What follows belongs to an exercise in optimizing a design on an open flow for small area, a short achievable clock period and few clock cycles; a production flow would make more cautious choices.
RTL that was checked went through simulation tests only; none was proved equivalent to the original.
Some runs may be left out. An edit can pass the tests and still lose a function that they never use.
The RTL of run 6 was laid out without a check of its function.
Power and IR drop assume default switching activity.

==> run_1/final_routing.png <==
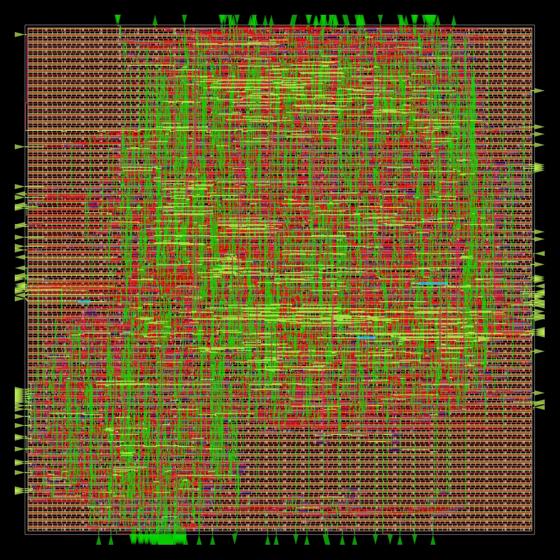
==> run_1/metal_stack.png <==
Drawn at 1 px/um. Only two layers are drawn.
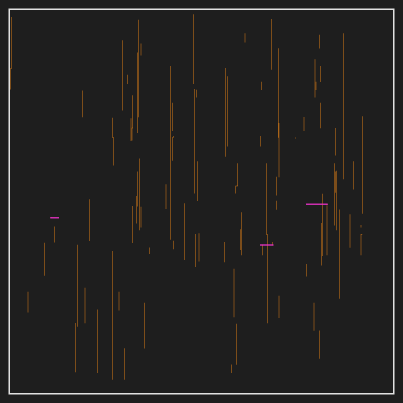
==> run_1/final_congestion.png <==
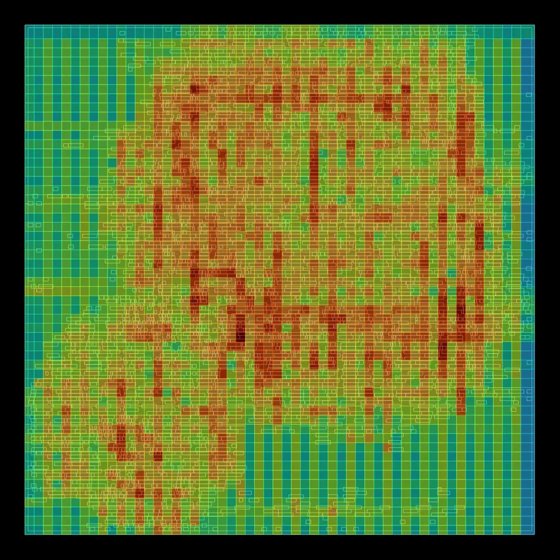
<file path="design.v">
module DirectMappedCache #( parameter       BLOCK_SIZE = 32,
                            parameter       NUM_OF_BLOCKS_PER_LINE = 4,
                            parameter       NUM_OF_CACHE_LINES = 4,
                            parameter       ADDRESS_SIZE = 32
                            )
(
input rst_n_i, clk_i, read_i, write_i, write_line_i, read_line_i,
input [ADDRESS_SIZE - 1: 0] address_i,
input [BLOCK_SIZE - 1: 0] data_i,
input [NUM_OF_BLOCKS_PER_LINE*BLOCK_SIZE - 1 : 0] line_i,  
output reg [BLOCK_SIZE - 1: 0] data_o,
output reg [NUM_OF_BLOCKS_PER_LINE*BLOCK_SIZE - 1 : 0] line_o,
output reg [ADDRESS_SIZE - 1: 0]                        address_o,
output reg hit_o, read_flush_o, read_fetch_o, write_flush_o, write_fetch_o
);
reg rst_n_reg, read_reg, write_reg, write_line_reg, read_line_reg;
reg [ADDRESS_SIZE - 1: 0] address_reg;
reg [BLOCK_SIZE - 1: 0] data_i_reg;
reg [NUM_OF_BLOCKS_PER_LINE*BLOCK_SIZE - 1 : 0] line_i_reg;
localparam BLOCK_OFFSET_LENGTH = $clog2(NUM_OF_BLOCKS_PER_LINE);
localparam INDEX_LENGTH = $clog2(NUM_OF_CACHE_LINES);
localparam TAG_LENGTH = ADDRESS_SIZE - BLOCK_OFFSET_LENGTH - INDEX_LENGTH;
localparam DIRTY_BIT = 1'b1;  
localparam VALID_BIT = 1'b1;  
localparam CACHE_LINE_LENGTH = DIRTY_BIT + VALID_BIT + TAG_LENGTH + NUM_OF_BLOCKS_PER_LINE * BLOCK_SIZE;
localparam DIRTY_BIT_INDEX = CACHE_LINE_LENGTH - 1;
localparam VALID_BIT_INDEX = CACHE_LINE_LENGTH - 1 - DIRTY_BIT;
localparam TAG_INDEX = CACHE_LINE_LENGTH -1 - DIRTY_BIT - VALID_BIT;
wire [BLOCK_OFFSET_LENGTH - 1: 0] block_offset;
wire [INDEX_LENGTH - 1: 0] index;
wire [TAG_LENGTH - 1: 0] tag;
reg  [CACHE_LINE_LENGTH - 1: 0] cache [NUM_OF_CACHE_LINES - 1: 0];  
integer i;
assign index = address_reg[INDEX_LENGTH + BLOCK_OFFSET_LENGTH - 1 -: INDEX_LENGTH];
assign block_offset = address_reg[BLOCK_OFFSET_LENGTH - 1 -: BLOCK_OFFSET_LENGTH];
assign tag = address_reg[ADDRESS_SIZE - 1 -: TAG_LENGTH];
always @(posedge clk_i) begin
     rst_n_reg <= rst_n_i;
     read_reg <= read_i;
     write_reg <= write_i;
     write_line_reg <= write_line_i;
     read_line_reg <= read_line_i;
     address_reg <= address_i;
     data_i_reg <= data_i;
     line_i_reg <= line_i;
end
always @(posedge clk_i ) begin  
    if(!rst_n_reg) begin
        hit_o <= 0;
        read_flush_o <= 0;
        read_fetch_o <= 0;
        write_flush_o <= 0;
        write_fetch_o <= 0;
        for(i = 0; i < NUM_OF_CACHE_LINES; i = i + 1) begin
            cache[i][VALID_BIT_INDEX] <= 0;
        end
    end
    hit_o <= 0;
    read_flush_o <= 0;
    read_fetch_o <= 0;
    write_flush_o <= 0;
    write_fetch_o <= 0;
    if(read_reg) begin 
        if(cache[index][VALID_BIT_INDEX] && cache[index][TAG_INDEX -: TAG_LENGTH] == tag) begin
            hit_o <= 1;
            data_o <= cache[index][block_offset*BLOCK_SIZE + BLOCK_SIZE - 1 -: BLOCK_SIZE];
        end
        else if(cache[index][VALID_BIT_INDEX] && cache[index][DIRTY_BIT_INDEX] && !(cache[index][TAG_INDEX -: TAG_LENGTH] == tag)) begin
            read_flush_o <= 1;
        end
        else if(cache[index][VALID_BIT_INDEX] && !cache[index][DIRTY_BIT_INDEX] && !(cache[index][TAG_INDEX -: TAG_LENGTH] == tag)) begin
            read_fetch_o <= 1;
        end
        else if(!cache[index][VALID_BIT_INDEX]) begin
            read_fetch_o <= 1;
        end
    end
    if(write_reg) begin
        if(cache[index][VALID_BIT_INDEX] && cache[index][TAG_INDEX -: TAG_LENGTH] == tag) begin
            hit_o <= 1;
            read_flush_o <= 0;
            read_fetch_o <= 0;
            write_flush_o <= 0;
            write_fetch_o <= 0;
            cache[index][ DIRTY_BIT_INDEX ] <= 1;
            cache[index][ block_offset*BLOCK_SIZE + BLOCK_SIZE - 1 -: BLOCK_SIZE] <= data_i_reg;
        end
        else if(cache[index][VALID_BIT_INDEX] && cache[index][DIRTY_BIT_INDEX] && !(cache[index][TAG_INDEX -: TAG_LENGTH] == tag)) begin
            hit_o <= 0;
            read_flush_o <= 0;
            read_fetch_o <= 0;
            write_flush_o <= 1;
            write_fetch_o <= 0;
        end
        else if(cache[index][VALID_BIT_INDEX] && !cache[index][DIRTY_BIT_INDEX] && !(cache[index][TAG_INDEX -: TAG_LENGTH] == tag)) begin
            hit_o <= 0;
            read_flush_o <= 0;
            read_fetch_o <= 0;
            write_flush_o <= 0;
            write_fetch_o <= 1;
        end
        else if(!cache[index][VALID_BIT_INDEX]) begin
            hit_o <= 0;
            read_flush_o <= 0;
            read_fetch_o <= 0;
            write_flush_o <= 0;
            write_fetch_o <= 1;
        end
        else begin
            hit_o <= 0;
            read_flush_o <= 0;
            read_fetch_o <= 0;
            write_flush_o <= 0;
            write_fetch_o <= 0;
        end
    end
    if(write_line_reg) begin
        cache[index] <= {1'b0, 1'b1, tag, line_i_reg};
    end
    if(read_line_reg) begin
        hit_o <= 1;
        read_flush_o <= 0;
        read_fetch_o <= 0;
        write_flush_o <= 0;
        write_fetch_o <= 0;
        line_o <= cache[index][(TAG_INDEX - TAG_LENGTH) -: NUM_OF_BLOCKS_PER_LINE*BLOCK_SIZE];
        address_o <= { cache[index][ TAG_INDEX -: TAG_LENGTH ], index, {BLOCK_OFFSET_LENGTH{1'b0}}};
    end
end
endmodule
module DMC_Controller #(
                            parameter       BLOCK_SIZE = 32,
                            parameter       NUM_OF_BLOCKS_PER_LINE = 4,
                            parameter       NUM_OF_CACHE_LINES = 4,
                            parameter       ADDRESS_SIZE = 32
)
(
input                                                   clk_i,
input                                                   rst_n_i,
input                                                   write_i,
input                                                   read_i,
input                                                   hit_i,
input                                                   start_from_CPU_i,
input                                                   read_flush_i,
input                                                   read_fetch_i,
input                                                   write_flush_i,
input                                                   write_fetch_i,
input       [ADDRESS_SIZE - 1: 0]                       address_from_CPU_i,
input       [ADDRESS_SIZE - 1: 0]                       address_from_cache_i,
input       [BLOCK_SIZE - 1: 0]                         data_from_CPU_i,
input       [BLOCK_SIZE - 1: 0]                         data_from_cache_i,
input       [BLOCK_SIZE - 1: 0]                         data_from_memory_i,
input       [NUM_OF_BLOCKS_PER_LINE*BLOCK_SIZE - 1: 0]  line_i,
output  reg [BLOCK_SIZE - 1: 0]                         data_to_CPU_o,
output  reg [BLOCK_SIZE - 1: 0]                         data_to_cache_o,
output  reg [BLOCK_SIZE - 1: 0]                         data_to_memory_o,
output  reg [NUM_OF_BLOCKS_PER_LINE*BLOCK_SIZE - 1: 0]  line_o,
output  reg [ADDRESS_SIZE - 1: 0]                       address_to_cache_o,
output  reg [ADDRESS_SIZE - 1: 0]                       address_to_memory_o,
output  reg                                             ready_to_CPU_o,
output  reg                                             mem_read_o,
output  reg                                             mem_write_o,
output  reg                                             read_o,
output  reg                                             read_line_o,
output  reg                                             write_o,
output  reg                                             write_line_o
        );
localparam HIT = 0;
localparam READ_FLUSH = 1;
localparam READ_FETCH = 2;
localparam WRITE_FLUSH = 3;
localparam WRITE_FETCH = 4;
localparam READY = 0;
localparam READ = 1;
localparam READ_RESPONSE = 2;
localparam WRITE = 3;
localparam WRITE_RESPONSE = 4;
localparam FLUSH_CACHE_LINE = 5;
localparam READ_LINE = 6;
localparam WRITE_TO_MEM = 7;
localparam READ_FROM_MEM = 8;
localparam WAIT_MEM_READ = 9;
localparam RECEIVE_FROM_MEM = 10;
localparam WRITE_LINE = 11;
reg [$clog2(NUM_OF_BLOCKS_PER_LINE): 0] block_count;
reg [NUM_OF_BLOCKS_PER_LINE*BLOCK_SIZE - 1: 0] local_line;
reg [ADDRESS_SIZE - 1: 0] address_reg, address_from_cache_reg;
reg [BLOCK_SIZE - 1: 0] data_from_CPU_reg, data_from_cache_reg;
reg read_reg, write_reg;
reg [5:0] state;
wire [4:0] response;  
wire [ADDRESS_SIZE - 1: 0] line_address = {address_reg[ADDRESS_SIZE - 1: $clog2(NUM_OF_BLOCKS_PER_LINE)], {$clog2(NUM_OF_BLOCKS_PER_LINE){1'b0}}};
integer i;
always@(posedge clk_i) begin
    if(!rst_n_i) begin
        state <= READY;
        ready_to_CPU_o <= 0;
        mem_read_o <= 0;
        mem_write_o <= 0;
        read_o <= 0;
        read_line_o <= 0;
        write_o <= 0;
        write_line_o <= 0;
    end
    else
    case(state)
        READY: begin
            data_to_CPU_o <= data_from_cache_reg;  
            ready_to_CPU_o <= 1;
            if(start_from_CPU_i) begin
                address_reg <= address_from_CPU_i;
                data_from_CPU_reg <= data_from_CPU_i;
                read_reg <= read_i;
                write_reg <= write_i;
                ready_to_CPU_o <= 0;
                block_count <= 0;
                if(read_i) begin
                    state <= READ;
                end
                else if(write_i) begin
                    state <= WRITE;
                end
                else begin  
                    state <= READY;
                    $display("START RECEIEVED FROM CPU WITH NO INSTRUCTION");
                end
            end
        end
        READ: begin
            read_o <= 1;
            address_to_cache_o <= address_reg;
            state <= READ_RESPONSE;
            write_line_o <= 0;
        end
        READ_RESPONSE: begin
            read_o <= 0;
            if(hit_i == 1) begin
                data_from_cache_reg <= data_from_cache_i;
                state <= READY;
            end
            else if(read_flush_i == 1) begin
                state <= FLUSH_CACHE_LINE;
            end
            else if(read_fetch_i == 1) begin
                state <= READ_FROM_MEM;
            end
            else begin
                state <= READ_RESPONSE;
            end
        end
        WRITE: begin
            data_to_cache_o <= data_from_CPU_reg;
            write_o <= 1;
            address_to_cache_o <= address_reg;
            write_line_o <= 0;
            state <= WRITE_RESPONSE;
        end
        WRITE_RESPONSE: begin
            write_o <= 0;
            if(hit_i == 1) begin
                state <= READY;
            end
            else if(write_flush_i == 1) begin
                state <= FLUSH_CACHE_LINE;
            end
            else if(write_fetch_i == 1) begin
                state <= READ_FROM_MEM;
            end
            else begin
                state <= WRITE_RESPONSE;
            end
        end
        FLUSH_CACHE_LINE: begin
            address_to_cache_o <= address_reg;
            read_line_o <= 1;
            state <= READ_LINE;
        end
        READ_LINE: begin
            read_line_o <= 0;
            if(hit_i == 1) begin
                local_line <= line_i;
                address_from_cache_reg <= address_from_cache_i;
                state <= WRITE_TO_MEM;
            end
        end
        WRITE_TO_MEM: begin
            block_count <= block_count + 1;
            if(block_count < NUM_OF_BLOCKS_PER_LINE) begin  
                mem_write_o <= 1;
                data_to_memory_o <= local_line[block_count*BLOCK_SIZE + BLOCK_SIZE  - 1 -: BLOCK_SIZE];   
                address_to_memory_o <= (address_from_cache_reg + block_count);
            end
            else begin
                block_count <= 0;
                mem_write_o <= 0;
                state <= READ_FROM_MEM;
            end
        end
        READ_FROM_MEM: begin
            mem_read_o <= 1;
            address_to_memory_o <= (line_address + block_count);
            state <= WAIT_MEM_READ;
        end
        WAIT_MEM_READ: begin
            mem_read_o <= 0;
            state <= RECEIVE_FROM_MEM;
        end
        RECEIVE_FROM_MEM: begin
            if(block_count < NUM_OF_BLOCKS_PER_LINE)
                local_line[(block_count * BLOCK_SIZE) + BLOCK_SIZE - 1 -: BLOCK_SIZE]  <= data_from_memory_i;
            block_count <= block_count + 1;
            if(block_count < NUM_OF_BLOCKS_PER_LINE) begin
                state <= READ_FROM_MEM;
            end
            else begin
                block_count <= 0;
                state <= WRITE_LINE;
            end
        end
        WRITE_LINE: begin
            line_o <= local_line;
            write_line_o <= 1;
            address_to_cache_o <= address_reg;
            if(read_reg) begin
                state <= READ;
            end
            else if(write_reg) begin
                state <= WRITE;
            end
            else begin
                $display("GOT TO WRITE_LINE WITH INVALID INSTRUCTION");
                state <= READY;
            end
        end
    endcase
end
endmodule
module dmc_top (
    input         clk_i,
    input         rst_n_i,
    input         start_i,
    input         read_i,
    input         write_i,
    input  [31:0] address_i,
    input  [31:0] data_i,
    output [31:0] data_o,
    output        ready_o,
    output        mem_read_o,
    output        mem_write_o,
    output [31:0] mem_address_o,
    output [31:0] mem_data_o,
    input  [31:0] mem_data_i
);
localparam BLOCK_SIZE = 32;
localparam NUM_OF_BLOCKS_PER_LINE = 4;
localparam NUM_OF_CACHE_LINES = 4;
localparam ADDRESS_SIZE = 32;
localparam LINE_SIZE = NUM_OF_BLOCKS_PER_LINE * BLOCK_SIZE;
wire hit, read_flush, read_fetch, write_flush, write_fetch;
wire cache_read, cache_write, cache_read_line, cache_write_line;
wire [BLOCK_SIZE - 1: 0]   data_from_cache, data_to_cache;
wire [ADDRESS_SIZE - 1: 0] address_from_cache, address_to_cache;
wire [LINE_SIZE - 1: 0]    line_from_cache, line_to_cache;
DMC_Controller #(.BLOCK_SIZE(BLOCK_SIZE), .NUM_OF_BLOCKS_PER_LINE(NUM_OF_BLOCKS_PER_LINE),
                 .NUM_OF_CACHE_LINES(NUM_OF_CACHE_LINES), .ADDRESS_SIZE(ADDRESS_SIZE)) controller (
    .clk_i(clk_i),
    .rst_n_i(rst_n_i),
    .write_i(write_i),
    .read_i(read_i),
    .hit_i(hit),
    .start_from_CPU_i(start_i),
    .read_flush_i(read_flush),
    .read_fetch_i(read_fetch),
    .write_flush_i(write_flush),
    .write_fetch_i(write_fetch),
    .address_from_CPU_i(address_i),
    .address_from_cache_i(address_from_cache),
    .data_from_CPU_i(data_i),
    .data_from_cache_i(data_from_cache),
    .data_from_memory_i(mem_data_i),
    .line_i(line_from_cache),
    .data_to_CPU_o(data_o),
    .data_to_cache_o(data_to_cache),
    .data_to_memory_o(mem_data_o),
    .line_o(line_to_cache),
    .address_to_cache_o(address_to_cache),
    .address_to_memory_o(mem_address_o),
    .ready_to_CPU_o(ready_o),
    .mem_read_o(mem_read_o),
    .mem_write_o(mem_write_o),
    .read_o(cache_read),
    .read_line_o(cache_read_line),
    .write_o(cache_write),
    .write_line_o(cache_write_line)
);
DirectMappedCache #(.BLOCK_SIZE(BLOCK_SIZE), .NUM_OF_BLOCKS_PER_LINE(NUM_OF_BLOCKS_PER_LINE),
                    .NUM_OF_CACHE_LINES(NUM_OF_CACHE_LINES), .ADDRESS_SIZE(ADDRESS_SIZE)) cache (
    .rst_n_i(rst_n_i),
    .clk_i(clk_i),
    .read_i(cache_read),
    .write_i(cache_write),
    .write_line_i(cache_write_line),
    .read_line_i(cache_read_line),
    .address_i(address_to_cache),
    .data_i(data_to_cache),
    .line_i(line_to_cache),
    .data_o(data_from_cache),
    .line_o(line_from_cache),
    .address_o(address_from_cache),
    .hit_o(hit),
    .read_flush_o(read_flush),
    .read_fetch_o(read_fetch),
    .write_flush_o(write_flush),
    .write_fetch_o(write_fetch)
);
endmodule
</file>
<file path="run.sh">
#!/bin/bash
# synth_recipe.tcl (not shown) runs the flow's synth.tcl, then flattens the netlist and writes it again
# the make line also repeats each setting of config.mk as NAME=value (left out here)
make -C /OpenROAD-flow-scripts/flow DESIGN_CONFIG=/design/flow/config.mk WORK_HOME=/design/flow/orfs CLKGATE_MAP_FILE= SYNTH_SCRIPT=/design/flow/synth_recipe.tcl finish
</file>
<file path="config.mk">
export PLATFORM = sky130hd
export DESIGN_NAME = dmc_top
export DESIGN_NICKNAME = dmc_top
export VERILOG_FILES = /design/flow/design.v
export SDC_FILE = /design/flow/constraint.sdc
export NUM_CORES = 4
export LEC_CHECK = 0
export CAP_MARGIN = 20
export CORE_MARGIN = 2
export CORE_UTILIZATION = 40
export SLEW_MARGIN = 20
</file>
<file path="constraint.sdc">
create_clock -name core_clock -period 5.0 [get_ports {clk_i}]
set_input_delay 1.0000 -clock core_clock [delete_from_list [all_inputs] [get_ports {clk_i}]]
set_output_delay 1.0000 -clock core_clock [all_outputs]
set_load 0.01 [all_outputs]
</file>
==> reports/metrics.csv, run 1 <==
metric,value,unit
largest_reg_flops,632,
synth_top_area_share,71.4,%
synth_seq_area_share,78.9,%
place_hpwl,94200,um
fin_area,67900,um^2
critPathArrivalTime,4.63,ns
max_stage_delay,0.78,ns
cts_tree,built,
period_minus_slack,4.26,ns
critPathLaunchType,register,
num-nets-final,3427,
final_cell_mix,"edfxtp_1 (1365), dfxtp_1 (211), mux4_2 (209)",
ff_latch_area,45400,um^2
reg2reg_depth,7,
dpl_cell_area,62400,um^2
final_common_cell,edfxtp_1,
synthFlopType,edfxtp_1,
ys_top_cells_by_area,"edfxtp_1 (71%), mux4_2 (8.2%), dfxtp_1 (7.6%)",
worstPathRequired,5.38,ns
drive_gt1_share,17.9,%
insertion_delay,0.80,ns
io_buffers,199,
core.rowCount,139,
outcome,timing/DRC/antenna clean,
grt_pass1_vias,29300,
ant_nets,0,
path_clk_slew,0.06,ns
hold_viol,0,
cp_max_fo,26,
slowest_stage,nor4_2,
skew,0.0651,ns
syn-instance-count,3022,
cts_setup_buffers,0,
cts.sink_count,1582,
io_pins,200,
ys_types,66,
fmaxAchievable,235,MHz
netlist_area,57400,um^2
cp_num_buf_inv,1,
fin_cells,5364,
end_kind,register,
finalSetupViolCount,0,
cp.depth,7,
holdCritPathClass,reg -> reg,
worstPathCellList,mux4_2 > xnor2_1 > nand4_1 > nor4_2 > a31oi_2 > nor3_2 > buf_4,
leakagePower,22.2,nW
fp.dieW,383,um
postSynth.asyncResetShare,0,%
clockBufferDepth,3,
syn_avg_cell_area,19.0,um^2
syn_nets,3129,
ir_worst_vdd,0.278,mV
power,0.0308,W
initial_core_util,40.1,%
die_h,383,um
synth_edf_count,1365,
dp.cells,5059,
numCtsBuffers,161,
tightest_slew,1.10,ns
cts.htree.levels,4,
postCtsHoldBufs,0,
min_path_cells,0,
dr.pass1.iters,5,
path_delay_family,simple AND/OR/NAND/NOR gates,
rsz0062_at_grt,no,
multi_input_area,11600,um^2
dieArea,147000,um^2
root_buffer,clkbuf_16,
fill_cells,11800,
critPathKind,reg -> reg,
cts_resized,0,
slew_headroom,27.0,%
min_period_over_period,85.2,%
yosysTopAreaCell,edfxtp_1,
antenna_found_initial,6,
drt_iter0_drc,3153,
drv_cap,0,
via_per_inst,5.53,
grt_start_max_net_pins,112,
globalplace.congestion,0.808,
core_region_area,143000,um^2
slew_viol_final,0,
grt_overflow,0,
powerDensity,455,nW/um^2
grt_pass1_wl,211000,um
area_growth,18.2,%
yosys_warnings,2,
drc_errors,0,
ys_seq_elements,1582,
Testbench counts for the RTL of run 1, summed over its fixed seeds: cycles 63,208.
About final_routing.png:
DR WL/cell: 27.6 um
Met3 Routed Length: 11800 um

About metal_stack.png:
- met5: magenta (wire length 39.6 um)
- met4: orange (wire length 3580 um)
Post-Route WL: 148000 um
vias: 29700
GRT Total Usage: 20.2%

About final_congestion.png:
final core occ: 47.4%
met2 GRT Util: 31.5%
GR met3 Demand/Resource: 4.32%
met1 Use GR: 28.7%
grt peak-use layer: met2

## run 1: final cells by class
class / count / area share (%)
multi-input cells: 1257 / 17.1
flip-flops and latches: 1582 / 66.8
clock buffers: 225 / 6.65
repair buffers: 298 / 4.47
clock inverters: 77 / 1.30
diodes: 2 / 0.00737
well taps: 1903 / 3.51
inverters: 20 / 0.111
## run 1: stage by stage
stage	setup WS [ns]	setup TNS, ns	hold slack (ns)	utilization, %
3_3_place_gp	0.852	0	0.324	43.6
6_report	0.742	0	0.299	47.4
3_5_place_dp	0.783	0	0.327	43.6
2_1_floorplan	-0.774	-99.05	0.323	-
5_1_grt	0.423	0	0.304	47.4
4_1_cts	0.736	0	0.312	47.4
## run 1: path summary, 6_finish.rpt
check	startpoint	slack, ns	to
setup reg to reg	cache.address_reg[2]$_DFF_P_	0.74	cache.cache[2][3]$_DFFE_PP_
setup / recovery	cache.address_reg[2]$_DFF_P_	0.74	cache.cache[2][3]$_DFFE_PP_
hold reg to reg	controller.data_to_cache_o[9]$_DFFE_PP_	0.30	cache.data_i_reg[9]$_DFF_P_
hold / removal	controller.data_to_cache_o[9]$_DFFE_PP_	0.30	cache.data_i_reg[9]$_DFF_P_
## run 1: synthesized netlist by cell type, types with 2 or more instances
cell	count
o21ai_0	13
a21oi_1	111
mux2i_1	64
a211oi_1	10
mux4_2	209
nor2b_1	29
and2_1	34
clkbuf_1	116
a2111oi_2	2
o211a_1	2
dfxtp_1	217
a22oi_1	67
nor3_1	25
nor2_1	163
a22o_1	129
mux2_2	2
inv_1	18
nand2b_1	11
nand3b_1	4
a21boi_0	6
nand4_1	22
nand2_1	128
nand3_1	32
ha_1	6
o21a_1	4
a32o_1	2
buf_6	2
xor2_1	30
buf_2	19
a31oi_1	45
o22ai_1	7
and3_1	19
buf_1	25
edfxtp_1	1365
nor4_1	9
xnor2_1	39
a21o_1	6
a221oi_1	2
## run 1: cells by family (layout without fill, tap and decap cells)
logic type,count (synthesis),in the layout,synth area share [%]
AND/OR/NAND/NOR,486,486,3.97
adder cells (fa/ha/maj),6,6,0.131
flip-flops,1582,1582,78.9
multiplexers,276,276,9.38
other,0,2,0
AO/OA/AOI/OAI,420,420,5.25
buffers and inverters,183,620,1.27
XOR/XNOR,69,69,1.05
## run 1: per-layer routing
| layer | vias up | wire length, um | GRT usage [%] |
|---|---|---|---|
| li1 | 12700 | - | - |
| met4 | 6 | 3580 | 5.71 |
| met3 | 220 | 11800 | 4.32 |
| met2 | 1279 | 69500 | 31.5 |
| met1 | 15500 | 63200 | 28.7 |
| met5 | - | 39 | 0 |
## run 1: where the power goes
| group | total (W) | switching, W | internal (W) |
|---|---|---|---|
| combinational | 0.00332 | 0.00210 | 0.00123 |
| clock | 0.0121 | 0.00515 | 0.00699 |
| sequential | 0.0154 | 0.000326 | 0.0150 |
## Run 2: files that changed since run 1, shown whole
==> design.v <==
module dmc_top (
    input         clk_i,
    input         rst_n_i,
    input         start_i,
    input         read_i,
    input         write_i,
    input  [31:0] address_i,
    input  [31:0] data_i,
    output [31:0] data_o,
    output        ready_o,
    output        mem_read_o,
    output        mem_write_o,
    output [31:0] mem_address_o,
    output [31:0] mem_data_o,
    input  [31:0] mem_data_i
);
reg [31:0] store [0:15];       
reg [27:0] tag   [0:3];
reg [3:0]  pres  [0:3];        
reg [3:0]  dirty;
reg        busy;               
reg [31:0] dreg;               
reg [31:0] wdat;               
reg        byp;                
reg        pw_v;
reg [3:0]  pw_a;               
reg        pw_mem;             
reg [27:0] ra_tag;
reg [3:0]  ra_a;
reg        ra_wr;
reg [3:0]  mm;                 
reg [1:0]  wp;                 
wire [1:0]  idx = address_i[3:2];
wire [27:0] tg  = address_i[31:4];
wire        req = !busy && start_i && (read_i || write_i);
wire        rd  = read_i;
wire        wr  = !read_i;
wire        valid = |pres[idx];
wire        thit  = valid && (tag[idx] == tg);
wire        dm    = valid && !thit && dirty[idx];
wire        present = thit && pres[idx][address_i[1:0]];
wire [31:0] wbus = pw_mem ? mem_data_i : wdat;
wire        fwd  = pw_v && (pw_a == address_i[3:0]);
wire [3:0]  rsel = busy ? {ra_a[3:2], wp} : address_i[3:0];
wire [31:0] rword = store[rsel];
wire        wb_read  = busy && (mm != 4'd0);
wire        wb_write = busy && (mm == 4'd0) && !(pw_v && pw_a[1:0] == wp);
wire [1:0]  mj = mm[0] ? 2'd0 : mm[1] ? 2'd1 : mm[2] ? 2'd2 : 2'd3;
assign ready_o       = !busy;
assign data_o        = byp ? mem_data_i : dreg;
assign mem_read_o    = !busy || wb_read;
assign mem_write_o   = wb_write;
assign mem_address_o = busy ? {tag[ra_a[3:2]], ra_a[3:2], wb_read ? mj : wp} : address_i;
assign mem_data_o    = rword;
integer k;
always @(posedge clk_i) begin
    if (pw_v)
        store[pw_a] <= wbus;
    if (req && rd)
        dreg <= fwd ? wbus : rword;
    else if (byp)
        dreg <= mem_data_i;
    if (req && wr)
        wdat <= data_i;
    else if (busy && byp)
        wdat <= mem_data_i;
    byp  <= req && rd && !present;
    pw_v <= 1'b0;
    if (req) begin
        ra_tag <= tg;
        ra_a   <= address_i[3:0];
        ra_wr  <= wr;
        if (dm) begin
            busy <= 1'b1;
            mm   <= ~pres[idx];
            wp   <= 2'd0;
        end else begin
            pw_v   <= wr || !present;
            pw_a   <= address_i[3:0];
            pw_mem <= rd;
            if (!thit) begin
                tag[idx]   <= tg;
                pres[idx]  <= 4'b0001 << address_i[1:0];
                dirty[idx] <= wr;
            end else begin
                pres[idx][address_i[1:0]] <= 1'b1;
                if (wr)
                    dirty[idx] <= 1'b1;
            end
        end
    end
    if (busy) begin
        if (wb_read) begin
            mm[mj] <= 1'b0;
            pw_v   <= 1'b1;
            pw_a   <= {ra_a[3:2], mj};
            pw_mem <= 1'b1;
        end else if (wb_write) begin
            wp <= wp + 2'd1;
            if (wp == 2'd3) begin
                busy <= 1'b0;
                tag[ra_a[3:2]]   <= ra_tag;
                pres[ra_a[3:2]]  <= 4'b0001 << ra_a[1:0];
                dirty[ra_a[3:2]] <= ra_wr;
                pw_v   <= 1'b1;
                pw_a   <= ra_a;
                pw_mem <= 1'b0;
            end
        end
    end
    if (!rst_n_i) begin
        busy <= 1'b0;
        byp  <= 1'b0;
        pw_v <= 1'b0;
        for (k = 0; k < 4; k = k + 1)
            pres[k] <= 4'd0;
    end
end
endmodule
==> config.mk <==
export PLATFORM = sky130hd
export DESIGN_NAME = dmc_top
export DESIGN_NICKNAME = dmc_top
export VERILOG_FILES = /design/flow/design.v
export SDC_FILE = /design/flow/constraint.sdc
export NUM_CORES = 4
export LEC_CHECK = 0
export ABC_CLOCK_PERIOD_IN_PS = 2500
export CAP_MARGIN = 20
export CORE_MARGIN = 2
export CORE_UTILIZATION = 40
export SETUP_SLACK_MARGIN = 2.5
export SLEW_MARGIN = 20
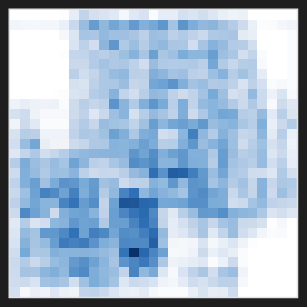
(run_2/wire_density.png)
Drawn at 1 px/um. 29 x 29 tiles, from white (low) to dark blue (high), scaled to the fullest tile. Values are wire area over tile area, all layers added.
- densest ninth of the die: centre
- nearly empty tiles: 12%
- tiles over half the peak: 17%
- mean over tiles: 0.18
- fullest tile: 0.61
vias: 19600
DR WL/cell: 27.0 um
Post-Route WL: 93400 um

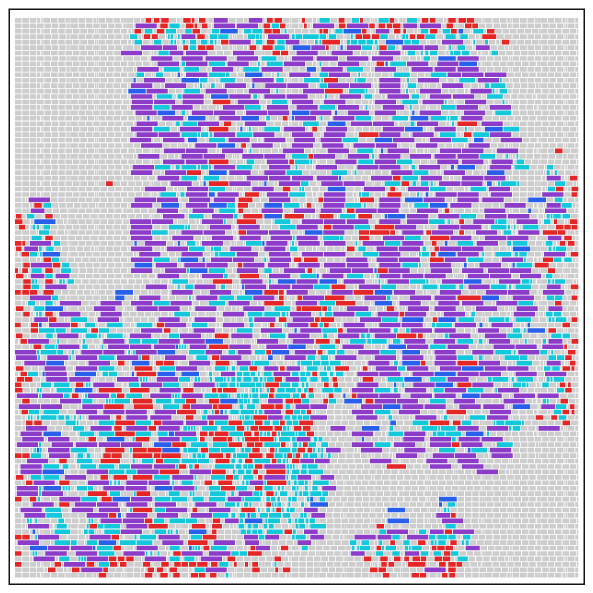
(run_2/cell_classes.png)
Drawn at 2 px/um. Fill, decap, tap and diode cells in grey.
- clock drivers and dummy loads: blue (cells 150)
- all other logic: cyan (cells 1001)
- other buffers and delay cells: red (cells 497)
- flops: purple (cells 757)
std cell rows: 103
final core occ: 55.1%
Design Area, Final: 43500 um^2

==> reports/metrics.csv, run 2 <==
metric,value,unit,change
outcome,timing/DRC/antenna clean,,
end_kind,output pin,,
powerDensity,367,nW/um^2,-19%
dpl_cell_area,36300,um^2,-42%
cts.htree.levels,3,,-1
drive_gt1_share,43.6,%,+26 points
synth_edf_count,689,,-50%
finalSetupViolCount,0,,unchanged
num-nets-final,2450,,-29%
holdCritPathClass,reg -> reg,,
globalplace.congestion,0.795,,-1.6%
ys_seq_elements,757,,-52%
ant_nets,0,,unchanged
io_pins,200,,unchanged
largest_reg_flops,512,,-19%
rsz0062_at_grt,yes,,
grt_pass1_vias,20100,,-31%
yosys_warnings,1,,-1
worstPathRequired,4.00,ns,-1.38 ns
hold_viol,0,,unchanged
slew_headroom,27.9,%,+0.90 points
slew_viol_final,0,,unchanged
min_period_over_period,78.6,%,-6.6 points
synth_seq_area_share,69.0,%,-10 points
syn_nets,1969,,-37%
root_buffer,clkbuf_16,,
cts.sink_count,757,,-52%
yosysMostFrequentCell,edfxtp_1,,
synth_top_area_share,64.7,%,-6.7 points
drt_iter0_drc,1773,,-44%
critPathLaunchType,register,,
path_clk_slew,0.06,ns,about the same
yosysTopAreaCell,edfxtp_1,,
tightest_slew,1.08,ns,-0.0147 ns
place_hpwl,47200,um,-50%
postSynth.asyncResetShare,0,%,unchanged
grt_overflow,0,,unchanged
fmaxAchievable,254,MHz,+8.4%
netlist_area,32000,um^2,-44%
io_buffers,199,,unchanged
reg2reg_from,pres[3][1]$_SDFFE_PN0P_,,
postCtsHoldBufs,0,,unchanged
syn-instance-count,1858,,-39%
clockBufferDepth,3,,unchanged
drv_cap,0,,unchanged
final_cell_mix,"edfxtp_1 (689), nand2_1 (242), mux4_2 (189)",,
setup_tns,0,ns,unchanged
ys_types,63,,-4.5%
grt_start_max_net_pins,67,,-40%
insertion_delay,0.63,ns,-0.17 ns
drc_errors,0,,unchanged
via_per_inst,5.66,,+2.4%
ys_top_cells_by_count,"edfxtp_1 (689), nand2_1 (291), mux4_2 (189), mux2_2 (124)",,
synthFlopType,edfxtp_1,,
critPathKind,reg -> out,,
ir_worst_vdd,0.261,mV,-6.3%
cts_tree,built,,
crit_path_start,busy$_SDFF_PN0_,,
leakagePower,15.3,nW,-31%
die_h,287,um,-25%
grt_pass1_wl,133000,um,-37%
track_usage,22.3,%,+2.1 points
dr.pass1.iters,5,,unchanged
cp_max_fo,7,,-73%
min_from,pres[3][0]$_SDFFE_PN0P_,,
initial_core_util,40.5,%,+0.35 points
period_minus_slack,3.93,ns,-0.328 ns
holdWs,0.461,ns,+0.163 ns
fill_cells,6060,,-49%
skew,0.0307,ns,-0.0344 ns
critPathArrivalTime,2.93,ns,-1.70 ns
final_common_cell,edfxtp_1,,
numCtsBuffers,82,,-49%
fp.dieW,287,um,-25%
antenna_found_initial,4,,-2
dieArea,82200,um^2,-44%
syn_avg_cell_area,17.2,um^2,-9.4%
area_growth,36.2,%,
Testbench counts for the RTL of run 2, summed over its fixed seeds: cycles 8,719.
run 2: per-stage QoR:
stage,setup slack [ns],total power [W],cells
final,1.07,0.0160,3456
after global routing,1.00,0.0165,3456
after CTS,1.06,0.0159,3383
after detailed placement,0.238,0.00951,3062
after global placement,0.240,0.00946,3062
after floorplan,1.04,0.00874,1858
run 2: worst max-delay path, stage by stage (launching register included):
cell	delay, ns
dfxtp_4	0.37
buf_12	0.10
mux2i_4	0.28
buf_6	0.14
buf_12	0.14
buf_8	0.13
buf_12	0.14
mux4_2	0.50
nand2_1	0.08
and3_4	0.18
a31oi_2	0.05
buf_2	0.20
run 2: worst paths after layout:
check             slack, ns                      end  depth (start not counted)
setup / recovery       1.07           mem_data_o[19]                         11
hold / removal         0.46  pres[3][0]$_SDFFE_PN0P_                          1
setup reg to reg       2.10     tag[0][16]$_DFFE_PP_                          9
hold reg to reg        0.46  pres[3][0]$_SDFFE_PN0P_                          1
run 2: timing repair:
item,in CTS,in global routing
pin swaps,66,51
gates cloned,42,7
resized for setup,800,177
setup buffers,129,64
setup endpoints to repair,628,384
run 2: cell families (layout without fill, tap and decap cells):
kind of cell | Yosys count | after routing | synth area share [%]
xor+xnor | 31 | 31 | 0.920
simple gates | 415 | 419 | 5.77
mux | 353 | 353 | 18.9
compound gates | 167 | 169 | 3.34
other cells | 0 | 1 | 0
buf+inv | 125 | 666 | 1.67
fa+ha+maj | 10 | 10 | 0.391
flops | 757 | 757 | 69.0
run 2: where the power goes:
group / switching (W) / total, W / internal, W
clock: 0.00243 / 0.00596 / 0.00353
sequential: 0.000145 / 0.00745 / 0.00730
combinational: 0.00130 / 0.00256 / 0.00126
run 2: per-layer routing:
layer  global-route usage [%]  vias up  part of all wire [%]
li1                         -     8409                     -
met1                     28.8    10200                    40
met2                     37.2      788                    50
met3                     4.54      164                   7.1
met4                     8.10        4                   3.0
met5                        0        -                 0.029
run 2: final cells by class:
class	count	area, um^2	area share [%]
repair buffers	497	6320	14.5
flip-flops and latches	757	22100	50.7
clock inverters	43	389	0.894
diodes	1	2.50	0.00575
inverters	18	108	0.247
repair inverters	1	20.0	0.0460
well taps	1050	1310	3.02
clock buffers	107	2250	5.17
multi-input cells	982	11100	25.4
==> run 2 -> run 3 <==
--- a/config.mk
+++ b/config.mk
@@ -5,9 +5,7 @@
 export SDC_FILE = /design/flow/constraint.sdc
 export NUM_CORES = 4
 export LEC_CHECK = 0
-export ABC_CLOCK_PERIOD_IN_PS = 2500
 export CAP_MARGIN = 20
 export CORE_MARGIN = 2
 export CORE_UTILIZATION = 40
-export SETUP_SLACK_MARGIN = 2.5
 export SLEW_MARGIN = 20
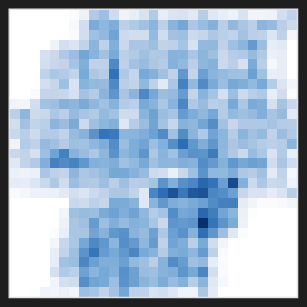
(run_3/wire_density.png)
Drawn at 1 px/um. 29 x 29 tiles, from white (low) to dark blue (high), scaled to the fullest tile. Values are wire area over tile area, all layers added.
- fullest tile: 0.51
- mean over tiles: 0.16
- tiles over half the peak: 17%
vias: 18000
GRT Total Usage: 19.6%
DR WL/cell: 24.9 um
Post-Route WL: 80700 um

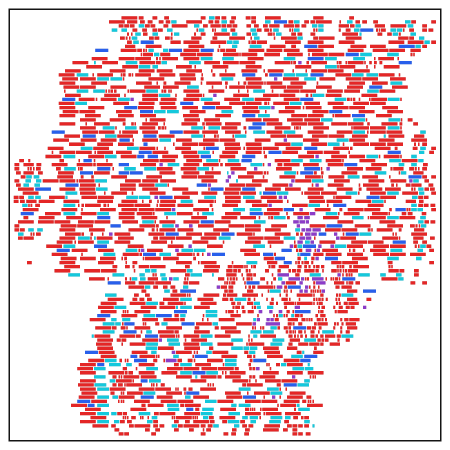
(run_3/drive_strength.png)
Drawn at 1.5 px/um.
- drive 3 to 4: purple (cells 87; share 4.0%)
- drive 1 or less: red (cells 1626; share 74%)
- drive 2: cyan (cells 354; share 16%)
- drive 6 and up: blue (cells 117; share 5.4%)
non-clock buffer count: 279
Final WS setup: 0.206 ns
Design Area, Final: 38500 um^2
area delta synth->final: 20.5%

==> reports/metrics.csv, run 3 <==
metric,value,unit,change
core.rowCount,103,,unchanged
reg2reg_slack,1.76,ns,-0.34 ns
drive_gt1_share,25.5,%,-18 points
core_region_area,79000,um^2,
outcome,timing/DRC/antenna clean,,
final_common_cell,edfxtp_1,,
slowest_stage,clkdlybuf4s50_1,,
synthFlopType,edfxtp_1,,
postCtsHoldBufs,0,,unchanged
ant_nets,0,,unchanged
critPathLaunchType,input port,,
syn-instance-count,1858,,unchanged
antenna_found_initial,4,,unchanged
ys_types,63,,unchanged
cts_setup_buffers,0,,-100%
yosysTopAreaCell,edfxtp_1,,
io_pins,200,,unchanged
ys_seq_elements,757,,unchanged
critPathKind,in -> out,,
netlist_area,32000,um^2,unchanged
root_buffer,clkbuf_16,,
place_hpwl,48200,um,+2.1%
finalSetupViolCount,0,,unchanged
num-nets-final,2225,,-9.2%
dieArea,82200,um^2,unchanged
wl_met1,34600,um,-7.7%
final_cell_mix,"edfxtp_1 (689), nand2_1 (288), clkdlybuf4s50_1 (197)",,
via_per_inst,5.57,,-1.6%
met3_length,4370,um,-34%
path_delay_family,buffers and inverters,,
path_common_cell,clkdlybuf4s50_1,,
syn_avg_cell_area,17.2,um^2,unchanged
cts_tree,built,,
grt_overflow,0,,unchanged
path_clk_slew,0.06,ns,about the same
cts.sink_count,757,,unchanged
worstPathCellList,clkdlybuf4s50_1 > mux2i_4 > buf_12 > buf_4 > mux4_2 > nand2_1 > and3_1 > a31oi_1 > clkdlybuf4s50_1,,
synth_edf_count,689,,unchanged
period_minus_slack,4.79,ns,+0.864 ns
hold_viol,0,,unchanged
cts.htree.levels,3,,unchanged
slew_viol_final,0,,unchanged
critPathArrivalTime,3.79,ns,+0.86 ns
skew,0.0237,ns,-0.00703 ns
ir_worst_vdd,0.264,mV,+1.4%
holdCritPathClass,reg -> reg,,
end_kind,output pin,,
yosys_warnings,1,,unchanged
min_period_over_period,95.9,%,+17 points
worstPathRequired,4.00,ns,about the same
die_h,287,um,unchanged
syn_nets,1969,,unchanged
tightest_slew,1.01,ns,-0.0737 ns
final_core_util,48.8,%,-6.3 points
dr.pass1.iters,6,,+1
powerDensity,396,nW/um^2,+8.1%
max_stage_delay,0.63,ns,+0.13 ns
grt_pass1_vias,18700,,-6.9%
synth_seq_area_share,69.0,%,unchanged
drt_iter0_drc,1696,,-4.3%
synth_top_area_share,64.7,%,unchanged
yosysMostFrequentCell,edfxtp_1,,
fmaxAchievable,209,MHz,-18%
initial_core_util,40.5,%,unchanged
highest_layer,met4,,
leakagePower,12.9,nW,-16%
cts_resized,0,,-100%
dpl_cell_area,35800,um^2,-1.2%
numCtsBuffers,82,,unchanged
setup_tns,0,ns,unchanged
fp.dieW,287,um,unchanged
drc_errors,0,,unchanged
grt_pass1_wl,120000,um,-10%
io_buffers,199,,unchanged
insertion_delay,0.64,ns,about the same
rsz0062_at_grt,no,,
cp_max_fo,23,,+16
drv_cap,0,,unchanged
ys_top_cells_by_count,"edfxtp_1 (689), nand2_1 (291), mux4_2 (189), mux2_2 (124)",,
postSynth.asyncResetShare,0,%,unchanged
largest_reg_flops,512,,unchanged
grt_start_max_net_pins,48,,-28%
cp_num_buf_inv,4,,-2
ys_top_cells_by_area,"edfxtp_1 (65%), mux4_2 (13%), mux2_2 (4.4%)",,
clockBufferDepth,3,,unchanged
slew_headroom,32.7,%,+4.8 points
globalplace.congestion,0.797,,+0.18%
wl_met2,39400,um,-15%
run 3: through the flow:
step / setup WS (ns) / total power, W / hold WS, ns / std cells
4_1_cts: 0.126 / 0.0154 / 0.470 / 3234
3_3_place_gp: 0.187 / 0.00937 / 0.442 / 3078
5_1_grt: 0.0477 / 0.0158 / 0.490 / 3238
6_report: 0.206 / 0.0153 / 0.464 / 3238
2_1_floorplan: 0.312 / 0.00859 / 0.427 / 1858
3_5_place_dp: 0.193 / 0.00943 / 0.450 / 3080
run 3: path summary, 6_finish.rpt:
path / cells after the start / endpoint / startpoint
hold reg to reg: 1 / pres[2][0]$_SDFFE_PN0P_ / pres[2][0]$_SDFFE_PN0P_
setup / recovery: 9 / mem_data_o[29] / address_i[0]
hold / removal: 1 / pres[2][0]$_SDFFE_PN0P_ / pres[2][0]$_SDFFE_PN0P_
setup reg to reg: 8 / pres[1][0]$_SDFFE_PN0P_ / busy$_SDFF_PN0_
run 3: layout make-up:
class | count | area (um^2)
clock buffer | 113 | 2250
multi-input combinational | 976 | 9610
inverter | 18 | 67.6
tap | 1050 | 1310
timing repair buffer | 279 | 2780
clock inverter | 41 | 434
fill | 6583 | 40500
antenna | 4 | 10.0
sequential | 757 | 22100
run 3: logic make-up after synthesis:
logic type	synth area share [%]
AOI/OAI and AO/OA	3.34
xor gates and xnor gates	0.920
adders and majority gates	0.391
buffers and inverters	1.67
DFF	69.0
muxes	18.9
and+or+nand+nor	5.77
run 3: routing by layer:
| layer | vias to the layer above | track usage (%) |
|---|---|---|
| met3 | 131 | 3.13 |
| met4 | 0 | 7.03 |
| li1 | 7926 | - |
| met2 | 576 | 32.0 |
| met1 | 9405 | 26.8 |
| met5 | - | 0 |
run 3: power breakdown:
group          switching (W)  internal, W
clock                0.00250      0.00349
sequential          0.000138      0.00730
combinational        0.00101     0.000836
total                0.00365       0.0116
==> run 3 -> run 4 <==
==> design.v (replaced) <==
module dmc_top (
    input         clk_i,
    input         rst_n_i,
    input         start_i,
    input         read_i,
    input         write_i,
    input  [31:0] address_i,
    input  [31:0] data_i,
    output [31:0] data_o,
    output        ready_o,
    output        mem_read_o,
    output        mem_write_o,
    output [31:0] mem_address_o,
    output [31:0] mem_data_o,
    input  [31:0] mem_data_i
);
reg [127:0] line  [0:3];       
reg [27:0]  tag   [0:3];
reg [3:0]   pres  [0:3];       
reg [3:0]   dirty;
reg        busy;               
reg [31:0] dreg;               
reg [31:0] wdat;               
reg        byp;                
reg        pw_v;
reg [3:0]  pw_a;               
reg        pw_mem;             
reg [27:0] vtag;               
reg [3:0]  ra_a;               
reg [3:0]  mm;                 
reg [3:0]  av;                 
reg [1:0]  wp;                 
reg [31:0] mdo;                
reg        mv;                 
wire [1:0]  idx = address_i[3:2];
wire [27:0] tg  = address_i[31:4];
wire        req = !busy && start_i && (read_i || write_i);
wire        rd  = read_i;
wire        wr  = !read_i;
wire        valid   = |pres[idx];
wire        thit    = valid && (tag[idx] == tg);
wire        dm      = valid && !thit && dirty[idx];
wire        present = thit && pres[idx][address_i[1:0]];
wire [31:0] wbus = pw_mem ? mem_data_i : wdat;
wire        wb_read  = busy && (mm != 4'd0);
wire        wb_write = busy && (mm == 4'd0) && mv;
wire [1:0]  mj = mm[0] ? 2'd0 : mm[1] ? 2'd1 : mm[2] ? 2'd2 : 2'd3;
wire [1:0]  wp_next = wb_write ? wp + 2'd1 : wp;
wire [1:0]   lsel  = busy ? ra_a[3:2] : idx;
wire [1:0]   wsel  = busy ? wp_next : address_i[1:0];
wire [127:0] lword = line[lsel];
wire [31:0]  rword = lword[wsel*32 +: 32];
wire [3:0]   rtgt  = busy ? {ra_a[3:2], wp_next} : address_i[3:0];
wire         rfwd  = pw_v && (pw_a == rtgt);
wire         mfwd  = pw_v && (pw_a == {lsel, busy ? wp_next : 2'd0});
assign ready_o       = !busy;
assign data_o        = byp ? mem_data_i : dreg;
assign mem_read_o    = !busy || wb_read;
assign mem_write_o   = wb_write;
assign mem_address_o = busy ? {vtag, ra_a[3:2], wb_read ? mj : wp} : address_i;
assign mem_data_o    = mdo;
integer k;
always @(posedge clk_i) begin
    if (pw_v)
        line[pw_a[3:2]][pw_a[1:0]*32 +: 32] <= wbus;
    if (req && rd)
        dreg <= rfwd ? wbus : rword;
    else if (byp)
        dreg <= mem_data_i;
    if (req && wr)
        wdat <= data_i;
    else if (busy && byp)
        wdat <= mem_data_i;
    mdo <= mfwd ? wbus : busy ? rword : lword[31:0];
    byp  <= req && rd && !present;
    pw_v <= 1'b0;
    if (!busy) begin
        vtag <= tag[idx];
        ra_a <= address_i[3:0];
        mm   <= ~pres[idx];
        av   <= pres[idx];
        wp   <= 2'd0;
        mv   <= pres[idx][0];
    end
    if (req) begin
        if (dm)
            busy <= 1'b1;
        else begin
            pw_v   <= wr || !present;
            pw_a   <= address_i[3:0];
            pw_mem <= rd;
        end
        if (!thit) begin
            tag[idx]   <= tg;
            pres[idx]  <= 4'b0001 << address_i[1:0];
            dirty[idx] <= wr;
        end else begin
            pres[idx][address_i[1:0]] <= 1'b1;
            if (wr)
                dirty[idx] <= 1'b1;
        end
    end
    if (busy) begin
        if (pw_v)
            av[pw_a[1:0]] <= 1'b1;
        mv <= av[wp_next] || (pw_v && pw_a[1:0] == wp_next);
        if (wb_read) begin
            mm[mj] <= 1'b0;
            pw_v   <= 1'b1;
            pw_a   <= {ra_a[3:2], mj};
            pw_mem <= 1'b1;
        end else if (wb_write) begin
            wp <= wp + 2'd1;
            if (wp == 2'd3) begin
                busy   <= 1'b0;
                pw_v   <= 1'b1;
                pw_a   <= ra_a;
                pw_mem <= 1'b0;
            end
        end
    end
    if (!rst_n_i) begin
        busy <= 1'b0;
        byp  <= 1'b0;
        pw_v <= 1'b0;
        for (k = 0; k < 4; k = k + 1)
            pres[k] <= 4'd0;
    end
end
endmodule
--- a/config.mk
+++ b/config.mk
@@ -5,7 +5,9 @@
 export SDC_FILE = /design/flow/constraint.sdc
 export NUM_CORES = 4
 export LEC_CHECK = 0
+export ABC_CLOCK_PERIOD_IN_PS = 2500
 export CAP_MARGIN = 20
 export CORE_MARGIN = 2
 export CORE_UTILIZATION = 40
+export SETUP_SLACK_MARGIN = 3.0
 export SLEW_MARGIN = 20
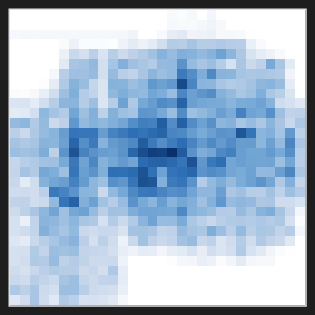
(run_4/wire_density.png)
Drawn at 1 px/um. 30 x 30 tiles, from white (low) to dark blue (high), scaled to the fullest tile. Values are wire area over tile area, all layers added.
- tiles over half the peak: 22%
- fullest tile: 0.77
- densest ninth of the die: centre
- nearly empty tiles: 20%
GRT Total Usage: 26.2%
DR WL/cell: 28.3 um

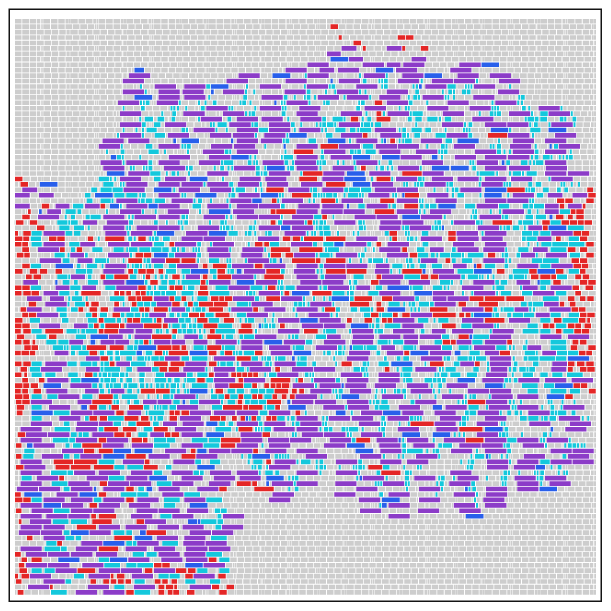
(run_4/cell_classes.png)
Drawn at 2 px/um. Fill, decap, tap and diode cells in grey.
- all other logic: cyan (cells 1631)
- other buffers and delay cells: red (cells 536)
- clock drivers and dummy loads: blue (cells 156)
- flops: purple (cells 791)
Design Area, Final: 46200 um^2
Core Box Area: 83800 um^2
sequential share of cell area: 49.4%
final core occ: 55.2%
std cell rows: 106

==> reports/metrics.csv, run 4 <==
metric,value,unit,change
setup_tns,0,ns,unchanged
synth_top_family_by_area,simple AND/OR/NAND/NOR gates,,
hold_viol,0,,unchanged
finalSetupViolCount,0,,unchanged
grt_pass1_wl,167000,um,+39%
grt_pass1_vias,24500,,+31%
fp.dieW,295,um,+3.0%
holdCritPathClass,reg -> reg,,
cp_num_buf_inv,1,,-3
worstPathCellList,or4_4 > nand2_4 > nor3_2 > a31oi_1 > nand2_2 > buf_6,,
dieArea,87200,um^2,+6.1%
clockBufferDepth,3,,unchanged
ys_types,65,,+3.2%
slowest_stage,or4_4,,
ys_top_cells_by_count,"edfxtp_1 (692), nand2_1 (571), nor2_1 (197), and3_1 (160), a31oi_1 (135)",,
leakagePower,17.7,nW,+37%
drc_errors,0,,unchanged
reg2reg_to,mdo[28]$_DFF_P_,,
numCtsBuffers,83,,+1.2%
post-place-ws,0.690,ns,+0.497 ns
switchingPower,0.00435,W,+19%
syn_avg_cell_area,13.1,um^2,-24%
cts.htree.levels,3,,unchanged
cp_max_fo,4,,-83%
p_comb_share,16.3,%,+4.2 points
period_minus_slack,3.20,ns,-1.59 ns
end_kind,output pin,,
setup_slack,1.80,ns,+1.59 ns
critPathArrivalTime,2.20,ns,-1.59 ns
worstPathRequired,4.00,ns,about the same
die_h,295,um,+3.0%
synth-xor-area-share,0.973,%,+0.054 points
drive_gt1_share,33.2,%,+7.6 points
drt_iter0_drc,2780,,+64%
path_clk_slew,0.07,ns,about the same
synth_compound_area_share,5.81,%,+2.5 points
cts.sink_count,791,,+4.5%
synth-simple-area-share,12.7,%,+7.0 points
initial_core_util,40.5,%,about the same
antenna_found_initial,4,,unchanged
outcome,timing/DRC/antenna clean,,
ys_top_cells_by_area,"edfxtp_1 (61%), nand2_1 (6.3%), dfxtp_1 (5.8%)",,
p_sw_share,25.7,%,+1.8 points
endpoint,mem_address_o[0],,
power.internal,0.0126,W,+8.0%
largest_reg_flops,512,,unchanged
powerDensity,366,nW/um^2,-7.8%
synth_seq_area_share,67.1,%,-1.9 points
ant_nets,0,,unchanged
netlist_area,33900,um^2,+6.2%
min_period_over_period,64.0,%,-32 points
synthFlopType,edfxtp_1,,
yosysTopAreaCell,edfxtp_1,,
critPathKind,reg -> out,,
yosysMostFrequentCell,edfxtp_1,,
clockPowerShare,38.5,%,-0.7 points
slew_viol_final,0,,unchanged
dr.pass1.iters,7,,+1
seqPwrFrac,45.2,%,-3.5 points
area_growth,36.3,%,
grt_overflow,0,,unchanged
vias,25000,,+38%
io_pins,200,,unchanged
globalplace.congestion,0.823,,+3.4%
final_cell_mix,"edfxtp_1 (692), nand2_1 (565), nor2_1 (172)",,
cts_tree,built,,
synthMuxAreaShare,10.6,%,-8.4 points
postCtsHoldBufs,0,,unchanged
rsz0062_at_grt,yes,,
crit_path_start,mm[2]$_DFF_P_,,
syn_nets,2691,,+37%
cp.depth,6,,-3
num-nets-final,3149,,+42%
final_common_cell,edfxtp_1,,
synth_edf_count,692,,+0.44%
grt_start_max_net_pins,127,,+160%
drv_cap,0,,unchanged
max_stage_delay,0.55,ns,-0.08 ns
critPathLaunchType,register,,
io_buffers,199,,unchanged
yosys_warnings,1,,unchanged
syn-instance-count,2585,,+39%
ys_seq_elements,791,,+4.5%
reg2reg_depth,15,,+7
ir_worst_vdd,0.317,mV,+20%
via_per_inst,5.88,,+5.5%
root_buffer,clkbuf_16,,
slew_headroom,32.5,%,-0.18 points
insertion_delay,0.66,ns,+0.02 ns
postSynth.asyncResetShare,0,%,unchanged
path_delay_family,simple AND/OR/NAND/NOR gates,,
fmaxAchievable,312,MHz,+50%
wl,120000,um,+49%
synthAdderAreaFrac,0.184,%,-0.21 points
skew,0.0287,ns,+0.00508 ns
synth_top_area_share,61.2,%,-3.5 points
place_hpwl,58400,um,+21%
reg2reg_slack,1.90,ns,+0.14 ns
tightest_slew,0.984,ns,-0.0230 ns
reg2reg_from,mm[2]$_DFF_P_,,
Testbench counts for the RTL of run 4, summed over its fixed seeds: cycles 8,719.
## run 4: cell types whose count changed after synthesis, moves of 65 or more
cell and change:
nand2_1 +280, nor2_1 +174, mux4_2 -156, and3_1 +128
a31oi_1 +99, mux2i_1 +65
## run 4: per-layer routing
| layer | wire length [um] | vias up | share of wire [%] | global-route usage (%) |
|---|---|---|---|---|
| met3 | 14500 | 295 | 12 | 5.86 |
| met5 | 30 | - | 0.025 | 0 |
| li1 | - | 10500 | - | - |
| met4 | 5360 | 4 | 4.5 | 9.87 |
| met2 | 54400 | 1589 | 45 | 41.7 |
| met1 | 45800 | 12600 | 38 | 35.2 |
## run 4: power groups by stage
stage          combinational [W]  clock (W)  sequential [W]
4_1_cts                  0.00245    0.00656         0.00763
5_1_grt                  0.00286    0.00683         0.00766
3_5_place_dp             0.00202          0         0.00776
3_3_place_gp             0.00198          0         0.00776
6_report                 0.00275    0.00651         0.00764
2_1_floorplan            0.00122          0         0.00771
## run 4: cell families after synthesis
group / Yosys count
xor gates and xnor gates: 36
buffers and inverters: 195
DFF: 791
AOI/OAI and AO/OA: 271
and+or+nand+nor: 990
muxes: 297
adders and majority gates: 5
## run 4: worst min-delay path by stage
stage / slack [ns] / cells after the start / startpoint / endpoint
5_1_grt: 0.49 / 2 / pres[1][0]$_SDFFE_PN0P_ / pres[1][0]$_SDFFE_PN0P_
3_5_place_dp: 0.44 / 2 / pres[0][3]$_SDFFE_PN0P_ / pres[0][3]$_SDFFE_PN0P_
2_1_floorplan: 0.43 / 2 / pres[2][3]$_SDFFE_PN0P_ / pres[2][3]$_SDFFE_PN0P_
6_report: 0.47 / 2 / pres[2][0]$_SDFFE_PN0P_ / pres[2][0]$_SDFFE_PN0P_
4_1_cts: 0.45 / 2 / pres[0][3]$_SDFFE_PN0P_ / pres[0][3]$_SDFFE_PN0P_
3_3_place_gp: 0.44 / 2 / pres[3][3]$_SDFFE_PN0P_ / pres[3][3]$_SDFFE_PN0P_
## run 4: stage by stage
step | util, % | total power, W | hold slack (ns) | area, um^2 | instances
6_report | 55.2 | 0.0169 | 0.469 | 46200 | 4249
5_1_grt | 55.2 | 0.0173 | 0.488 | 46200 | 4248
4_1_cts | 52.9 | 0.0166 | 0.453 | 44300 | 4158
2_1_floorplan | - | 0.00893 | 0.425 | 34800 | 2585
3_3_place_gp | 45.0 | 0.00974 | 0.439 | 37800 | 3803
3_5_place_dp | 45.0 | 0.00978 | 0.444 | 37800 | 3803
## run 4: what timing repair did
item | in CTS | in global routing
setup buffers | 150 | 77
gates resized for setup | 835 | 273
gates cloned | 49 | 13
hold endpoints to repair | 0 | 0
endpoints found under the setup margin | 1358 | 711
pin swaps | 35 | 43
## run 4: final cells by class
class / count / area [um^2]
Antenna cell: 1 / 2.50
Clock buffer: 115 / 2330
Clock inverter: 41 / 567
Fill cell: 6596 / 37600
Inverter: 20 / 103
Multi-Input combinational cell: 1611 / 12100
Sequential cell: 791 / 22800
Tap cell: 1134 / 1420
Timing Repair Buffer: 536 / 6860
## run 4: worst reg2reg max path, delay by kind of cell (launching register included)
family | cells | cell delay [ns]
buffers and inverters | 8 | 0.98
AO/OA/AOI/OAI | 5 | 0.79
AND/OR/NAND/NOR | 1 | 0.55
flip-flops | 1 | 0.35
multiplexers | 1 | 0.34
==> run 4 -> run 5 <==
--- a/config.mk
+++ b/config.mk
@@ -9,5 +9,5 @@
 export CAP_MARGIN = 20
 export CORE_MARGIN = 2
 export CORE_UTILIZATION = 40
-export SETUP_SLACK_MARGIN = 3.0
+export SETUP_SLACK_MARGIN = 2.5
 export SLEW_MARGIN = 20
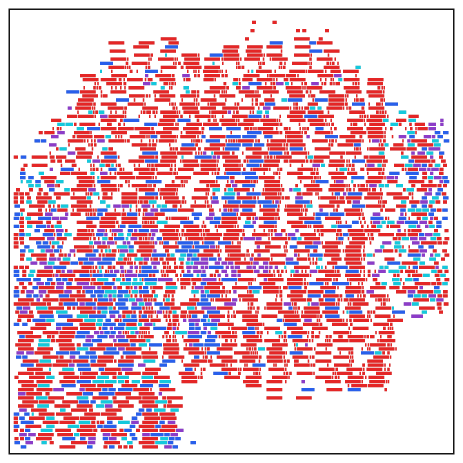
(run_5/drive_strength.png)
Drawn at 1.5 px/um.
- drive 3 to 4: purple (cells 284; share 9.2%)
- drive 6 and up: blue (cells 377; share 12%)
- drive 1 or less: red (cells 2166; share 70%)
- drive 2: cyan (cells 253; share 8.2%)
Final WS setup: 1.78 ns
area delta synth->final: 33.2%
Design Area, Final: 45200 um^2
non-clock buffer count: 497

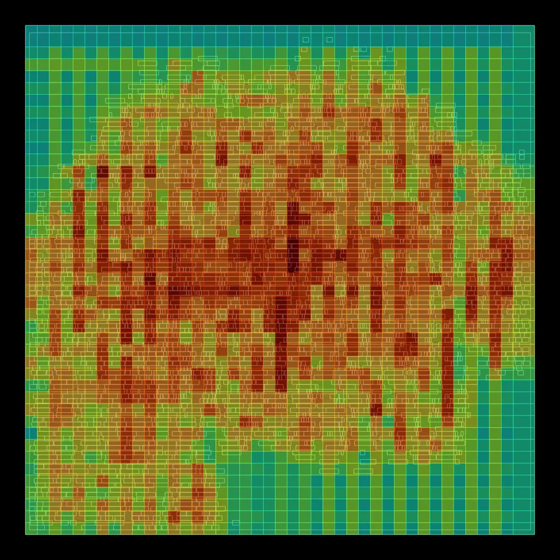
(run_5/final_congestion.png)
met2 GRT Util: 43.0%
final core occ: 53.9%
GRT Total Usage: 27.3%

==> reports/metrics.csv, run 5 <==
metric,value,unit,change
power.internal,0.0122,W,-2.8%
syn_avg_cell_area,13.1,um^2,unchanged
postSynth.asyncResetShare,0,%,unchanged
largest_reg_flops,512,,unchanged
synthFlopType,edfxtp_1,,
syn-instance-count,2585,,unchanged
crit_path_start,mm[0]$_DFF_P_,,
synth_seq_area_share,67.1,%,unchanged
synth_top_area_share,61.2,%,unchanged
core.rowCount,106,,unchanged
synth_edf_count,692,,unchanged
ir_worst_vdd,0.302,mV,-4.6%
period_minus_slack,3.22,ns,+0.0158 ns
via_per_inst,5.96,,+1.4%
ys_top_cells_by_count,"edfxtp_1 (692), nand2_1 (571), nor2_1 (197), and3_1 (160), a31oi_1 (135)",,
ys_top_cells_by_area,"edfxtp_1 (61%), nand2_1 (6.3%), dfxtp_1 (5.8%)",,
drc_errors,0,,unchanged
dieArea,87200,um^2,unchanged
ant_nets,0,,unchanged
num-nets-final,3118,,-0.98%
reg2reg_slack,1.89,ns,about the same
skew,0.0307,ns,+0.00200 ns
cp_num_buf_inv,5,,+4
post-place-ws,0.652,ns,-0.0380 ns
p_sw_share,26.1,%,+0.40 points
wl,124000,um,+3.1%
dr.pass1.iters,8,,+1
drive_gt1_share,29.7,%,-3.5 points
core_region_area,83800,um^2,unchanged
fmaxAchievable,311,MHz,-0.49%
slew_headroom,21.6,%,-11 points
final_cell_mix,"edfxtp_1 (692), nand2_1 (562), nor2_1 (173)",,
cts.sink_count,791,,unchanged
min_period_over_period,64.4,%,+0.32 points
fp.dieW,295,um,unchanged
end_kind,output pin,,
rsz0062_at_grt,yes,,
syn_nets,2691,,unchanged
drv_cap,0,,unchanged
grt_overflow,0,,unchanged
clockPowerShare,37.8,%,-0.7 points
initial_core_util,40.5,%,unchanged
root_buffer,clkbuf_16,,
numCtsBuffers,83,,unchanged
tightest_slew,1.14,ns,+0.160 ns
endpoint,mem_address_o[0],,
globalplace.congestion,0.801,,-2.7%
reg2reg_to,dreg[10]$_DFF_P_,,
final_common_cell,edfxtp_1,,
critPathKind,reg -> out,,
critPathArrivalTime,2.22,ns,+0.02 ns
grt_start_max_net_pins,56,,-56%
reg2reg_from,mm[0]$_DFF_P_,,
hold_viol,0,,unchanged
yosys_warnings,1,,unchanged
worstPathCellList,buf_12 > buf_12 > nor4_4 > buf_4 > buf_6 > a31oi_1 > nand2_2 > buf_6,,
outcome,timing/DRC/antenna clean,,
clockBufferDepth,3,,unchanged
p_comb_share,15.9,%,-0.4 points
setup_tns,0,ns,unchanged
cp_max_fo,3,,-1
switchingPower,0.00432,W,-0.73%
io_buffers,199,,unchanged
powerDensity,365,nW/um^2,about the same
io_pins,200,,unchanged
insertion_delay,0.67,ns,about the same
leakagePower,17.2,nW,-2.7%
cts.htree.levels,3,,unchanged
avgRoutedWirePerCell,29.4,um,+3.9%
netlist_area,33900,um^2,unchanged
max_stage_delay,0.35,ns,-0.20 ns
slew_viol_final,0,,unchanged
slowest_stage,dfxtp_4,,
cp.depth,8,,+2
vias,25100,,+0.56%
seqPwrFrac,46.3,%,+1.1 points
yosysTopAreaCell,edfxtp_1,,
holdWs,0.473,ns,+0.00463 ns
dpl_cell_area,37300,um^2,-1.3%
place_hpwl,58700,um,+0.61%
path_delay_family,buffers and inverters,,
finalSetupViolCount,0,,unchanged
die_h,295,um,unchanged
critPathLaunchType,register,,
ys_seq_elements,791,,unchanged
grt_pass1_wl,171000,um,+2.5%
ys_types,65,,unchanged
yosysMostFrequentCell,edfxtp_1,,
worstPathRequired,4.00,ns,about the same
drt_iter0_drc,3048,,+9.6%
grt_pass1_vias,24500,,+0.12%
antenna_found_initial,6,,+2
holdCritPathClass,reg -> reg,,
cts_tree,built,,
path_clk_slew,0.06,ns,about the same
reg2reg_depth,15,,unchanged
==> run 5: final cells by class <==
| class | count | area, um^2 |
|---|---|---|
| Antenna cell | 1 | 2.50 |
| Inverter | 20 | 114 |
| Fill cell | 6703 | 38600 |
| Clock buffer | 108 | 2230 |
| Timing Repair Buffer | 497 | 6390 |
| Timing Repair inverter | 2 | 15.0 |
| Sequential cell | 791 | 22800 |
| Tap cell | 1134 | 1420 |
| Clock inverter | 45 | 512 |
| Multi-Input combinational cell | 1617 | 11800 |
==> run 5: repair_timing <==
action / CTS / global route
cloned: 56 / 11
hold buffers: 0 / 0
setup endpoints to repair: 882 / 512
pin swaps: 79 / 49
setup buffers: 155 / 49
resized for setup: 731 / 201
==> run 5: through the flow <==
stage,std cells,utilization [%],power (W)
2_1_floorplan,2585,-,0.00885
3_3_place_gp,3790,44.5,0.00969
3_5_place_dp,3790,44.5,0.00973
4_1_cts,4154,52.2,0.0163
5_1_grt,4214,53.9,0.0169
6_report,4215,53.9,0.0165
==> run 5: worst reg2reg max path, cell delays in order (launching register included) <==
cell and delay [ns]:
dfxtp_4 0.35, buf_12 0.12, buf_12 0.12, nor4_4 0.32, buf_4 0.18, buf_6 0.10, buf_4 0.11, buf_6 0.10
a21boi_2 0.06, o21ai_4 0.21, nand2_8 0.08, buf_6 0.15, xor2_4 0.16, buf_8 0.18, o31a_4 0.44, a221oi_2 0.32
==> run 5: power groups by stage <==
| stage | clock network (W) | logic (W) | registers [W] |
|---|---|---|---|
| floorplan | 0 | 0.00114 | 0.00771 |
| global placement | 0 | 0.00192 | 0.00777 |
| detailed placement | 0 | 0.00196 | 0.00777 |
| CTS | 0.00626 | 0.00237 | 0.00764 |
| global route | 0.00653 | 0.00273 | 0.00766 |
| finish | 0.00625 | 0.00263 | 0.00765 |
==> run 5: kinds of logic (layout without fill, tap and decap cells) <==
logic type                 Yosys count  after routing  share of synthesized area [%]
other                                0              1                              0
and+or+nand+nor                    990           1003                           12.7
adders and majority gates            5              5                          0.184
AOI/OAI and AO/OA                  271            276                           5.81
xor gates and xnor gates            36             36                          0.973
DFF                                791            791                           67.1
buffers and inverters              195            672                           2.68
muxes                              297            297                           10.6
==> run 5: how the worst min path moves through the flow <==
| stage | endpoint | depth (start not counted) | slack, ns | startpoint |
|---|---|---|---|---|
| 2_1_floorplan | pres[2][3]$_SDFFE_PN0P_ | 2 | 0.43 | pres[2][3]$_SDFFE_PN0P_ |
| 4_1_cts | pres[2][3]$_SDFFE_PN0P_ | 2 | 0.46 | pres[2][3]$_SDFFE_PN0P_ |
| 5_1_grt | pres[3][3]$_SDFFE_PN0P_ | 2 | 0.49 | pres[3][3]$_SDFFE_PN0P_ |
| 3_3_place_gp | pres[2][3]$_SDFFE_PN0P_ | 2 | 0.44 | pres[2][3]$_SDFFE_PN0P_ |
| 3_5_place_dp | pres[2][3]$_SDFFE_PN0P_ | 2 | 0.44 | pres[2][3]$_SDFFE_PN0P_ |
| 6_report | pres[2][3]$_SDFFE_PN0P_ | 2 | 0.47 | pres[2][3]$_SDFFE_PN0P_ |
==> run 5: routing by layer <==
metal / vias up / wire length, um / GRT usage, %
li1: 10400 / - / -
met1: 12700 / 47200 / 36.5
met2: 1728 / 56700 / 43.0
met3: 295 / 15600 / 7.59
met4: 2 / 4230 / 8.88
met5: - / 41 / 0
==> run 5 -> run 6 <==
==> design.v (replaced) <==
module dmc_top (
    input         clk_i,
    input         rst_n_i,
    input         start_i,
    input         read_i,
    input         write_i,
    input  [31:0] address_i,
    input  [31:0] data_i,
    output [31:0] data_o,
    output        ready_o,
    output        mem_read_o,
    output        mem_write_o,
    output [31:0] mem_address_o,
    output [31:0] mem_data_o,
    input  [31:0] mem_data_i
);
reg [127:0] line  [0:3];       
reg [27:0]  tag   [0:3];
reg [3:0]   pres  [0:3];       
reg [3:0]   dirty;
reg        busy;               
reg [31:0] dreg;               
reg [31:0] wdat;               
reg        byp;                
reg        pw_v;
reg [3:0]  pw_a;               
reg        pw_mem;             
reg [27:0] vtag;               
reg [3:0]  ra_a;               
reg [3:0]  mm;                 
reg [3:0]  av;                 
reg [1:0]  wp;                 
reg [31:0] mdo;                
reg        ord, owr;           
reg [1:0]  oj;                 
wire [1:0]  idx = address_i[3:2];
wire [1:0]  off = address_i[1:0];
wire [27:0] tg  = address_i[31:4];
wire        req = !busy && start_i && (read_i || write_i);
wire        rd  = read_i;
wire        wr  = !read_i;
wire [3:0]  match;
genvar g;
generate
    for (g = 0; g < 4; g = g + 1) begin : cmp
        assign match[g] = (tag[g] == tg);
    end
endgenerate
wire [3:0]  pi      = pres[idx];
wire        valid   = |pi;
wire        thit    = valid && match[idx];
wire        dm      = valid && !match[idx] && dirty[idx];
wire        present = thit && pi[off];
wire [31:0] wbus = pw_mem ? mem_data_i : wdat;
wire [1:0]   lsel  = busy ? ra_a[3:2] : idx;
wire [1:0]   wsel  = busy ? wp : off;
wire [127:0] lword = line[lsel];
wire [31:0]  rword = lword[wsel*32 +: 32];
wire         rfwd  = pw_v && (pw_a == address_i[3:0]);
wire [3:0]   mtgt  = busy ? {ra_a[3:2], wp} : {idx, 2'd0};
wire         mfwd  = pw_v && (pw_a == mtgt);
wire [3:0]  mi   = ~pi;
wire [1:0]  mij  = mi[0] ? 2'd0 : mi[1] ? 2'd1 : mi[2] ? 2'd2 : 2'd3;
wire [1:0]  mmj  = mm[0] ? 2'd0 : mm[1] ? 2'd1 : mm[2] ? 2'd2 : 2'd3;
wire        wavail = av[wp] || (pw_v && pw_a[1:0] == wp);
wire        last   = owr && oj == 2'd3;
assign ready_o       = !busy;
assign data_o        = byp ? mem_data_i : dreg;
assign mem_read_o    = !busy || ord;
assign mem_write_o   = owr;
assign mem_address_o = busy ? {vtag, ra_a[3:2], oj} : address_i;
assign mem_data_o    = mdo;
integer k;
always @(posedge clk_i) begin
    if (pw_v)
        line[pw_a[3:2]][pw_a[1:0]*32 +: 32] <= wbus;
    if (req && rd)
        dreg <= rfwd ? wbus : rword;
    else if (byp)
        dreg <= mem_data_i;
    if (req && wr)
        wdat <= data_i;
    else if (busy && byp)
        wdat <= mem_data_i;
    mdo <= mfwd ? wbus : busy ? rword : lword[31:0];
    byp  <= req && rd && !present;
    pw_v <= 1'b0;
    if (!busy) begin
        vtag <= tag[idx];
        ra_a <= address_i[3:0];
        av   <= pi;
        ord  <= mi != 4'd0;
        owr  <= req && dm && mi == 4'd0;
        oj   <= mi != 4'd0 ? mij : 2'd0;
        mm   <= mi & ~(4'd1 << mij);
        wp   <= mi != 4'd0 ? 2'd0 : 2'd1;
    end
    if (req) begin
        tag[idx] <= tg;
        if (dm)
            busy <= 1'b1;
        else begin
            pw_v   <= wr || !present;
            pw_a   <= address_i[3:0];
            pw_mem <= rd;
        end
        pres[idx]  <= (thit ? pi : 4'd0) | (4'd1 << off);
        dirty[idx] <= (thit && dirty[idx]) || wr;
    end
    if (busy) begin
        if (pw_v)
            av[pw_a[1:0]] <= 1'b1;
        if (ord) begin
            pw_v   <= 1'b1;
            pw_a   <= {ra_a[3:2], oj};
            pw_mem <= 1'b1;
        end
        if (last) begin
            busy   <= 1'b0;
            ord    <= 1'b0;
            owr    <= 1'b0;
            pw_v   <= 1'b1;
            pw_a   <= ra_a;
            pw_mem <= 1'b0;
        end else if (mm != 4'd0) begin
            ord    <= 1'b1;
            owr    <= 1'b0;
            oj     <= mmj;
            mm     <= mm & ~(4'd1 << mmj);
        end else if (wavail) begin
            ord    <= 1'b0;
            owr    <= 1'b1;
            oj     <= wp;
            wp     <= wp + 2'd1;
        end else begin
            ord    <= 1'b0;
            owr    <= 1'b0;
        end
    end
    if (!rst_n_i) begin
        busy <= 1'b0;
        byp  <= 1'b0;
        pw_v <= 1'b0;
        owr  <= 1'b0;
        for (k = 0; k < 4; k = k + 1)
            pres[k] <= 4'd0;
    end
end
endmodule
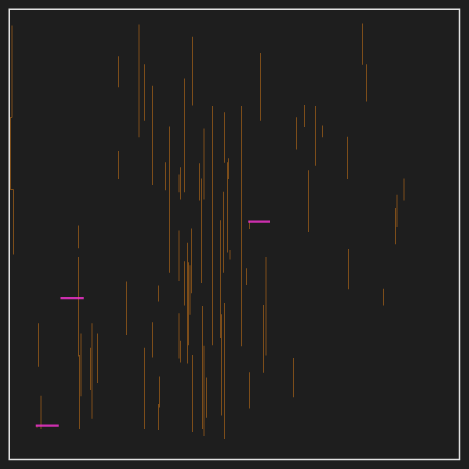
(run_6/metal_stack.png)
Drawn at 1.5 px/um. Only two layers are drawn.
- met5: magenta (wire length 40.5 um)
- met4: orange (wire length 3070 um)
DR WL/cell: 26.4 um
Post-Route WL: 104000 um
vias: 21800
GRT Total Usage: 22.2%

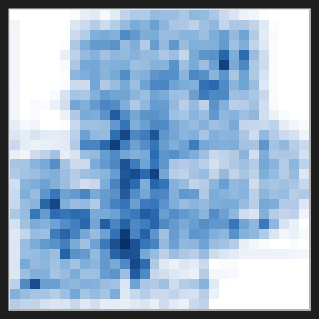
(run_6/wire_density.png)
Drawn at 1 px/um. 30 x 30 tiles, from white (low) to dark blue (high), scaled to the fullest tile. Values are wire area over tile area, all layers added.
- nearly empty tiles: 14%
- mean over tiles: 0.19
- emptiest ninth of the die: lower right
- fullest tile: 0.53
- tiles over half the peak: 26%
- densest ninth of the die: centre

==> reports/metrics.csv, run 6 <==
metric,value,unit,change
slew_viol_final,0,,unchanged
setup_tns,0,ns,unchanged
reg2reg_slack,2.06,ns,+0.17 ns
synth_top_family_by_area,multiplexers,,
drt_iter0_drc,1708,,-44%
critPathKind,reg -> reg,,
synthFlopType,edfxtp_1,,
synth_seq_area_share,65.5,%,-1.6 points
diodes,0,,-1
ys_top_cells_by_area,"edfxtp_1 (60%), mux2i_1 (14%), dfxtp_1 (5.9%)",,
drv_cap,0,,unchanged
yosysTopAreaCell,edfxtp_1,,
globalplace.congestion,0.852,,+6.4%
grt_pass1_wl,147000,um,-14%
largest_reg_flops,512,,unchanged
io_buffers,199,,unchanged
insertion_delay,0.65,ns,-0.02 ns
ys_seq_elements,794,,+0.38%
grt_overflow,0,,unchanged
worstPathRequired,5.52,ns,+1.52 ns
dr.pass1.iters,5,,-3
syn_avg_cell_area,15.1,um^2,+15%
ys_top_cells_by_count,"edfxtp_1 (692), mux2i_1 (485), nor2_1 (220), mux2_2 (125), dfxtp_1 (102)",,
tightest_slew,1.04,ns,-0.103 ns
synth-simple-area-share,4.25,%,-8.5 points
ant_nets,0,,unchanged
drc_errors,0,,unchanged
synth-xor-area-share,3.02,%,+2.0 points
end_kind,register,,
synthAdderAreaFrac,0.180,%,-0.0048 points
outcome,timing/DRC/antenna clean,,
synth_edf_count,692,,unchanged
dpl_cell_area,38400,um^2,+3.0%
use_met2,39.1,%,-3.9 points
final_common_cell,edfxtp_1,,
io_pins,200,,unchanged
antenna_found_initial,4,,-2
busiest_layer,met2,,
met1_usage,28.2,%,-8.3 points
core_region_area,86600,um^2,+3.3%
holdCritPathClass,reg -> reg,,
netlist_area,34800,um^2,+2.7%
ys_types,58,,-11%
cts.sink_count,794,,+0.38%
fmaxAchievable,341,MHz,+9.6%
drive_gt1_share,31.4,%,+1.7 points
hold_viol,0,,unchanged
skew,0.0284,ns,-0.00231 ns
syn-instance-count,2305,,-11%
postSynth.asyncResetShare,0,%,unchanged
slowest_stage,dfxtp_4,,
final_cell_mix,"edfxtp_1 (692), mux2i_1 (452), buf_4 (162)",,
die_h,299,um,+1.3%
dieArea,89500,um^2,+2.6%
fin_area,46000,um^2,+1.6%
met3_usage,3.74,%,-3.8 points
postCtsHoldBufs,0,,unchanged
synth_top_area_share,59.6,%,-1.6 points
min_path_cells,2,,unchanged
max_stage_delay,0.47,ns,+0.12 ns
root_buffer,clkbuf_16,,
numCtsBuffers,86,,+3.6%
critPathArrivalTime,3.46,ns,+1.24 ns
via_per_inst,5.52,,-7.4%
place_hpwl,56700,um,-3.5%
reg2reg_depth,13,,-2
fp.dieW,299,um,+1.3%
path_common_cell,buf_16,,
powerDensity,383,nW/um^2,+4.8%
synth_compound_area_share,4.51,%,-1.3 points
core.rowCount,108,,+1.9%
grt_pass1_vias,22200,,-9.5%
finalSetupViolCount,0,,unchanged
rsz0062_at_grt,yes,,
period_minus_slack,2.94,ns,-0.283 ns
synthMuxAreaShare,20.2,%,+9.6 points
min_period_over_period,58.7,%,-5.7 points
clockBufferDepth,3,,unchanged
critPathLaunchType,register,,
area_growth,31.9,%,
slew_headroom,28.6,%,+7.0 points
worstPathCellList,buf_16 > mux2_8 > buf_12 > buf_16 > buf_16 > buf_12 > buf_16 > mux2i_1 > mux2i_1 > mux2i_1 > mux2_4 > nor2_1 > o22a_1,,
initial_core_util,40.2,%,-0.26 points
yosys_warnings,1,,unchanged
cp_max_fo,8,,+5
path_clk_slew,0.06,ns,about the same
cts.htree.levels,3,,unchanged
cts_tree,built,,
yosysMostFrequentCell,edfxtp_1,,
grt_start_max_net_pins,55,,-1.8%
ir_worst_vdd,0.266,mV,-12%
leakagePower,17.6,nW,+2.3%
syn_nets,2411,,-10%
num-nets-final,2832,,-9.2%
==> run 6: changes by cell type in the layout (fill, tap and decap cells not counted), sizes merged, moves of 36 or more <==
cell	before	now
mux2i	105	485
nand2	573	26
xor2	6	54
a31oi	135	3
and3	160	4
xnor2	30	66
==> run 6: worst max-delay path: cells and delay by family (launching register included) <==
kind,cells,cell delay [ns]
compound gates,1,0.20
flops,1,0.47
mux,5,1.19
simple gates,1,0.04
buf+inv,6,0.87
==> run 6: metal layers <==
metal	wire length [um]	vias up
li1	-	9647
met1	42600	11300
met2	53200	724
met3	5480	169
met4	3070	6
met5	40	-
==> run 6: power by group <==
part | switching [W] | internal [W] | leakage (nW) | total (W)
clock network | 0.00265 | 0.00377 | 1.41 | 0.00642
registers | 0.000170 | 0.00771 | 7.21 | 0.00788
logic | 0.00178 | 0.00151 | 8.98 | 0.00329
==> run 6: repair_timing <==
action / CTS / global route
gates cloned: 41 / 19
gates resized for setup: 769 / 219
pin swaps: 36 / 77
buffers inserted: 115 / 76
endpoints found under the setup margin: 752 / 396
==> run 6: kinds of logic (layout without fill, tap and decap cells) <==
kind of cell,after synthesis,count (layout)
flops,794,794
mux,644,650
simple gates,333,337
compound gates,227,228
buf+inv,182,666
xor+xnor,120,120
fa+ha+maj,5,5
==> run 6: worst paths after layout <==
kind	start	to
hold / removal	av[2]$_DFF_P_	av[2]$_DFF_P_
setup / recovery	busy$_SDFF_PN0_	dreg[10]$_DFF_P_
hold reg to reg	av[2]$_DFF_P_	av[2]$_DFF_P_
setup reg to reg	busy$_SDFF_PN0_	dreg[10]$_DFF_P_
==> run 6: metrics by stage <==
step / setup WS, ns / cells / power (W) / hold WS [ns] / util [%]
floorplan: 2.11 / 2305 / 0.00955 / 0.432 / -
finish: 2.06 / 3955 / 0.0176 / 0.523 / 53.1
CTS: 2.05 / 3860 / 0.0174 / 0.524 / 51.0
detailed placement: 0.818 / 3542 / 0.0105 / 0.508 / 44.3
global placement: 1.04 / 3542 / 0.0105 / 0.482 / 44.3
global route: 2.04 / 3955 / 0.0182 / 0.553 / 53.1
==> run 6: final cells by class <==
cell class / instances / area [um^2]
sequential: 794 / 22800
inverter: 13 / 67.6
clock buffer: 125 / 2510
multi-input combinational: 1340 / 12900
clock inverter: 37 / 360
timing repair buffer: 491 / 5890
fill: 6925 / 40700
tap: 1155 / 1450
==> run 7: a larger rewrite; changed files in full <==
==> design.v <==
module dmc_top (
    input         clk_i,
    input         rst_n_i,
    input         start_i,
    input         read_i,
    input         write_i,
    input  [31:0] address_i,
    input  [31:0] data_i,
    output [31:0] data_o,
    output        ready_o,
    output        mem_read_o,
    output        mem_write_o,
    output [31:0] mem_address_o,
    output [31:0] mem_data_o,
    input  [31:0] mem_data_i
);
reg [31:0]  store [0:15];      
reg [27:0]  tag   [0:3];
reg [3:0]   pres  [0:3];       
reg [3:0]   dirty;
reg        busy;               
reg        rdy;                
reg        mrd;                
reg [31:0] dreg;               
reg [31:0] wdat;               
reg        byp;                
reg        pw_v;
reg [3:0]  pw_a;               
reg        pw_mem;             
reg [27:0] vtag;               
reg [3:0]  ra_a;               
reg [3:0]  mm;                 
reg [3:0]  av;                 
reg [1:0]  wp;                 
reg [15:0] wsel;               
reg [31:0] mdo;                
reg        ord, owr;           
reg [1:0]  oj;                 
wire [1:0]  idx = address_i[3:2];
wire [1:0]  off = address_i[1:0];
wire [27:0] tg  = address_i[31:4];
wire        req = rdy && start_i && (read_i || write_i);
wire        rd  = read_i;
wire        wr  = !read_i;
wire [3:0]  match;
wire [15:0] asel;
wire [15:0] sel;
genvar g;
generate
    for (g = 0; g < 4; g = g + 1) begin : cmp
        assign match[g] = (tag[g] == tg);
    end
    for (g = 0; g < 16; g = g + 1) begin : dec
        assign asel[g] = address_i[3:0] == g;
        assign sel[g]  = (rdy && asel[g]) || wsel[g];
    end
endgenerate
wire [3:0]  pi      = pres[idx];
wire        valid   = |pi;
wire        thit    = valid && match[idx];
wire        dm      = valid && !match[idx] && dirty[idx];
wire        present = thit && pi[off];
wire [31:0] wbus = pw_mem ? mem_data_i : wdat;
reg  [31:0] rword;
integer k;
always @(*) begin
    rword = 32'd0;
    for (k = 0; k < 16; k = k + 1)
        rword = rword | ({32{sel[k]}} & store[k]);
end
wire        rfwd   = pw_v && (pw_a == address_i[3:0]);
wire        mfwd   = pw_v && (pw_a == {ra_a[3:2], wp});
wire [3:0]  mi     = ~pi;
wire [1:0]  mij    = mi[0] ? 2'd0 : mi[1] ? 2'd1 : mi[2] ? 2'd2 : 2'd3;
wire [1:0]  mmj    = mm[0] ? 2'd0 : mm[1] ? 2'd1 : mm[2] ? 2'd2 : 2'd3;
wire        wavail = av[wp] || (pw_v && pw_a[1:0] == wp);
wire        last   = owr && oj == 2'd3;
wire        issue_w = !last && mm == 4'd0 && wavail;
wire [1:0]  wp_n   = issue_w ? wp + 2'd1 : wp;
assign ready_o       = rdy;
assign data_o        = byp ? mem_data_i : dreg;
assign mem_read_o    = mrd;
assign mem_write_o   = owr;
assign mem_address_o = busy ? {vtag, ra_a[3:2], oj} : address_i;
assign mem_data_o    = mdo;
always @(posedge clk_i) begin
    if (pw_v)
        store[pw_a] <= wbus;
    if (req && rd)
        dreg <= rfwd ? wbus : rword;
    else if (byp)
        dreg <= mem_data_i;
    if (req && wr)
        wdat <= data_i;
    else if (busy && byp)
        wdat <= mem_data_i;
    mdo <= mfwd ? wbus : rword;
    byp  <= req && rd && !present;
    pw_v <= 1'b0;
    if (!busy) begin
        vtag <= tag[idx];
        ra_a <= address_i[3:0];
        av   <= pi;
        ord  <= mi != 4'd0;
        mrd  <= !(req && dm) || mi != 4'd0;
        owr  <= 1'b0;
        oj   <= mij;
        mm   <= mi & ~(4'd1 << mij);
        wp   <= 2'd0;
        wsel <= (req && dm) ? 16'd1 << {idx, 2'd0} : 16'd0;
    end
    if (req) begin
        tag[idx] <= tg;
        if (dm) begin
            busy <= 1'b1;
            rdy  <= 1'b0;
        end else begin
            pw_v   <= wr || !present;
            pw_a   <= address_i[3:0];
            pw_mem <= rd;
        end
        pres[idx]  <= (thit ? pi : 4'd0) | (4'd1 << off);
        dirty[idx] <= (thit && dirty[idx]) || wr;
    end
    if (busy) begin
        if (pw_v)
            av[pw_a[1:0]] <= 1'b1;
        if (ord) begin
            pw_v   <= 1'b1;
            pw_a   <= {ra_a[3:2], oj};
            pw_mem <= 1'b1;
        end
        wp   <= wp_n;
        wsel <= last ? 16'd0 : 16'd1 << {ra_a[3:2], wp_n};
        if (last) begin
            busy   <= 1'b0;
            rdy    <= 1'b1;
            mrd    <= 1'b1;
            ord    <= 1'b0;
            owr    <= 1'b0;
            pw_v   <= 1'b1;
            pw_a   <= ra_a;
            pw_mem <= 1'b0;
        end else if (mm != 4'd0) begin
            ord    <= 1'b1;
            mrd    <= 1'b1;
            owr    <= 1'b0;
            oj     <= mmj;
            mm     <= mm & ~(4'd1 << mmj);
        end else begin
            ord    <= 1'b0;
            mrd    <= 1'b0;
            owr    <= issue_w;
            oj     <= wp;
        end
    end
    if (!rst_n_i) begin
        busy <= 1'b0;
        rdy  <= 1'b1;
        mrd  <= 1'b1;
        byp  <= 1'b0;
        pw_v <= 1'b0;
        owr  <= 1'b0;
        wsel <= 16'd0;
        for (k = 0; k < 4; k = k + 1)
            pres[k] <= 4'd0;
    end
end
endmodule
==> config.mk <==
export PLATFORM = sky130hd
export DESIGN_NAME = dmc_top
export DESIGN_NICKNAME = dmc_top
export VERILOG_FILES = /design/flow/design.v
export SDC_FILE = /design/flow/constraint.sdc
export NUM_CORES = 4
export LEC_CHECK = 0
export ABC_CLOCK_PERIOD_IN_PS = 2500
export CAP_MARGIN = 20
export CORE_MARGIN = 2
export CORE_UTILIZATION = 40
export SETUP_SLACK_MARGIN = 2.0
export SLEW_MARGIN = 20
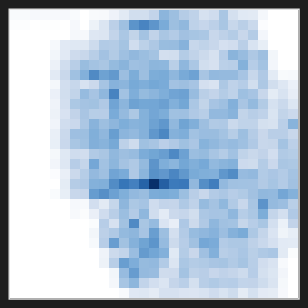
(run_7/wire_density.png)
Drawn at 1 px/um. 29 x 29 tiles, from white (low) to dark blue (high), scaled to the fullest tile. Values are wire area over tile area, all layers added.
- fullest tile: 0.74
- nearly empty tiles: 22%
- tiles over half the peak: 7.8%
- densest ninth of the die: centre
- mean over tiles: 0.19
- emptiest ninth of the die: lower left
DR WL/cell: 28.6 um
GRT Total Usage: 22.1%

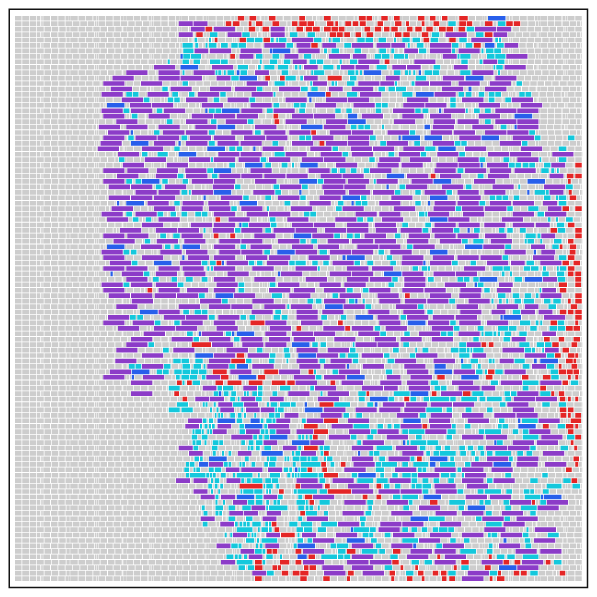
(run_7/cell_classes.png)
Drawn at 2 px/um. Fill, decap, tap and diode cells in grey.
- all other logic: cyan (cells 1021)
- flops: purple (cells 812)
- other buffers and delay cells: red (cells 280)
- clock drivers and dummy loads: blue (cells 144)
Design Area, Final: 38800 um^2
Core Box Area: 80300 um^2
final core occ: 48.4%

==> reports/metrics.csv, run 7 <==
metric,value,unit,change
outcome,timing/DRC/antenna clean,,
antenna_found_initial,3,,-1
synthMuxAreaShare,8.90,%,-11 points
dr.pass1.iters,6,,+1
grt_overflow,0,,unchanged
synth-xor-area-share,3.22,%,+0.21 points
postSynth.asyncResetShare,0,%,unchanged
path_clk_slew,0.06,ns,about the same
dieArea,83200,um^2,-7.1%
powerDensity,402,nW/um^2,+4.9%
drive_gt1_share,22.0,%,-9.4 points
drc_errors,0,,unchanged
io_pins,200,,unchanged
yosysMostFrequentCell,edfxtp_1,,
leakagePower,13.2,nW,-25%
slew_viol_final,0,,unchanged
period_minus_slack,3.04,ns,+0.0996 ns
insertion_delay,0.64,ns,about the same
use_met2,35.8,%,-3.3 points
io_buffers,199,,unchanged
synth_edf_count,692,,unchanged
setup_slack,1.96,ns,-0.0996 ns
numCtsBuffers,80,,-7.0%
holdWs,0.486,ns,-0.0371 ns
fmaxAchievable,329,MHz,-3.3%
core.rowCount,104,,-3.7%
slew_headroom,24.7,%,-3.9 points
diodes,0,,unchanged
syn-instance-count,1960,,-15%
synthAdderAreaFrac,0.271,%,+0.091 points
synth_compound_area_share,9.88,%,+5.4 points
via_per_inst,5.85,,+6.1%
cts_tree,built,,
drt_iter0_drc,1921,,+12%
skew,0.0257,ns,-0.00268 ns
dp.cells,3144,,-11%
place_hpwl,55300,um,-2.5%
min_period_over_period,60.7,%,+2.0 points
area_growth,20.1,%,
final_cell_mix,"edfxtp_1 (692), a22o_1 (131), a221oi_1 (121)",,
setup_tns,0,ns,unchanged
netlist_area,32300,um^2,-7.2%
critPathLaunchType,input port,,
syn_nets,2068,,-14%
critPathArrivalTime,2.04,ns,-1.42 ns
ir_worst_vdd,0.245,mV,-8.1%
synth-simple-area-share,3.72,%,-0.53 points
die_h,288,um,-3.6%
cp_max_fo,9,,+1
rsz0062_at_grt,yes,,
ys_top_cells_by_area,"edfxtp_1 (64%), dfxtp_1 (7.4%), mux2_2 (4.3%)",,
holdCritPathClass,reg -> reg,,
ys_seq_elements,812,,+2.3%
yosysTopAreaCell,edfxtp_1,,
end_kind,output pin,,
post-place-ws,0.747,ns,-0.0709 ns
num-nets-final,2303,,-19%
wl,94900,um,-9.2%
hold_viol,0,,unchanged
critPathKind,in -> out,,
ys_types,60,,+3.4%
clockBufferDepth,3,,unchanged
syn_avg_cell_area,16.5,um^2,+9.2%
ys_top_cells_by_count,"edfxtp_1 (692), a22o_1 (131), a221oi_1 (128), mux2_2 (124), dfxtp_1 (120)",,
tightest_slew,1.13,ns,+0.0852 ns
finalSetupViolCount,0,,unchanged
fin_cells,3317,,-16%
busiest_layer,met2,,
cts.htree.levels,3,,unchanged
synth_top_family_by_area,compound AO/OA/AOI/OAI gates,,
initial_core_util,40.3,%,+0.054 points
synth_top_area_share,64.2,%,+4.6 points
grt_pass1_wl,134000,um,-8.8%
fp.dieW,288,um,-3.6%
worstPathRequired,4.00,ns,-1.52 ns
grt_pass1_vias,19600,,-11%
yosys_warnings,1,,unchanged
met1_usage,30.2,%,+2.0 points
cts.sink_count,812,,+2.3%
root_buffer,clkbuf_16,,
met3_usage,4.37,%,+0.63 points
globalplace.congestion,0.805,,-5.6%
final_common_cell,edfxtp_1,,
ant_nets,0,,unchanged
synthFlopType,edfxtp_1,,
largest_reg_flops,512,,unchanged
drv_cap,0,,unchanged
synth_seq_area_share,71.7,%,+6.2 points
vias,19400,,-11%
grt_start_max_net_pins,46,,-16%
Testbench counts for the RTL of run 7, summed over its fixed seeds: cycles 8,771.
## run 7: changes by cell type after synthesis, sizes merged, moves of 23 or more
cell	before	now
mux2i	485	69
a2bb2oi	32	0
o22a	32	0
nor2	221	41
and4	2	32
a21oi	30	7
a22o	0	131
inv	13	52
a221oi	0	128
nand2	26	57
## run 7: cell families after synthesis
kind of cell	count (synthesis)
compound gates	394
fa+ha+maj	7
buf+inv	183
xor+xnor	119
flops	812
simple gates	217
mux	228
## run 7: cell type report
type,instances,area [um^2]
Sequential cell,812,23200
Tap cell,1060,1330
Inverter,53,203
Clock inverter,25,191
Clock buffer,119,2240
Multi-Input combinational cell,968,9030
Timing Repair Buffer,280,2670
Fill cell,6677,41400
## run 7: path summary, 6_finish.rpt
| check | start | to | slack [ns] | cells past startpoint |
|---|---|---|---|---|
| worst min register to register | av[2]$_DFF_P_ | av[2]$_DFF_P_ | 0.49 | 2 |
| worst max-delay path | address_i[3] | mem_address_o[3] | 1.96 | 4 |
| worst max register to register | pw_a[3]$_DFF_P_ | store[9][8]$_DFFE_PP_ | 2.10 | 3 |
| worst min-delay path | av[2]$_DFF_P_ | av[2]$_DFF_P_ | 0.49 | 2 |
## run 7: metal layers
metal	wire length (um)	vias to the layer above	part of all wire [%]
li1	-	8309	-
met1	39700	10100	42
met2	45000	836	47
met3	7630	141	8.0
met4	2440	6	2.6
met5	37	-	0.039
## run 7: repair_timing
action | 4_1_cts | 5_1_grt
endpoints found under the setup margin | 212 | 103
buffers inserted | 13 | 10
pin swaps | 8 | 27
gates cloned | 2 | 3
hold buffers | 0 | 0
resized for setup | 275 | 72
## run 7: worst max-delay path: stages
cell             delay [ns]
buf_2                  0.09
inv_1                  0.19
o21ai_1                0.20
clkdlybuf4s50_1        0.55
## run 7: where the power goes
part / total (W) / switching, W / internal (W)
combinational: 0.00187 / 0.00113 / 0.000745
sequential: 0.00805 / 0.000184 / 0.00787
clock: 0.00568 / 0.00252 / 0.00316
## run 7: through the flow
stage / utilization [%] / total power (W) / instance area (um^2)
final: 48.4 / 0.0156 / 38800
after global placement: 44.7 / 0.0100 / 35900
after detailed placement: 44.7 / 0.0101 / 35900
after global routing: 48.4 / 0.0161 / 38800
after floorplan: - / 0.00913 / 32600
after CTS: 48.1 / 0.0157 / 38600
==> run 7 -> run 8 <==
--- a/config.mk
+++ b/config.mk
@@ -9,5 +9,5 @@
 export CAP_MARGIN = 20
 export CORE_MARGIN = 2
 export CORE_UTILIZATION = 40
-export SETUP_SLACK_MARGIN = 2.0
+export SETUP_SLACK_MARGIN = 1.5
 export SLEW_MARGIN = 20
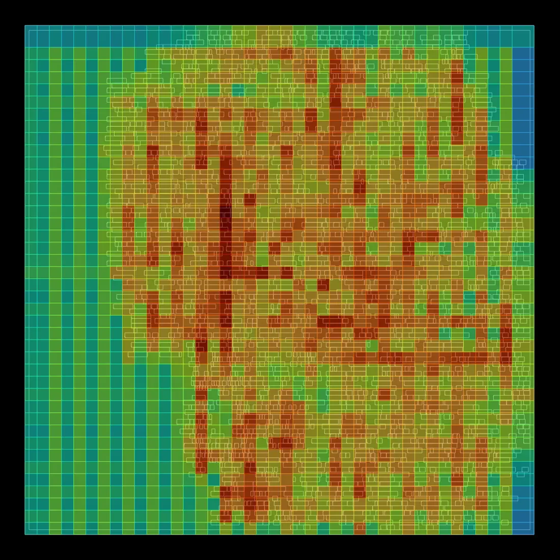
(run_8/final_congestion.png)
met2 GRT Util: 35.8%
GR met3 Demand/Resource: 4.36%
final core occ: 48.0%

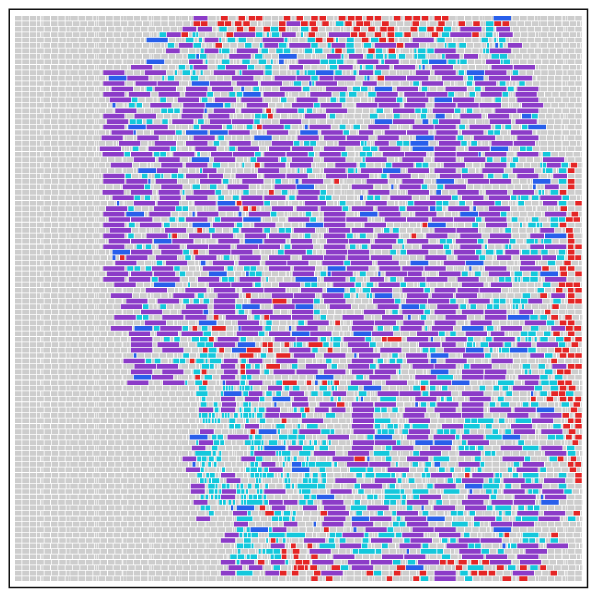
(run_8/cell_classes.png)
Drawn at 2 px/um. Fill, decap, tap and diode cells in grey.
- clock drivers and dummy loads: blue (cells 149)
- flops: purple (cells 812)
- other buffers and delay cells: red (cells 263)
- all other logic: cyan (cells 1018)
std cell rows: 104
sequential share of cell area: 60.2%

==> reports/metrics.csv, run 8 <==
metric,value,unit,change
outcome,timing/DRC/antenna clean,,
synthFlopType,edfxtp_1,,
largest_reg_flops,512,,unchanged
synth_seq_area_share,71.7,%,unchanged
cts.sink_count,812,,unchanged
min_period_over_period,70.4,%,+9.7 points
holdWs,0.482,ns,-0.00444 ns
ant_nets,0,,unchanged
cp_max_fo,3,,-6
yosys_warnings,1,,unchanged
synth_top_area_share,64.2,%,unchanged
holdCritPathClass,reg -> reg,,
worstPathCellList,clkdlybuf4s50_1 > mux2_2 > clkdlybuf4s50_1,,
final_cell_mix,"edfxtp_1 (692), clkdlybuf4s50_1 (168), a22o_1 (131)",,
skew,0.0331,ns,+0.00732 ns
io_pins,200,,unchanged
setup_tns,0,ns,unchanged
powerDensity,413,nW/um^2,+2.7%
ys_top_cells_by_area,"edfxtp_1 (64%), dfxtp_1 (7.4%), mux2_2 (4.3%)",,
dr.pass1.iters,5,,-1
cts_tree,built,,
initial_core_util,40.3,%,unchanged
rsz0062_at_grt,no,,
via_per_inst,5.80,,-0.98%
synth_edf_count,692,,unchanged
insertion_delay,0.63,ns,about the same
netlist_area,32300,um^2,unchanged
root_buffer,clkbuf_16,,
dieArea,83200,um^2,unchanged
slew_headroom,22.7,%,-2.0 points
cp_num_buf_inv,2,,-1
die_h,288,um,unchanged
ir_worst_vdd,0.271,mV,+11%
ys_top_cells_by_count,"edfxtp_1 (692), a22o_1 (131), a221oi_1 (128), mux2_2 (124), dfxtp_1 (120)",,
path_common_cell,clkdlybuf4s50_1,,
drive_gt1_share,18.2,%,-3.8 points
postSynth.asyncResetShare,0,%,unchanged
path_clk_slew,0.05,ns,about the same
avgRoutedWirePerCell,28.3,um,-1.1%
slew_viol_final,0,,unchanged
path_delay_family,buffers and inverters,,
grt_overflow,0,,unchanged
leakagePower,12.9,nW,-2.5%
critPathLaunchType,input port,,
syn_nets,2068,,unchanged
hold_viol,0,,unchanged
max_stage_delay,0.64,ns,+0.09 ns
core_region_area,80300,um^2,unchanged
yosysMostFrequentCell,edfxtp_1,,
grt_pass1_vias,19100,,-3.0%
fp.dieW,288,um,unchanged
critPathKind,in -> out,,
vias,19100,,-1.4%
track_usage,22.1,%,about the same
area_growth,19.1,%,
fmaxAchievable,284,MHz,-14%
finalSetupViolCount,0,,unchanged
diodes,0,,unchanged
syn_avg_cell_area,16.5,um^2,unchanged
end_kind,output pin,,
yosysTopAreaCell,edfxtp_1,,
grt_pass1_wl,133000,um,-1.2%
clockBufferDepth,3,,unchanged
globalplace.congestion,0.803,,-0.15%
wl,93400,um,-1.5%
drt_iter0_drc,2218,,+15%
place_hpwl,56500,um,+2.1%
antenna_found_initial,2,,-1
syn-instance-count,1960,,unchanged
worstPathRequired,4.00,ns,about the same
num-nets-final,2283,,-0.87%
tightest_slew,1.16,ns,+0.0330 ns
final_common_cell,edfxtp_1,,
numCtsBuffers,80,,unchanged
slowest_stage,clkdlybuf4s50_1,,
postCtsHoldBufs,0,,unchanged
cts.htree.levels,3,,unchanged
grt_start_max_net_pins,66,,+43%
ys_types,60,,unchanged
drc_errors,0,,unchanged
ys_seq_elements,812,,unchanged
io_buffers,199,,unchanged
critPathArrivalTime,2.52,ns,+0.48 ns
drv_cap,0,,unchanged
period_minus_slack,3.52,ns,+0.484 ns
-- run 8: cell count changes in the layout (fill, tap and decap cells not counted), sizes merged, moves of 4 or more --
cell	delta
buf	-39
clkdlybuf4s50	+85
bufinv	+7
clkinv	+13
dlygate4sd2	-41
clkinvlp	+4
clkbuf	-35
clkdlybuf4s15	-9
-- run 8: layout make-up --
cell class / instances / area (um^2)
clock inverter: 52 / 509
multi-input combinational: 965 / 8590
tap: 1060 / 1330
inverter: 53 / 204
sequential: 812 / 23200
clock buffer: 97 / 2110
fill: 6723 / 41800
timing repair buffer: 263 / 2580
-- run 8: what timing repair did --
action	CTS	global route
gates resized for setup	32	13
buffers inserted	0	1
pin swaps	0	2
gates cloned	0	0
setup endpoints to repair	86	57
-- run 8: layer usage --
metal	share of wire, %	up-vias	global-route usage (%)
met4	1.9	4	5.66
met5	0.086	-	0.568
met3	7.9	111	4.36
met2	48	846	35.8
li1	-	8267	-
met1	42	9910	30.6
-- run 8: metrics by stage --
step | instance area, um^2 | std cells | power (W) | util (%) | setup WS (ns)
6_report | 38500 | 3302 | 0.0159 | 48.0 | 1.48
5_1_grt | 38500 | 3302 | 0.0164 | 48.0 | 1.51
4_1_cts | 38400 | 3301 | 0.0160 | 47.9 | 1.29
3_5_place_dp | 35800 | 3152 | 0.0100 | 44.6 | 0.758
3_3_place_gp | 35800 | 3152 | 0.00998 | 44.6 | 0.803
2_1_floorplan | 32400 | 1960 | 0.00909 | - | 1.58
-- run 8: kinds of logic (layout without fill, tap and decap cells) --
logic type / count (synthesis) / count (layout) / share of synthesized area (%)
muxes: 228 / 228 / 8.90
and+or+nand+nor: 217 / 217 / 3.72
buffers and inverters: 183 / 465 / 2.33
adders and majority gates: 7 / 7 / 0.271
AOI/OAI and AO/OA: 394 / 394 / 9.88
DFF: 812 / 812 / 71.7
xor gates and xnor gates: 119 / 119 / 3.22
-- run 8: path summary, 6_finish.rpt --
| kind | startpoint | endpoint | slack (ns) | cells after the start |
|---|---|---|---|---|
| worst max-delay path | mem_data_i[4] | data_o[4] | 1.48 | 3 |
| worst min-delay path | av[2]$_DFF_P_ | av[2]$_DFF_P_ | 0.48 | 2 |
| worst max register to register | rdy$_SDFF_PN1_ | dreg[25]$_DFF_P_ | 2.15 | 8 |
| worst min register to register | av[2]$_DFF_P_ | av[2]$_DFF_P_ | 0.48 | 2 |
-- run 8: tightest hold or removal path: stages, from the launching register on --
cell and delay, ns:
dfxtp_1 0.30, inv_1 0.05, a31oi_1 0.07
-- run 8: power by group --
part | internal, W | switching, W | leakage [nW] | total (W)
Sequential | 0.00787 | 0.000182 | 7.30 | 0.00805
Combinational | 0.000743 | 0.00110 | 4.31 | 0.00184
Clock | 0.00344 | 0.00256 | 1.29 | 0.00600
Total | 0.0120 | 0.00384 | 12.9 | 0.0159
==> run 8 -> run 9 <==
--- a/config.mk
+++ b/config.mk
@@ -9,5 +9,5 @@
 export CAP_MARGIN = 20
 export CORE_MARGIN = 2
 export CORE_UTILIZATION = 40
-export SETUP_SLACK_MARGIN = 1.5
+export SETUP_SLACK_MARGIN = 2.5
 export SLEW_MARGIN = 20
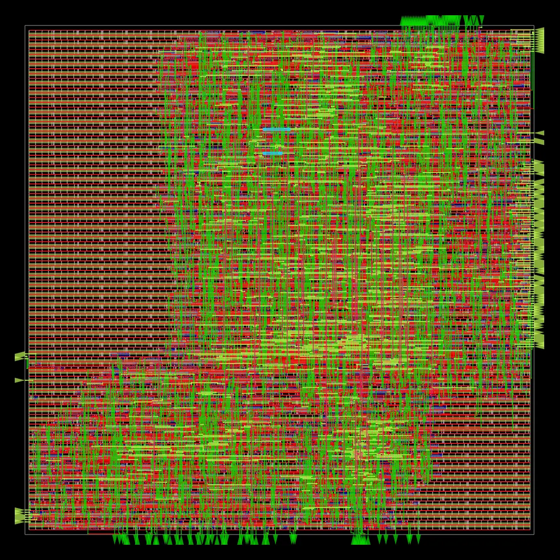
(run_9/final_routing.png)
vias: 20600
met2 wire len: 48400 um
DR top layer: met5
Post-Route WL: 104000 um
GRT Total Usage: 24.1%

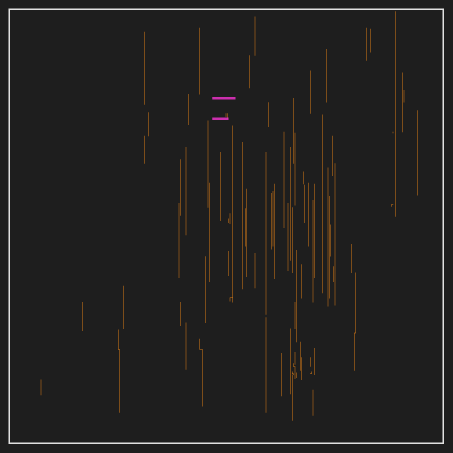
(run_9/metal_stack.png)
Drawn at 1.5 px/um. Only two layers are drawn.
- met4: orange (wire length 3140 um)
- met5: magenta (wire length 23.0 um)
DR WL/cell: 29.7 um

==> reports/metrics.csv, run 9 <==
metric,value,unit,change
outcome,timing/DRC/antenna clean,,
endpoint,data_o[10],,
insertion_delay,0.66,ns,+0.03 ns
postCtsHoldBufs,0,,unchanged
ys_top_cells_by_count,"edfxtp_1 (692), a22o_1 (131), a221oi_1 (128), mux2_2 (124), dfxtp_1 (120)",,
fmaxAchievable,346,MHz,+22%
fp.dieW,288,um,unchanged
skew,0.0473,ns,+0.0142 ns
path_common_cell,buf_6,,
hold_viol,0,,unchanged
ant_nets,0,,unchanged
largest_reg_flops,512,,unchanged
cts_tree,built,,
slew_viol_final,0,,unchanged
tightest_slew,0.913,ns,-0.246 ns
grt_start_max_net_pins,46,,-30%
p_sw_share,24.8,%,+0.66 points
rsz0062_at_grt,yes,,
reg2reg_to,dirty[3]$_DFFE_PP_,,
holdCritPathClass,reg -> reg,,
critPathArrivalTime,1.89,ns,-0.63 ns
critPathKind,reg -> out,,
leakagePower,15.4,nW,+19%
drt_iter0_drc,2478,,+12%
core.rowCount,104,,unchanged
ir_worst_vdd,0.246,mV,-9.2%
io_buffers,199,,unchanged
io_pins,200,,unchanged
powerDensity,390,nW/um^2,-5.5%
crit_path_start,byp$_SDFF_PN0_,,
drv_cap,0,,unchanged
initial_core_util,40.3,%,unchanged
min_period_over_period,57.9,%,-13 points
cp_max_fo,4,,+1
clockPowerShare,38.1,%,+0.3 points
grt_pass1_wl,144000,um,+8.8%
max_stage_delay,0.39,ns,-0.25 ns
place_hpwl,53800,um,-4.7%
synth_top_area_share,64.2,%,unchanged
via_per_inst,5.90,,+1.7%
synthFlopType,edfxtp_1,,
root_buffer,clkbuf_16,,
setup_tns,0,ns,unchanged
cts.htree.levels,3,,unchanged
syn_nets,2068,,unchanged
worstPathCellList,buf_12 > buf_16 > buf_6 > mux2_4 > buf_6,,
slowest_stage,dfxtp_4,,
yosysMostFrequentCell,edfxtp_1,,
switchingPower,0.00418,W,+8.7%
yosysTopAreaCell,edfxtp_1,,
final_common_cell,edfxtp_1,,
finalSetupViolCount,0,,unchanged
cts.sink_count,812,,unchanged
postSynth.asyncResetShare,0,%,unchanged
p_comb_share,14.0,%,+2.4 points
reg2reg_depth,8,,unchanged
globalplace.congestion,0.849,,+5.6%
ys_top_cells_by_area,"edfxtp_1 (64%), dfxtp_1 (7.4%), mux2_2 (4.3%)",,
numCtsBuffers,85,,+6.3%
yosys_warnings,1,,unchanged
grt_overflow,0,,unchanged
final_cell_mix,"edfxtp_1 (692), buf_4 (140), a22o_1 (131)",,
area_growth,33.3,%,
core_region_area,80300,um^2,unchanged
dr.pass1.iters,6,,+1
num-nets-final,2477,,+8.5%
dieArea,83200,um^2,unchanged
slew_headroom,39.1,%,+16 points
path_clk_slew,0.06,ns,about the same
critPathLaunchType,register,,
synth_seq_area_share,71.7,%,unchanged
seqPwrFrac,47.9,%,-2.7 points
reg2reg_slack,2.32,ns,+0.17 ns
syn-instance-count,1960,,unchanged
ys_seq_elements,812,,unchanged
netlist_area,32300,um^2,unchanged
worstPathRequired,4.00,ns,about the same
antenna_found_initial,3,,+1
die_h,288,um,unchanged
period_minus_slack,2.89,ns,-0.626 ns
syn_avg_cell_area,16.5,um^2,unchanged
drive_gt1_share,36.8,%,+19 points
end_kind,output pin,,
power,0.0168,W,+5.8%
reg2reg_from,tag[0][4]$_DFFE_PP_,,
ys_types,60,,unchanged
drc_errors,0,,unchanged
power.internal,0.0126,W,+4.9%
grt_pass1_vias,19900,,+4.6%
clockBufferDepth,3,,unchanged
synth_edf_count,692,,unchanged
-- run 9: cell counts after synthesis --
Identical to the previous run, type by type.
-- run 9: cells by family (layout without fill, tap and decap cells) --
| logic type | count (synthesis) | after routing | share of synthesized area [%] |
|---|---|---|---|
| other | 0 | 1 | 0 |
| adder cells (fa/ha/maj) | 7 | 7 | 0.271 |
| AND/OR/NAND/NOR | 217 | 220 | 3.72 |
| XOR/XNOR | 119 | 119 | 3.22 |
| multiplexers | 228 | 228 | 8.90 |
| flip-flops | 812 | 812 | 71.7 |
| buffers and inverters | 183 | 657 | 2.33 |
| AO/OA/AOI/OAI | 394 | 395 | 9.88 |
-- run 9: how the worst min path moves through the flow --
stage | from | endpoint | depth (start not counted)
after global placement | av[2]$_DFF_P_ | av[2]$_DFF_P_ | 2
after global routing | av[2]$_DFF_P_ | av[2]$_DFF_P_ | 2
after detailed placement | av[2]$_DFF_P_ | av[2]$_DFF_P_ | 2
after floorplan | av[2]$_DFF_P_ | av[2]$_DFF_P_ | 2
after CTS | av[2]$_DFF_P_ | av[2]$_DFF_P_ | 2
final | av[2]$_DFF_P_ | av[2]$_DFF_P_ | 2
-- run 9: repair_timing --
item                                    CTS  global route
pin swaps                                68            86
cloned                                   21             4
endpoints found under the hold margin     0             0
setup buffers                           121            48
resized for setup                       839           166
endpoints found under the setup margin  651           330
-- run 9: routing by layer --
layer	global-route usage, %	wire length (um)	vias up
met1	34.1	43000	10600
li1	-	-	8658
met2	38.8	48400	1160
met5	0	23	-
met4	6.31	3140	4
met3	3.86	9210	202
-- run 9: critical path, delay by kind of cell (launching register included) --
| kind | cells | cell delay [ns] |
|---|---|---|
| buf+inv | 4 | 0.54 |
| flops | 1 | 0.39 |
| mux | 1 | 0.31 |
-- run 9: power groups by stage --
| stage | registers (W) | logic [W] | clock network (W) |
|---|---|---|---|
| after global routing | 0.00808 | 0.00247 | 0.00671 |
| after global placement | 0.00818 | 0.00185 | 0 |
| after floorplan | 0.00810 | 0.00107 | 0 |
| after CTS | 0.00805 | 0.00217 | 0.00647 |
| after detailed placement | 0.00819 | 0.00188 | 0 |
| final | 0.00806 | 0.00235 | 0.00640 |
-- run 9: through the flow --
step | area, um^2 | setup slack (ns) | util, % | hold slack [ns] | cells
4_1_cts | 41700 | 2.10 | 52.0 | 0.492 | 3446
3_3_place_gp | 36200 | 0.762 | 45.1 | 0.460 | 3148
3_5_place_dp | 36200 | 0.583 | 45.1 | 0.480 | 3148
6_report | 43100 | 2.11 | 53.7 | 0.492 | 3499
2_1_floorplan | 33000 | 1.84 | - | 0.443 | 1960
5_1_grt | 43100 | 2.09 | 53.7 | 0.507 | 3498
-- run 9: area by class of cell --
cell class                 count  area, um^2
fill                        6276       37200
sequential                   812       23200
multi-input combinational    969       10500
timing repair buffer         448        5080
clock buffer                 103        2220
tap                         1060        1330
clock inverter                53         604
inverter                      53         236
antenna                        1        2.50
==> run 9 -> run 10 <==
--- a/design.v
+++ b/design.v
@@ -24,6 +24,7 @@
 reg [31:0] dreg;               
 reg [31:0] wdat;               
 reg        byp;                
+reg        nbyp;               
 reg        pw_v;
 reg [3:0]  pw_a;               
 reg        pw_mem;             
@@ -78,10 +79,10 @@
 wire        issue_w = !last && mm == 4'd0 && wavail;
 wire [1:0]  wp_n   = issue_w ? wp + 2'd1 : wp;
 assign ready_o       = rdy;
-assign data_o        = byp ? mem_data_i : dreg;
+assign data_o        = ({32{byp}} & mem_data_i) | ({32{nbyp}} & dreg);
 assign mem_read_o    = mrd;
 assign mem_write_o   = owr;
-assign mem_address_o = busy ? {vtag, ra_a[3:2], oj} : address_i;
+assign mem_address_o = ({32{rdy}} & address_i) | ({32{busy}} & {vtag, ra_a[3:2], oj});
 assign mem_data_o    = mdo;
 always @(posedge clk_i) begin
     if (pw_v)
@@ -96,6 +97,7 @@
         wdat <= mem_data_i;
     mdo <= mfwd ? wbus : rword;
     byp  <= req && rd && !present;
+    nbyp <= !(req && rd && !present);
     pw_v <= 1'b0;
     if (!busy) begin
         vtag <= tag[idx];
@@ -111,14 +113,13 @@
     end
     if (req) begin
         tag[idx] <= tg;
+        pw_a   <= address_i[3:0];
+        pw_mem <= rd;
         if (dm) begin
             busy <= 1'b1;
             rdy  <= 1'b0;
-        end else begin
-            pw_v   <= wr || !present;
-            pw_a   <= address_i[3:0];
-            pw_mem <= rd;
-        end
+        end else
+            pw_v <= wr || !present;
         pres[idx]  <= (thit ? pi : 4'd0) | (4'd1 << off);
         dirty[idx] <= (thit && dirty[idx]) || wr;
     end
@@ -159,6 +160,7 @@
         rdy  <= 1'b1;
         mrd  <= 1'b1;
         byp  <= 1'b0;
+        nbyp <= 1'b1;
         pw_v <= 1'b0;
         owr  <= 1'b0;
         wsel <= 16'd0;
--- a/config.mk
+++ b/config.mk
@@ -9,5 +9,5 @@
 export CAP_MARGIN = 20
 export CORE_MARGIN = 2
 export CORE_UTILIZATION = 40
-export SETUP_SLACK_MARGIN = 2.5
+export SETUP_SLACK_MARGIN = 2.0
 export SLEW_MARGIN = 20
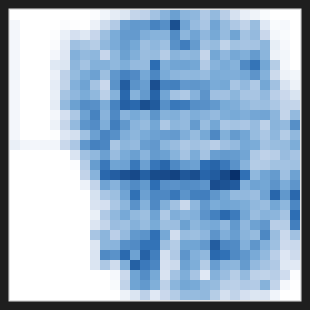
(run_10/wire_density.png)
Drawn at 1 px/um. 29 x 29 tiles, from white (low) to dark blue (high), scaled to the fullest tile. Values are wire area over tile area, all layers added.
- densest ninth of the die: centre
- tiles over half the peak: 28%
- nearly empty tiles: 22%
- fullest tile: 0.56
- emptiest ninth of the die: lower left
- mean over tiles: 0.19
GRT Total Usage: 23.0%
DR WL/cell: 29.5 um

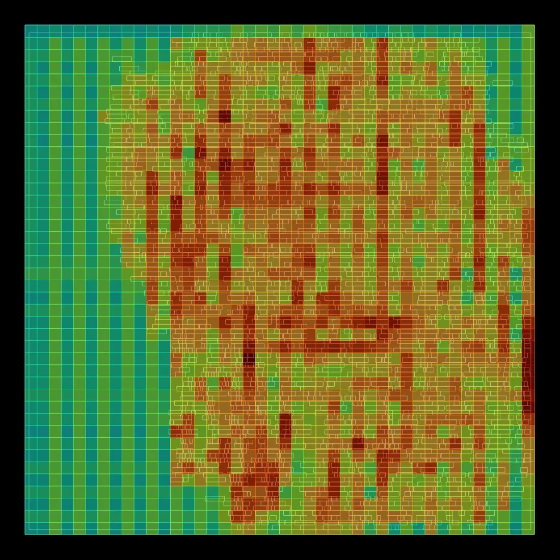
(run_10/final_congestion.png)
met2 GRT Util: 36.7%
GR met3 Demand/Resource: 4.94%
met1 Use GR: 31.6%
final core occ: 48.5%

==> reports/metrics.csv, run 10 <==
metric,value,unit,change
finalSetupViolCount,0,,unchanged
p_comb_share,11.4,%,-2.6 points
cts.sink_count,813,,+0.12%
final_cell_mix,"edfxtp_1 (724), a22o_1 (188), a221oi_1 (121)",,
skew,0.0238,ns,-0.0234 ns
min_period_over_period,59.6,%,+1.7 points
dp.cells,3167,,+0.60%
globalplace.congestion,0.818,,-3.7%
insertion_delay,0.64,ns,-0.02 ns
final_common_cell,edfxtp_1,,
outcome,timing/DRC/antenna clean,,
synth_top_area_share,66.4,%,+2.2 points
drc_errors,0,,unchanged
yosys_warnings,1,,unchanged
ys_seq_elements,813,,+0.12%
clockPowerShare,38.6,%,+0.5 points
syn_avg_cell_area,16.5,um^2,-0.19%
power.internal,0.0121,W,-3.9%
clockBufferDepth,3,,unchanged
drv_cap,0,,unchanged
synthFlopType,edfxtp_1,,
dpl_cell_area,36100,um^2,-0.16%
hold_viol,0,,unchanged
synthAdderAreaFrac,0.306,%,+0.035 points
yosysMostFrequentCell,edfxtp_1,,
io_buffers,199,,unchanged
reg2reg_depth,10,,+2
critPathArrivalTime,1.98,ns,+0.09 ns
die_h,290,um,+0.58%
postSynth.asyncResetShare,0,%,unchanged
fill_cells,6682,,+6.5%
holdCritPathClass,reg -> reg,,
switchingPower,0.00395,W,-5.6%
netlist_area,32700,um^2,+1.2%
fmaxAchievable,336,MHz,-2.9%
dieArea,84100,um^2,+1.2%
seqPwrFrac,50.0,%,+2.1 points
cts_tree,built,,
wl,98400,um,-5.1%
drt_iter0_drc,2151,,-13%
slew_viol_final,0,,unchanged
dr.pass1.iters,6,,unchanged
via_per_inst,5.98,,+1.4%
critPathKind,in -> out,,
syn_nets,2096,,+1.4%
yosysTopAreaCell,edfxtp_1,,
io_pins,200,,unchanged
core.rowCount,104,,unchanged
setup_tns,0,ns,unchanged
synth_seq_area_share,71.9,%,+0.20 points
core_region_area,80800,um^2,+0.65%
antenna_found_initial,2,,-1
leakagePower,13.4,nW,-13%
ys_types,66,,+10%
slowest_stage,clkdlybuf4s50_1,,
fin_area,39200,um^2,-9.2%
largest_reg_flops,512,,unchanged
worstPathRequired,4.00,ns,about the same
grt_pass1_vias,19900,,-0.36%
worstPathCellList,dlygate4sd2_1 > a22o_1 > clkdlybuf4s50_1,,
max_stage_delay,0.48,ns,+0.09 ns
root_buffer,clkbuf_16,,
period_minus_slack,2.98,ns,+0.0861 ns
cp_max_fo,4,,unchanged
fin_cells,3337,,-4.6%
cts.htree.levels,3,,unchanged
synth-xor-area-share,3.13,%,-0.091 points
vias,19900,,-3.3%
tightest_slew,1.12,ns,+0.208 ns
end_kind,output pin,,
p_sw_share,24.5,%,-0.32 points
ant_nets,0,,unchanged
initial_core_util,40.5,%,+0.22 points
ir_worst_vdd,0.275,mV,+12%
ys_top_cells_by_area,"edfxtp_1 (66%), dfxtp_1 (5.4%), a22o_1 (5.1%)",,
place_hpwl,59900,um,+11%
min_path_cells,2,,unchanged
slew_headroom,25.0,%,-14 points
synth-simple-area-share,3.83,%,+0.11 points
path_clk_slew,0.05,ns,about the same
grt_overflow,0,,unchanged
synth_compound_area_share,11.9,%,+2.0 points
drive_gt1_share,19.1,%,-18 points
rsz0062_at_grt,no,,
numCtsBuffers,82,,-3.5%
grt_pass1_wl,141000,um,-2.4%
powerDensity,411,nW/um^2,+5.3%
num-nets-final,2318,,-6.4%
ys_top_cells_by_count,"edfxtp_1 (724), a22o_1 (190), a221oi_1 (129), dfxtp_1 (89), xor2_1 (83)",,
synthMuxAreaShare,6.08,%,-2.8 points
syn-instance-count,1987,,+1.4%
fp.dieW,290,um,+0.58%
synth_top_family_by_area,compound AO/OA/AOI/OAI gates,,
Testbench counts for the RTL of run 10, summed over its fixed seeds: cycles 8,771.
-- run 10: changes by cell type after synthesis, moves of 19 or more --
cell and delta:
buf_2 +22, mux2_2 -57, xnor2_1 -20, a22o_1 +59, edfxtp_1 +32, a21oi_1 +22
o21ai_0 -42, dfxtp_1 -31, mux2i_1 -19
-- run 10: what timing repair did --
action | CTS | global route
endpoints found under the hold margin | 0 | 0
cloned | 3 | 0
endpoints found under the setup margin | 243 | 97
buffers inserted | 10 | 5
gates resized for setup | 272 | 33
pin swaps | 1 | 1
hold buffers | 0 | 0
-- run 10: final timing paths --
kind              slack (ns)           start                 end
setup / recovery        2.02  mem_data_i[25]          data_o[25]
hold / removal          0.48   av[2]$_DFF_P_       av[2]$_DFF_P_
setup reg to reg        2.08  rdy$_SDFF_PN1_  dreg[17]$_DFFE_PP_
hold reg to reg         0.48   av[2]$_DFF_P_       av[2]$_DFF_P_
-- run 10: kinds of logic (layout without fill, tap and decap cells) --
group           after synthesis  count (layout)
other cells                   0               2
simple gates                221             221
mux                         150             150
fa+ha+maj                     8               8
buf+inv                     198             486
compound gates              480             480
flops                       813             813
xor+xnor                    117             117
-- run 10: area by class of cell --
| class | instances | area, um^2 | area share [%] |
|---|---|---|---|
| repair buffers | 282 | 2820 | 7.21 |
| inverters | 54 | 216 | 0.553 |
| clock buffers | 100 | 2230 | 5.70 |
| well taps | 1060 | 1330 | 3.39 |
| flip-flops and latches | 813 | 23500 | 60.1 |
| clock inverters | 50 | 477 | 1.22 |
| multi-input cells | 976 | 8550 | 21.8 |
| diodes | 2 | 5.00 | 0.0128 |
-- run 10: worst max-delay path, delay by kind of cell --
kind | cells | cell delay (ns)
AO/OA/AOI/OAI | 1 | 0.22
buffers and inverters | 2 | 0.76
-- run 10: layer usage --
| metal | GRT usage [%] | wire length (um) | vias up | part of all wire, % |
|---|---|---|---|---|
| met4 | 6.78 | 2620 | 0 | 2.7 |
| met1 | 31.6 | 41600 | 10400 | 42 |
| li1 | - | - | 8461 | - |
| met5 | 0 | 0 | - | 0 |
| met2 | 36.7 | 46100 | 919 | 47 |
| met3 | 4.94 | 8150 | 150 | 8.3 |
-- run 10: power groups by stage --
stage	combinational [W]	sequential, W	clock (W)
after global placement	0.00176	0.00819	0
after floorplan	0.000970	0.00811	0
after detailed placement	0.00178	0.00820	0
final	0.00183	0.00805	0.00621
after global routing	0.00193	0.00807	0.00653
after CTS	0.00181	0.00805	0.00627
-- run 10: metrics by stage --
step	worst slack (ns)	power (W)	hold slack, ns
CTS	1.88	0.0161	0.481
global placement	0.969	0.00995	0.451
floorplan	1.82	0.00908	0.439
finish	2.02	0.0161	0.482
global route	2.00	0.0165	0.508
detailed placement	0.922	0.00998	0.472

==> notes/layouts.md <==
Pictures saved along the way, in no particular order.

Routed metal, one colour a layer.
Drawn at 1.5 px/um. Only two layers are drawn.
panel A
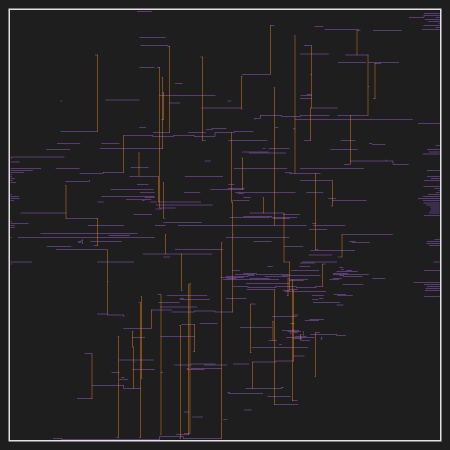
panel B
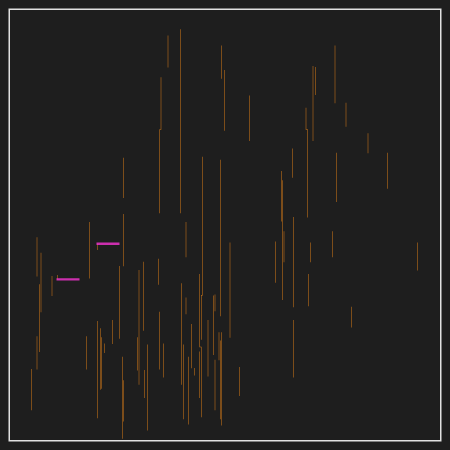
panel C
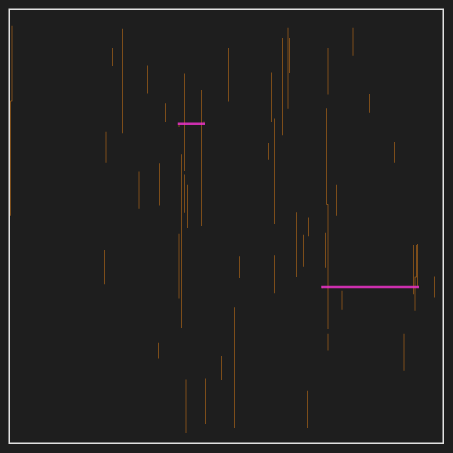
panel D
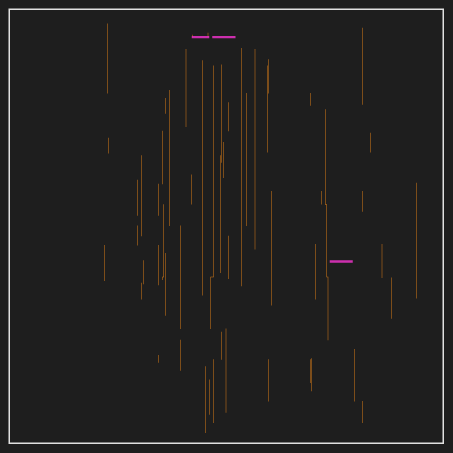
panel E
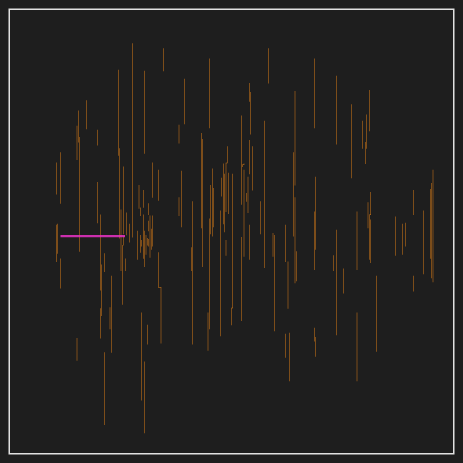
panel F
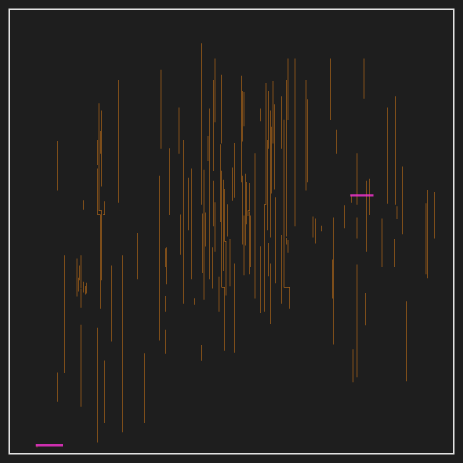
- run 3 = panel A
- run 8 = panel C
- run 7 = panel D
- run 4 = panel F
- run 2 = panel B
- run 5 = panel E
The one with the least wire is panel A.

Key to panel A:
- met3: purple (wire length 4370 um)
- met4: orange (wire length 2360 um)


==> gallery <==
Track usage over the die.
shot_01.png
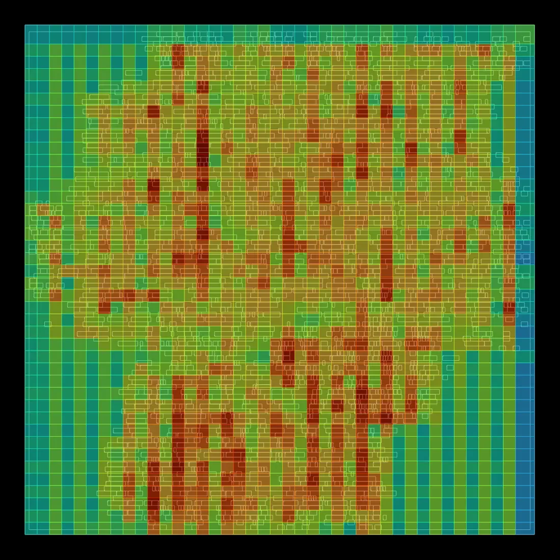
shot_02.png
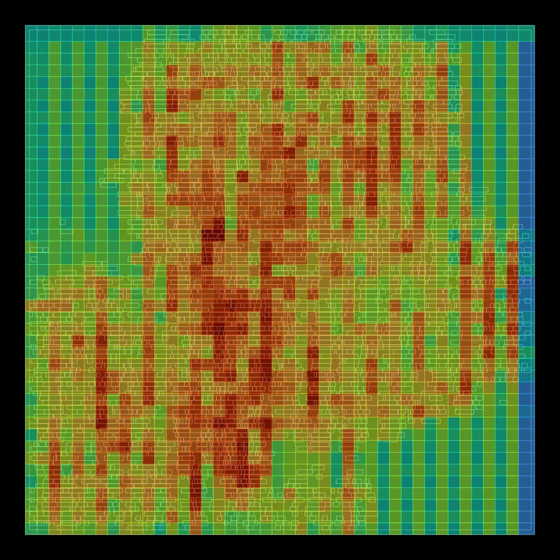
shot_03.png
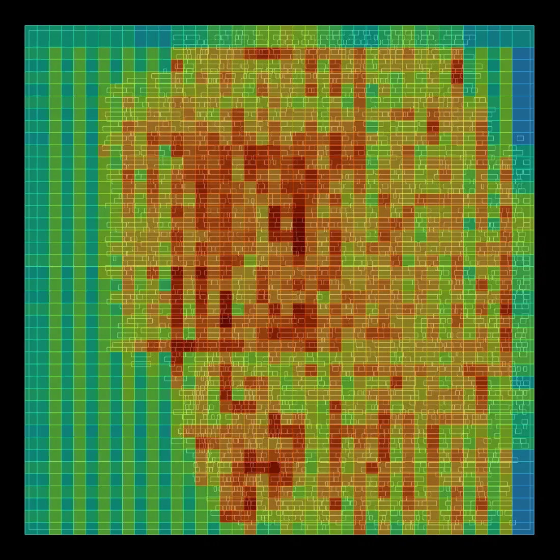
shot_04.png
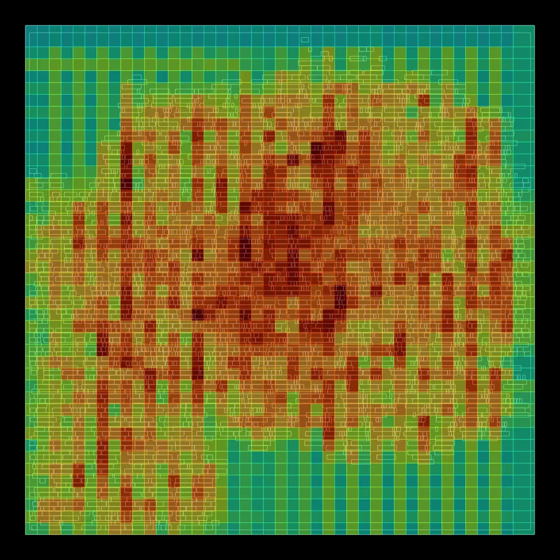
shot_05.png
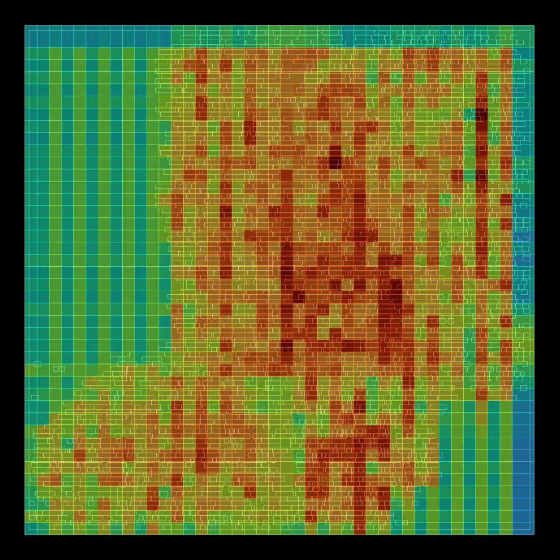
shot_03.png: run 7
shot_04.png: run 4
shot_05.png: run 9
shot_02.png: run 6
shot_01.png: run 3

## afterwards: timing with drivers on the ports
The flow's constraints put no driver on any port. The routed layouts listed below were extracted and timed again, unchanged, in two steps.
Step 1: set_driving_cell puts a clkbuf_16 on clk_i and a buf_2 on each other input, an assumption about the parent block.
Step 2 adds t to the input delays and takes it off the output delays; t is the mean of the earliest and latest rising clock arrival at the registers after step 1. Input paths then give back, and output paths get back, about the clock's delay inside the block.
Three values: ideal ports, drivers, drivers and shift; two values: the first two.
run	t, ns	setup WS [ns]	worst setup path at the end	clock arrival spread, ns	slew at the worst register clock pin (ns)
run 1	0.847	0.742 / 0.742 / 0.742	register to register	0.069 / 0.069	0.07 / 0.07
run 2	0.680	1.070 / 1.002 / 1.054	input to output	0.038 / 0.038	0.06 / 0.06
run 3	0.689	0.206 / 0.156 / 0.178	input to output	0.029 / 0.029	0.06 / 0.06
run 4	0.712	1.798 / 1.731 / 1.089	input to register	0.035 / 0.035	0.07 / 0.07
run 5	0.718	1.782 / 1.714 / 1.022	input to register	0.033 / 0.032	0.07 / 0.07
run 6	0.702	2.064 / 2.010 / 1.490	input to register	0.029 / 0.029	0.06 / 0.06
run 7	0.698	1.965 / 1.922 / 1.348	input to register	0.028 / 0.027	0.06 / 0.06
run 8	0.677	1.480 / 1.440 / 0.910	input to register	0.037 / 0.036	0.07 / 0.07
run 9	0.707	2.107 / 2.038 / 1.613	input to register	0.048 / 0.047	0.07 / 0.07
run 10	0.691	2.021 / 1.958 / 1.388	input to register	0.024 / 0.025	0.07 / 0.07
After both steps every run listed still meets setup and hold. For run 5, which loses most, drivers alone change the setup slack by -0.068 ns; drivers and shift together by -0.760 ns.
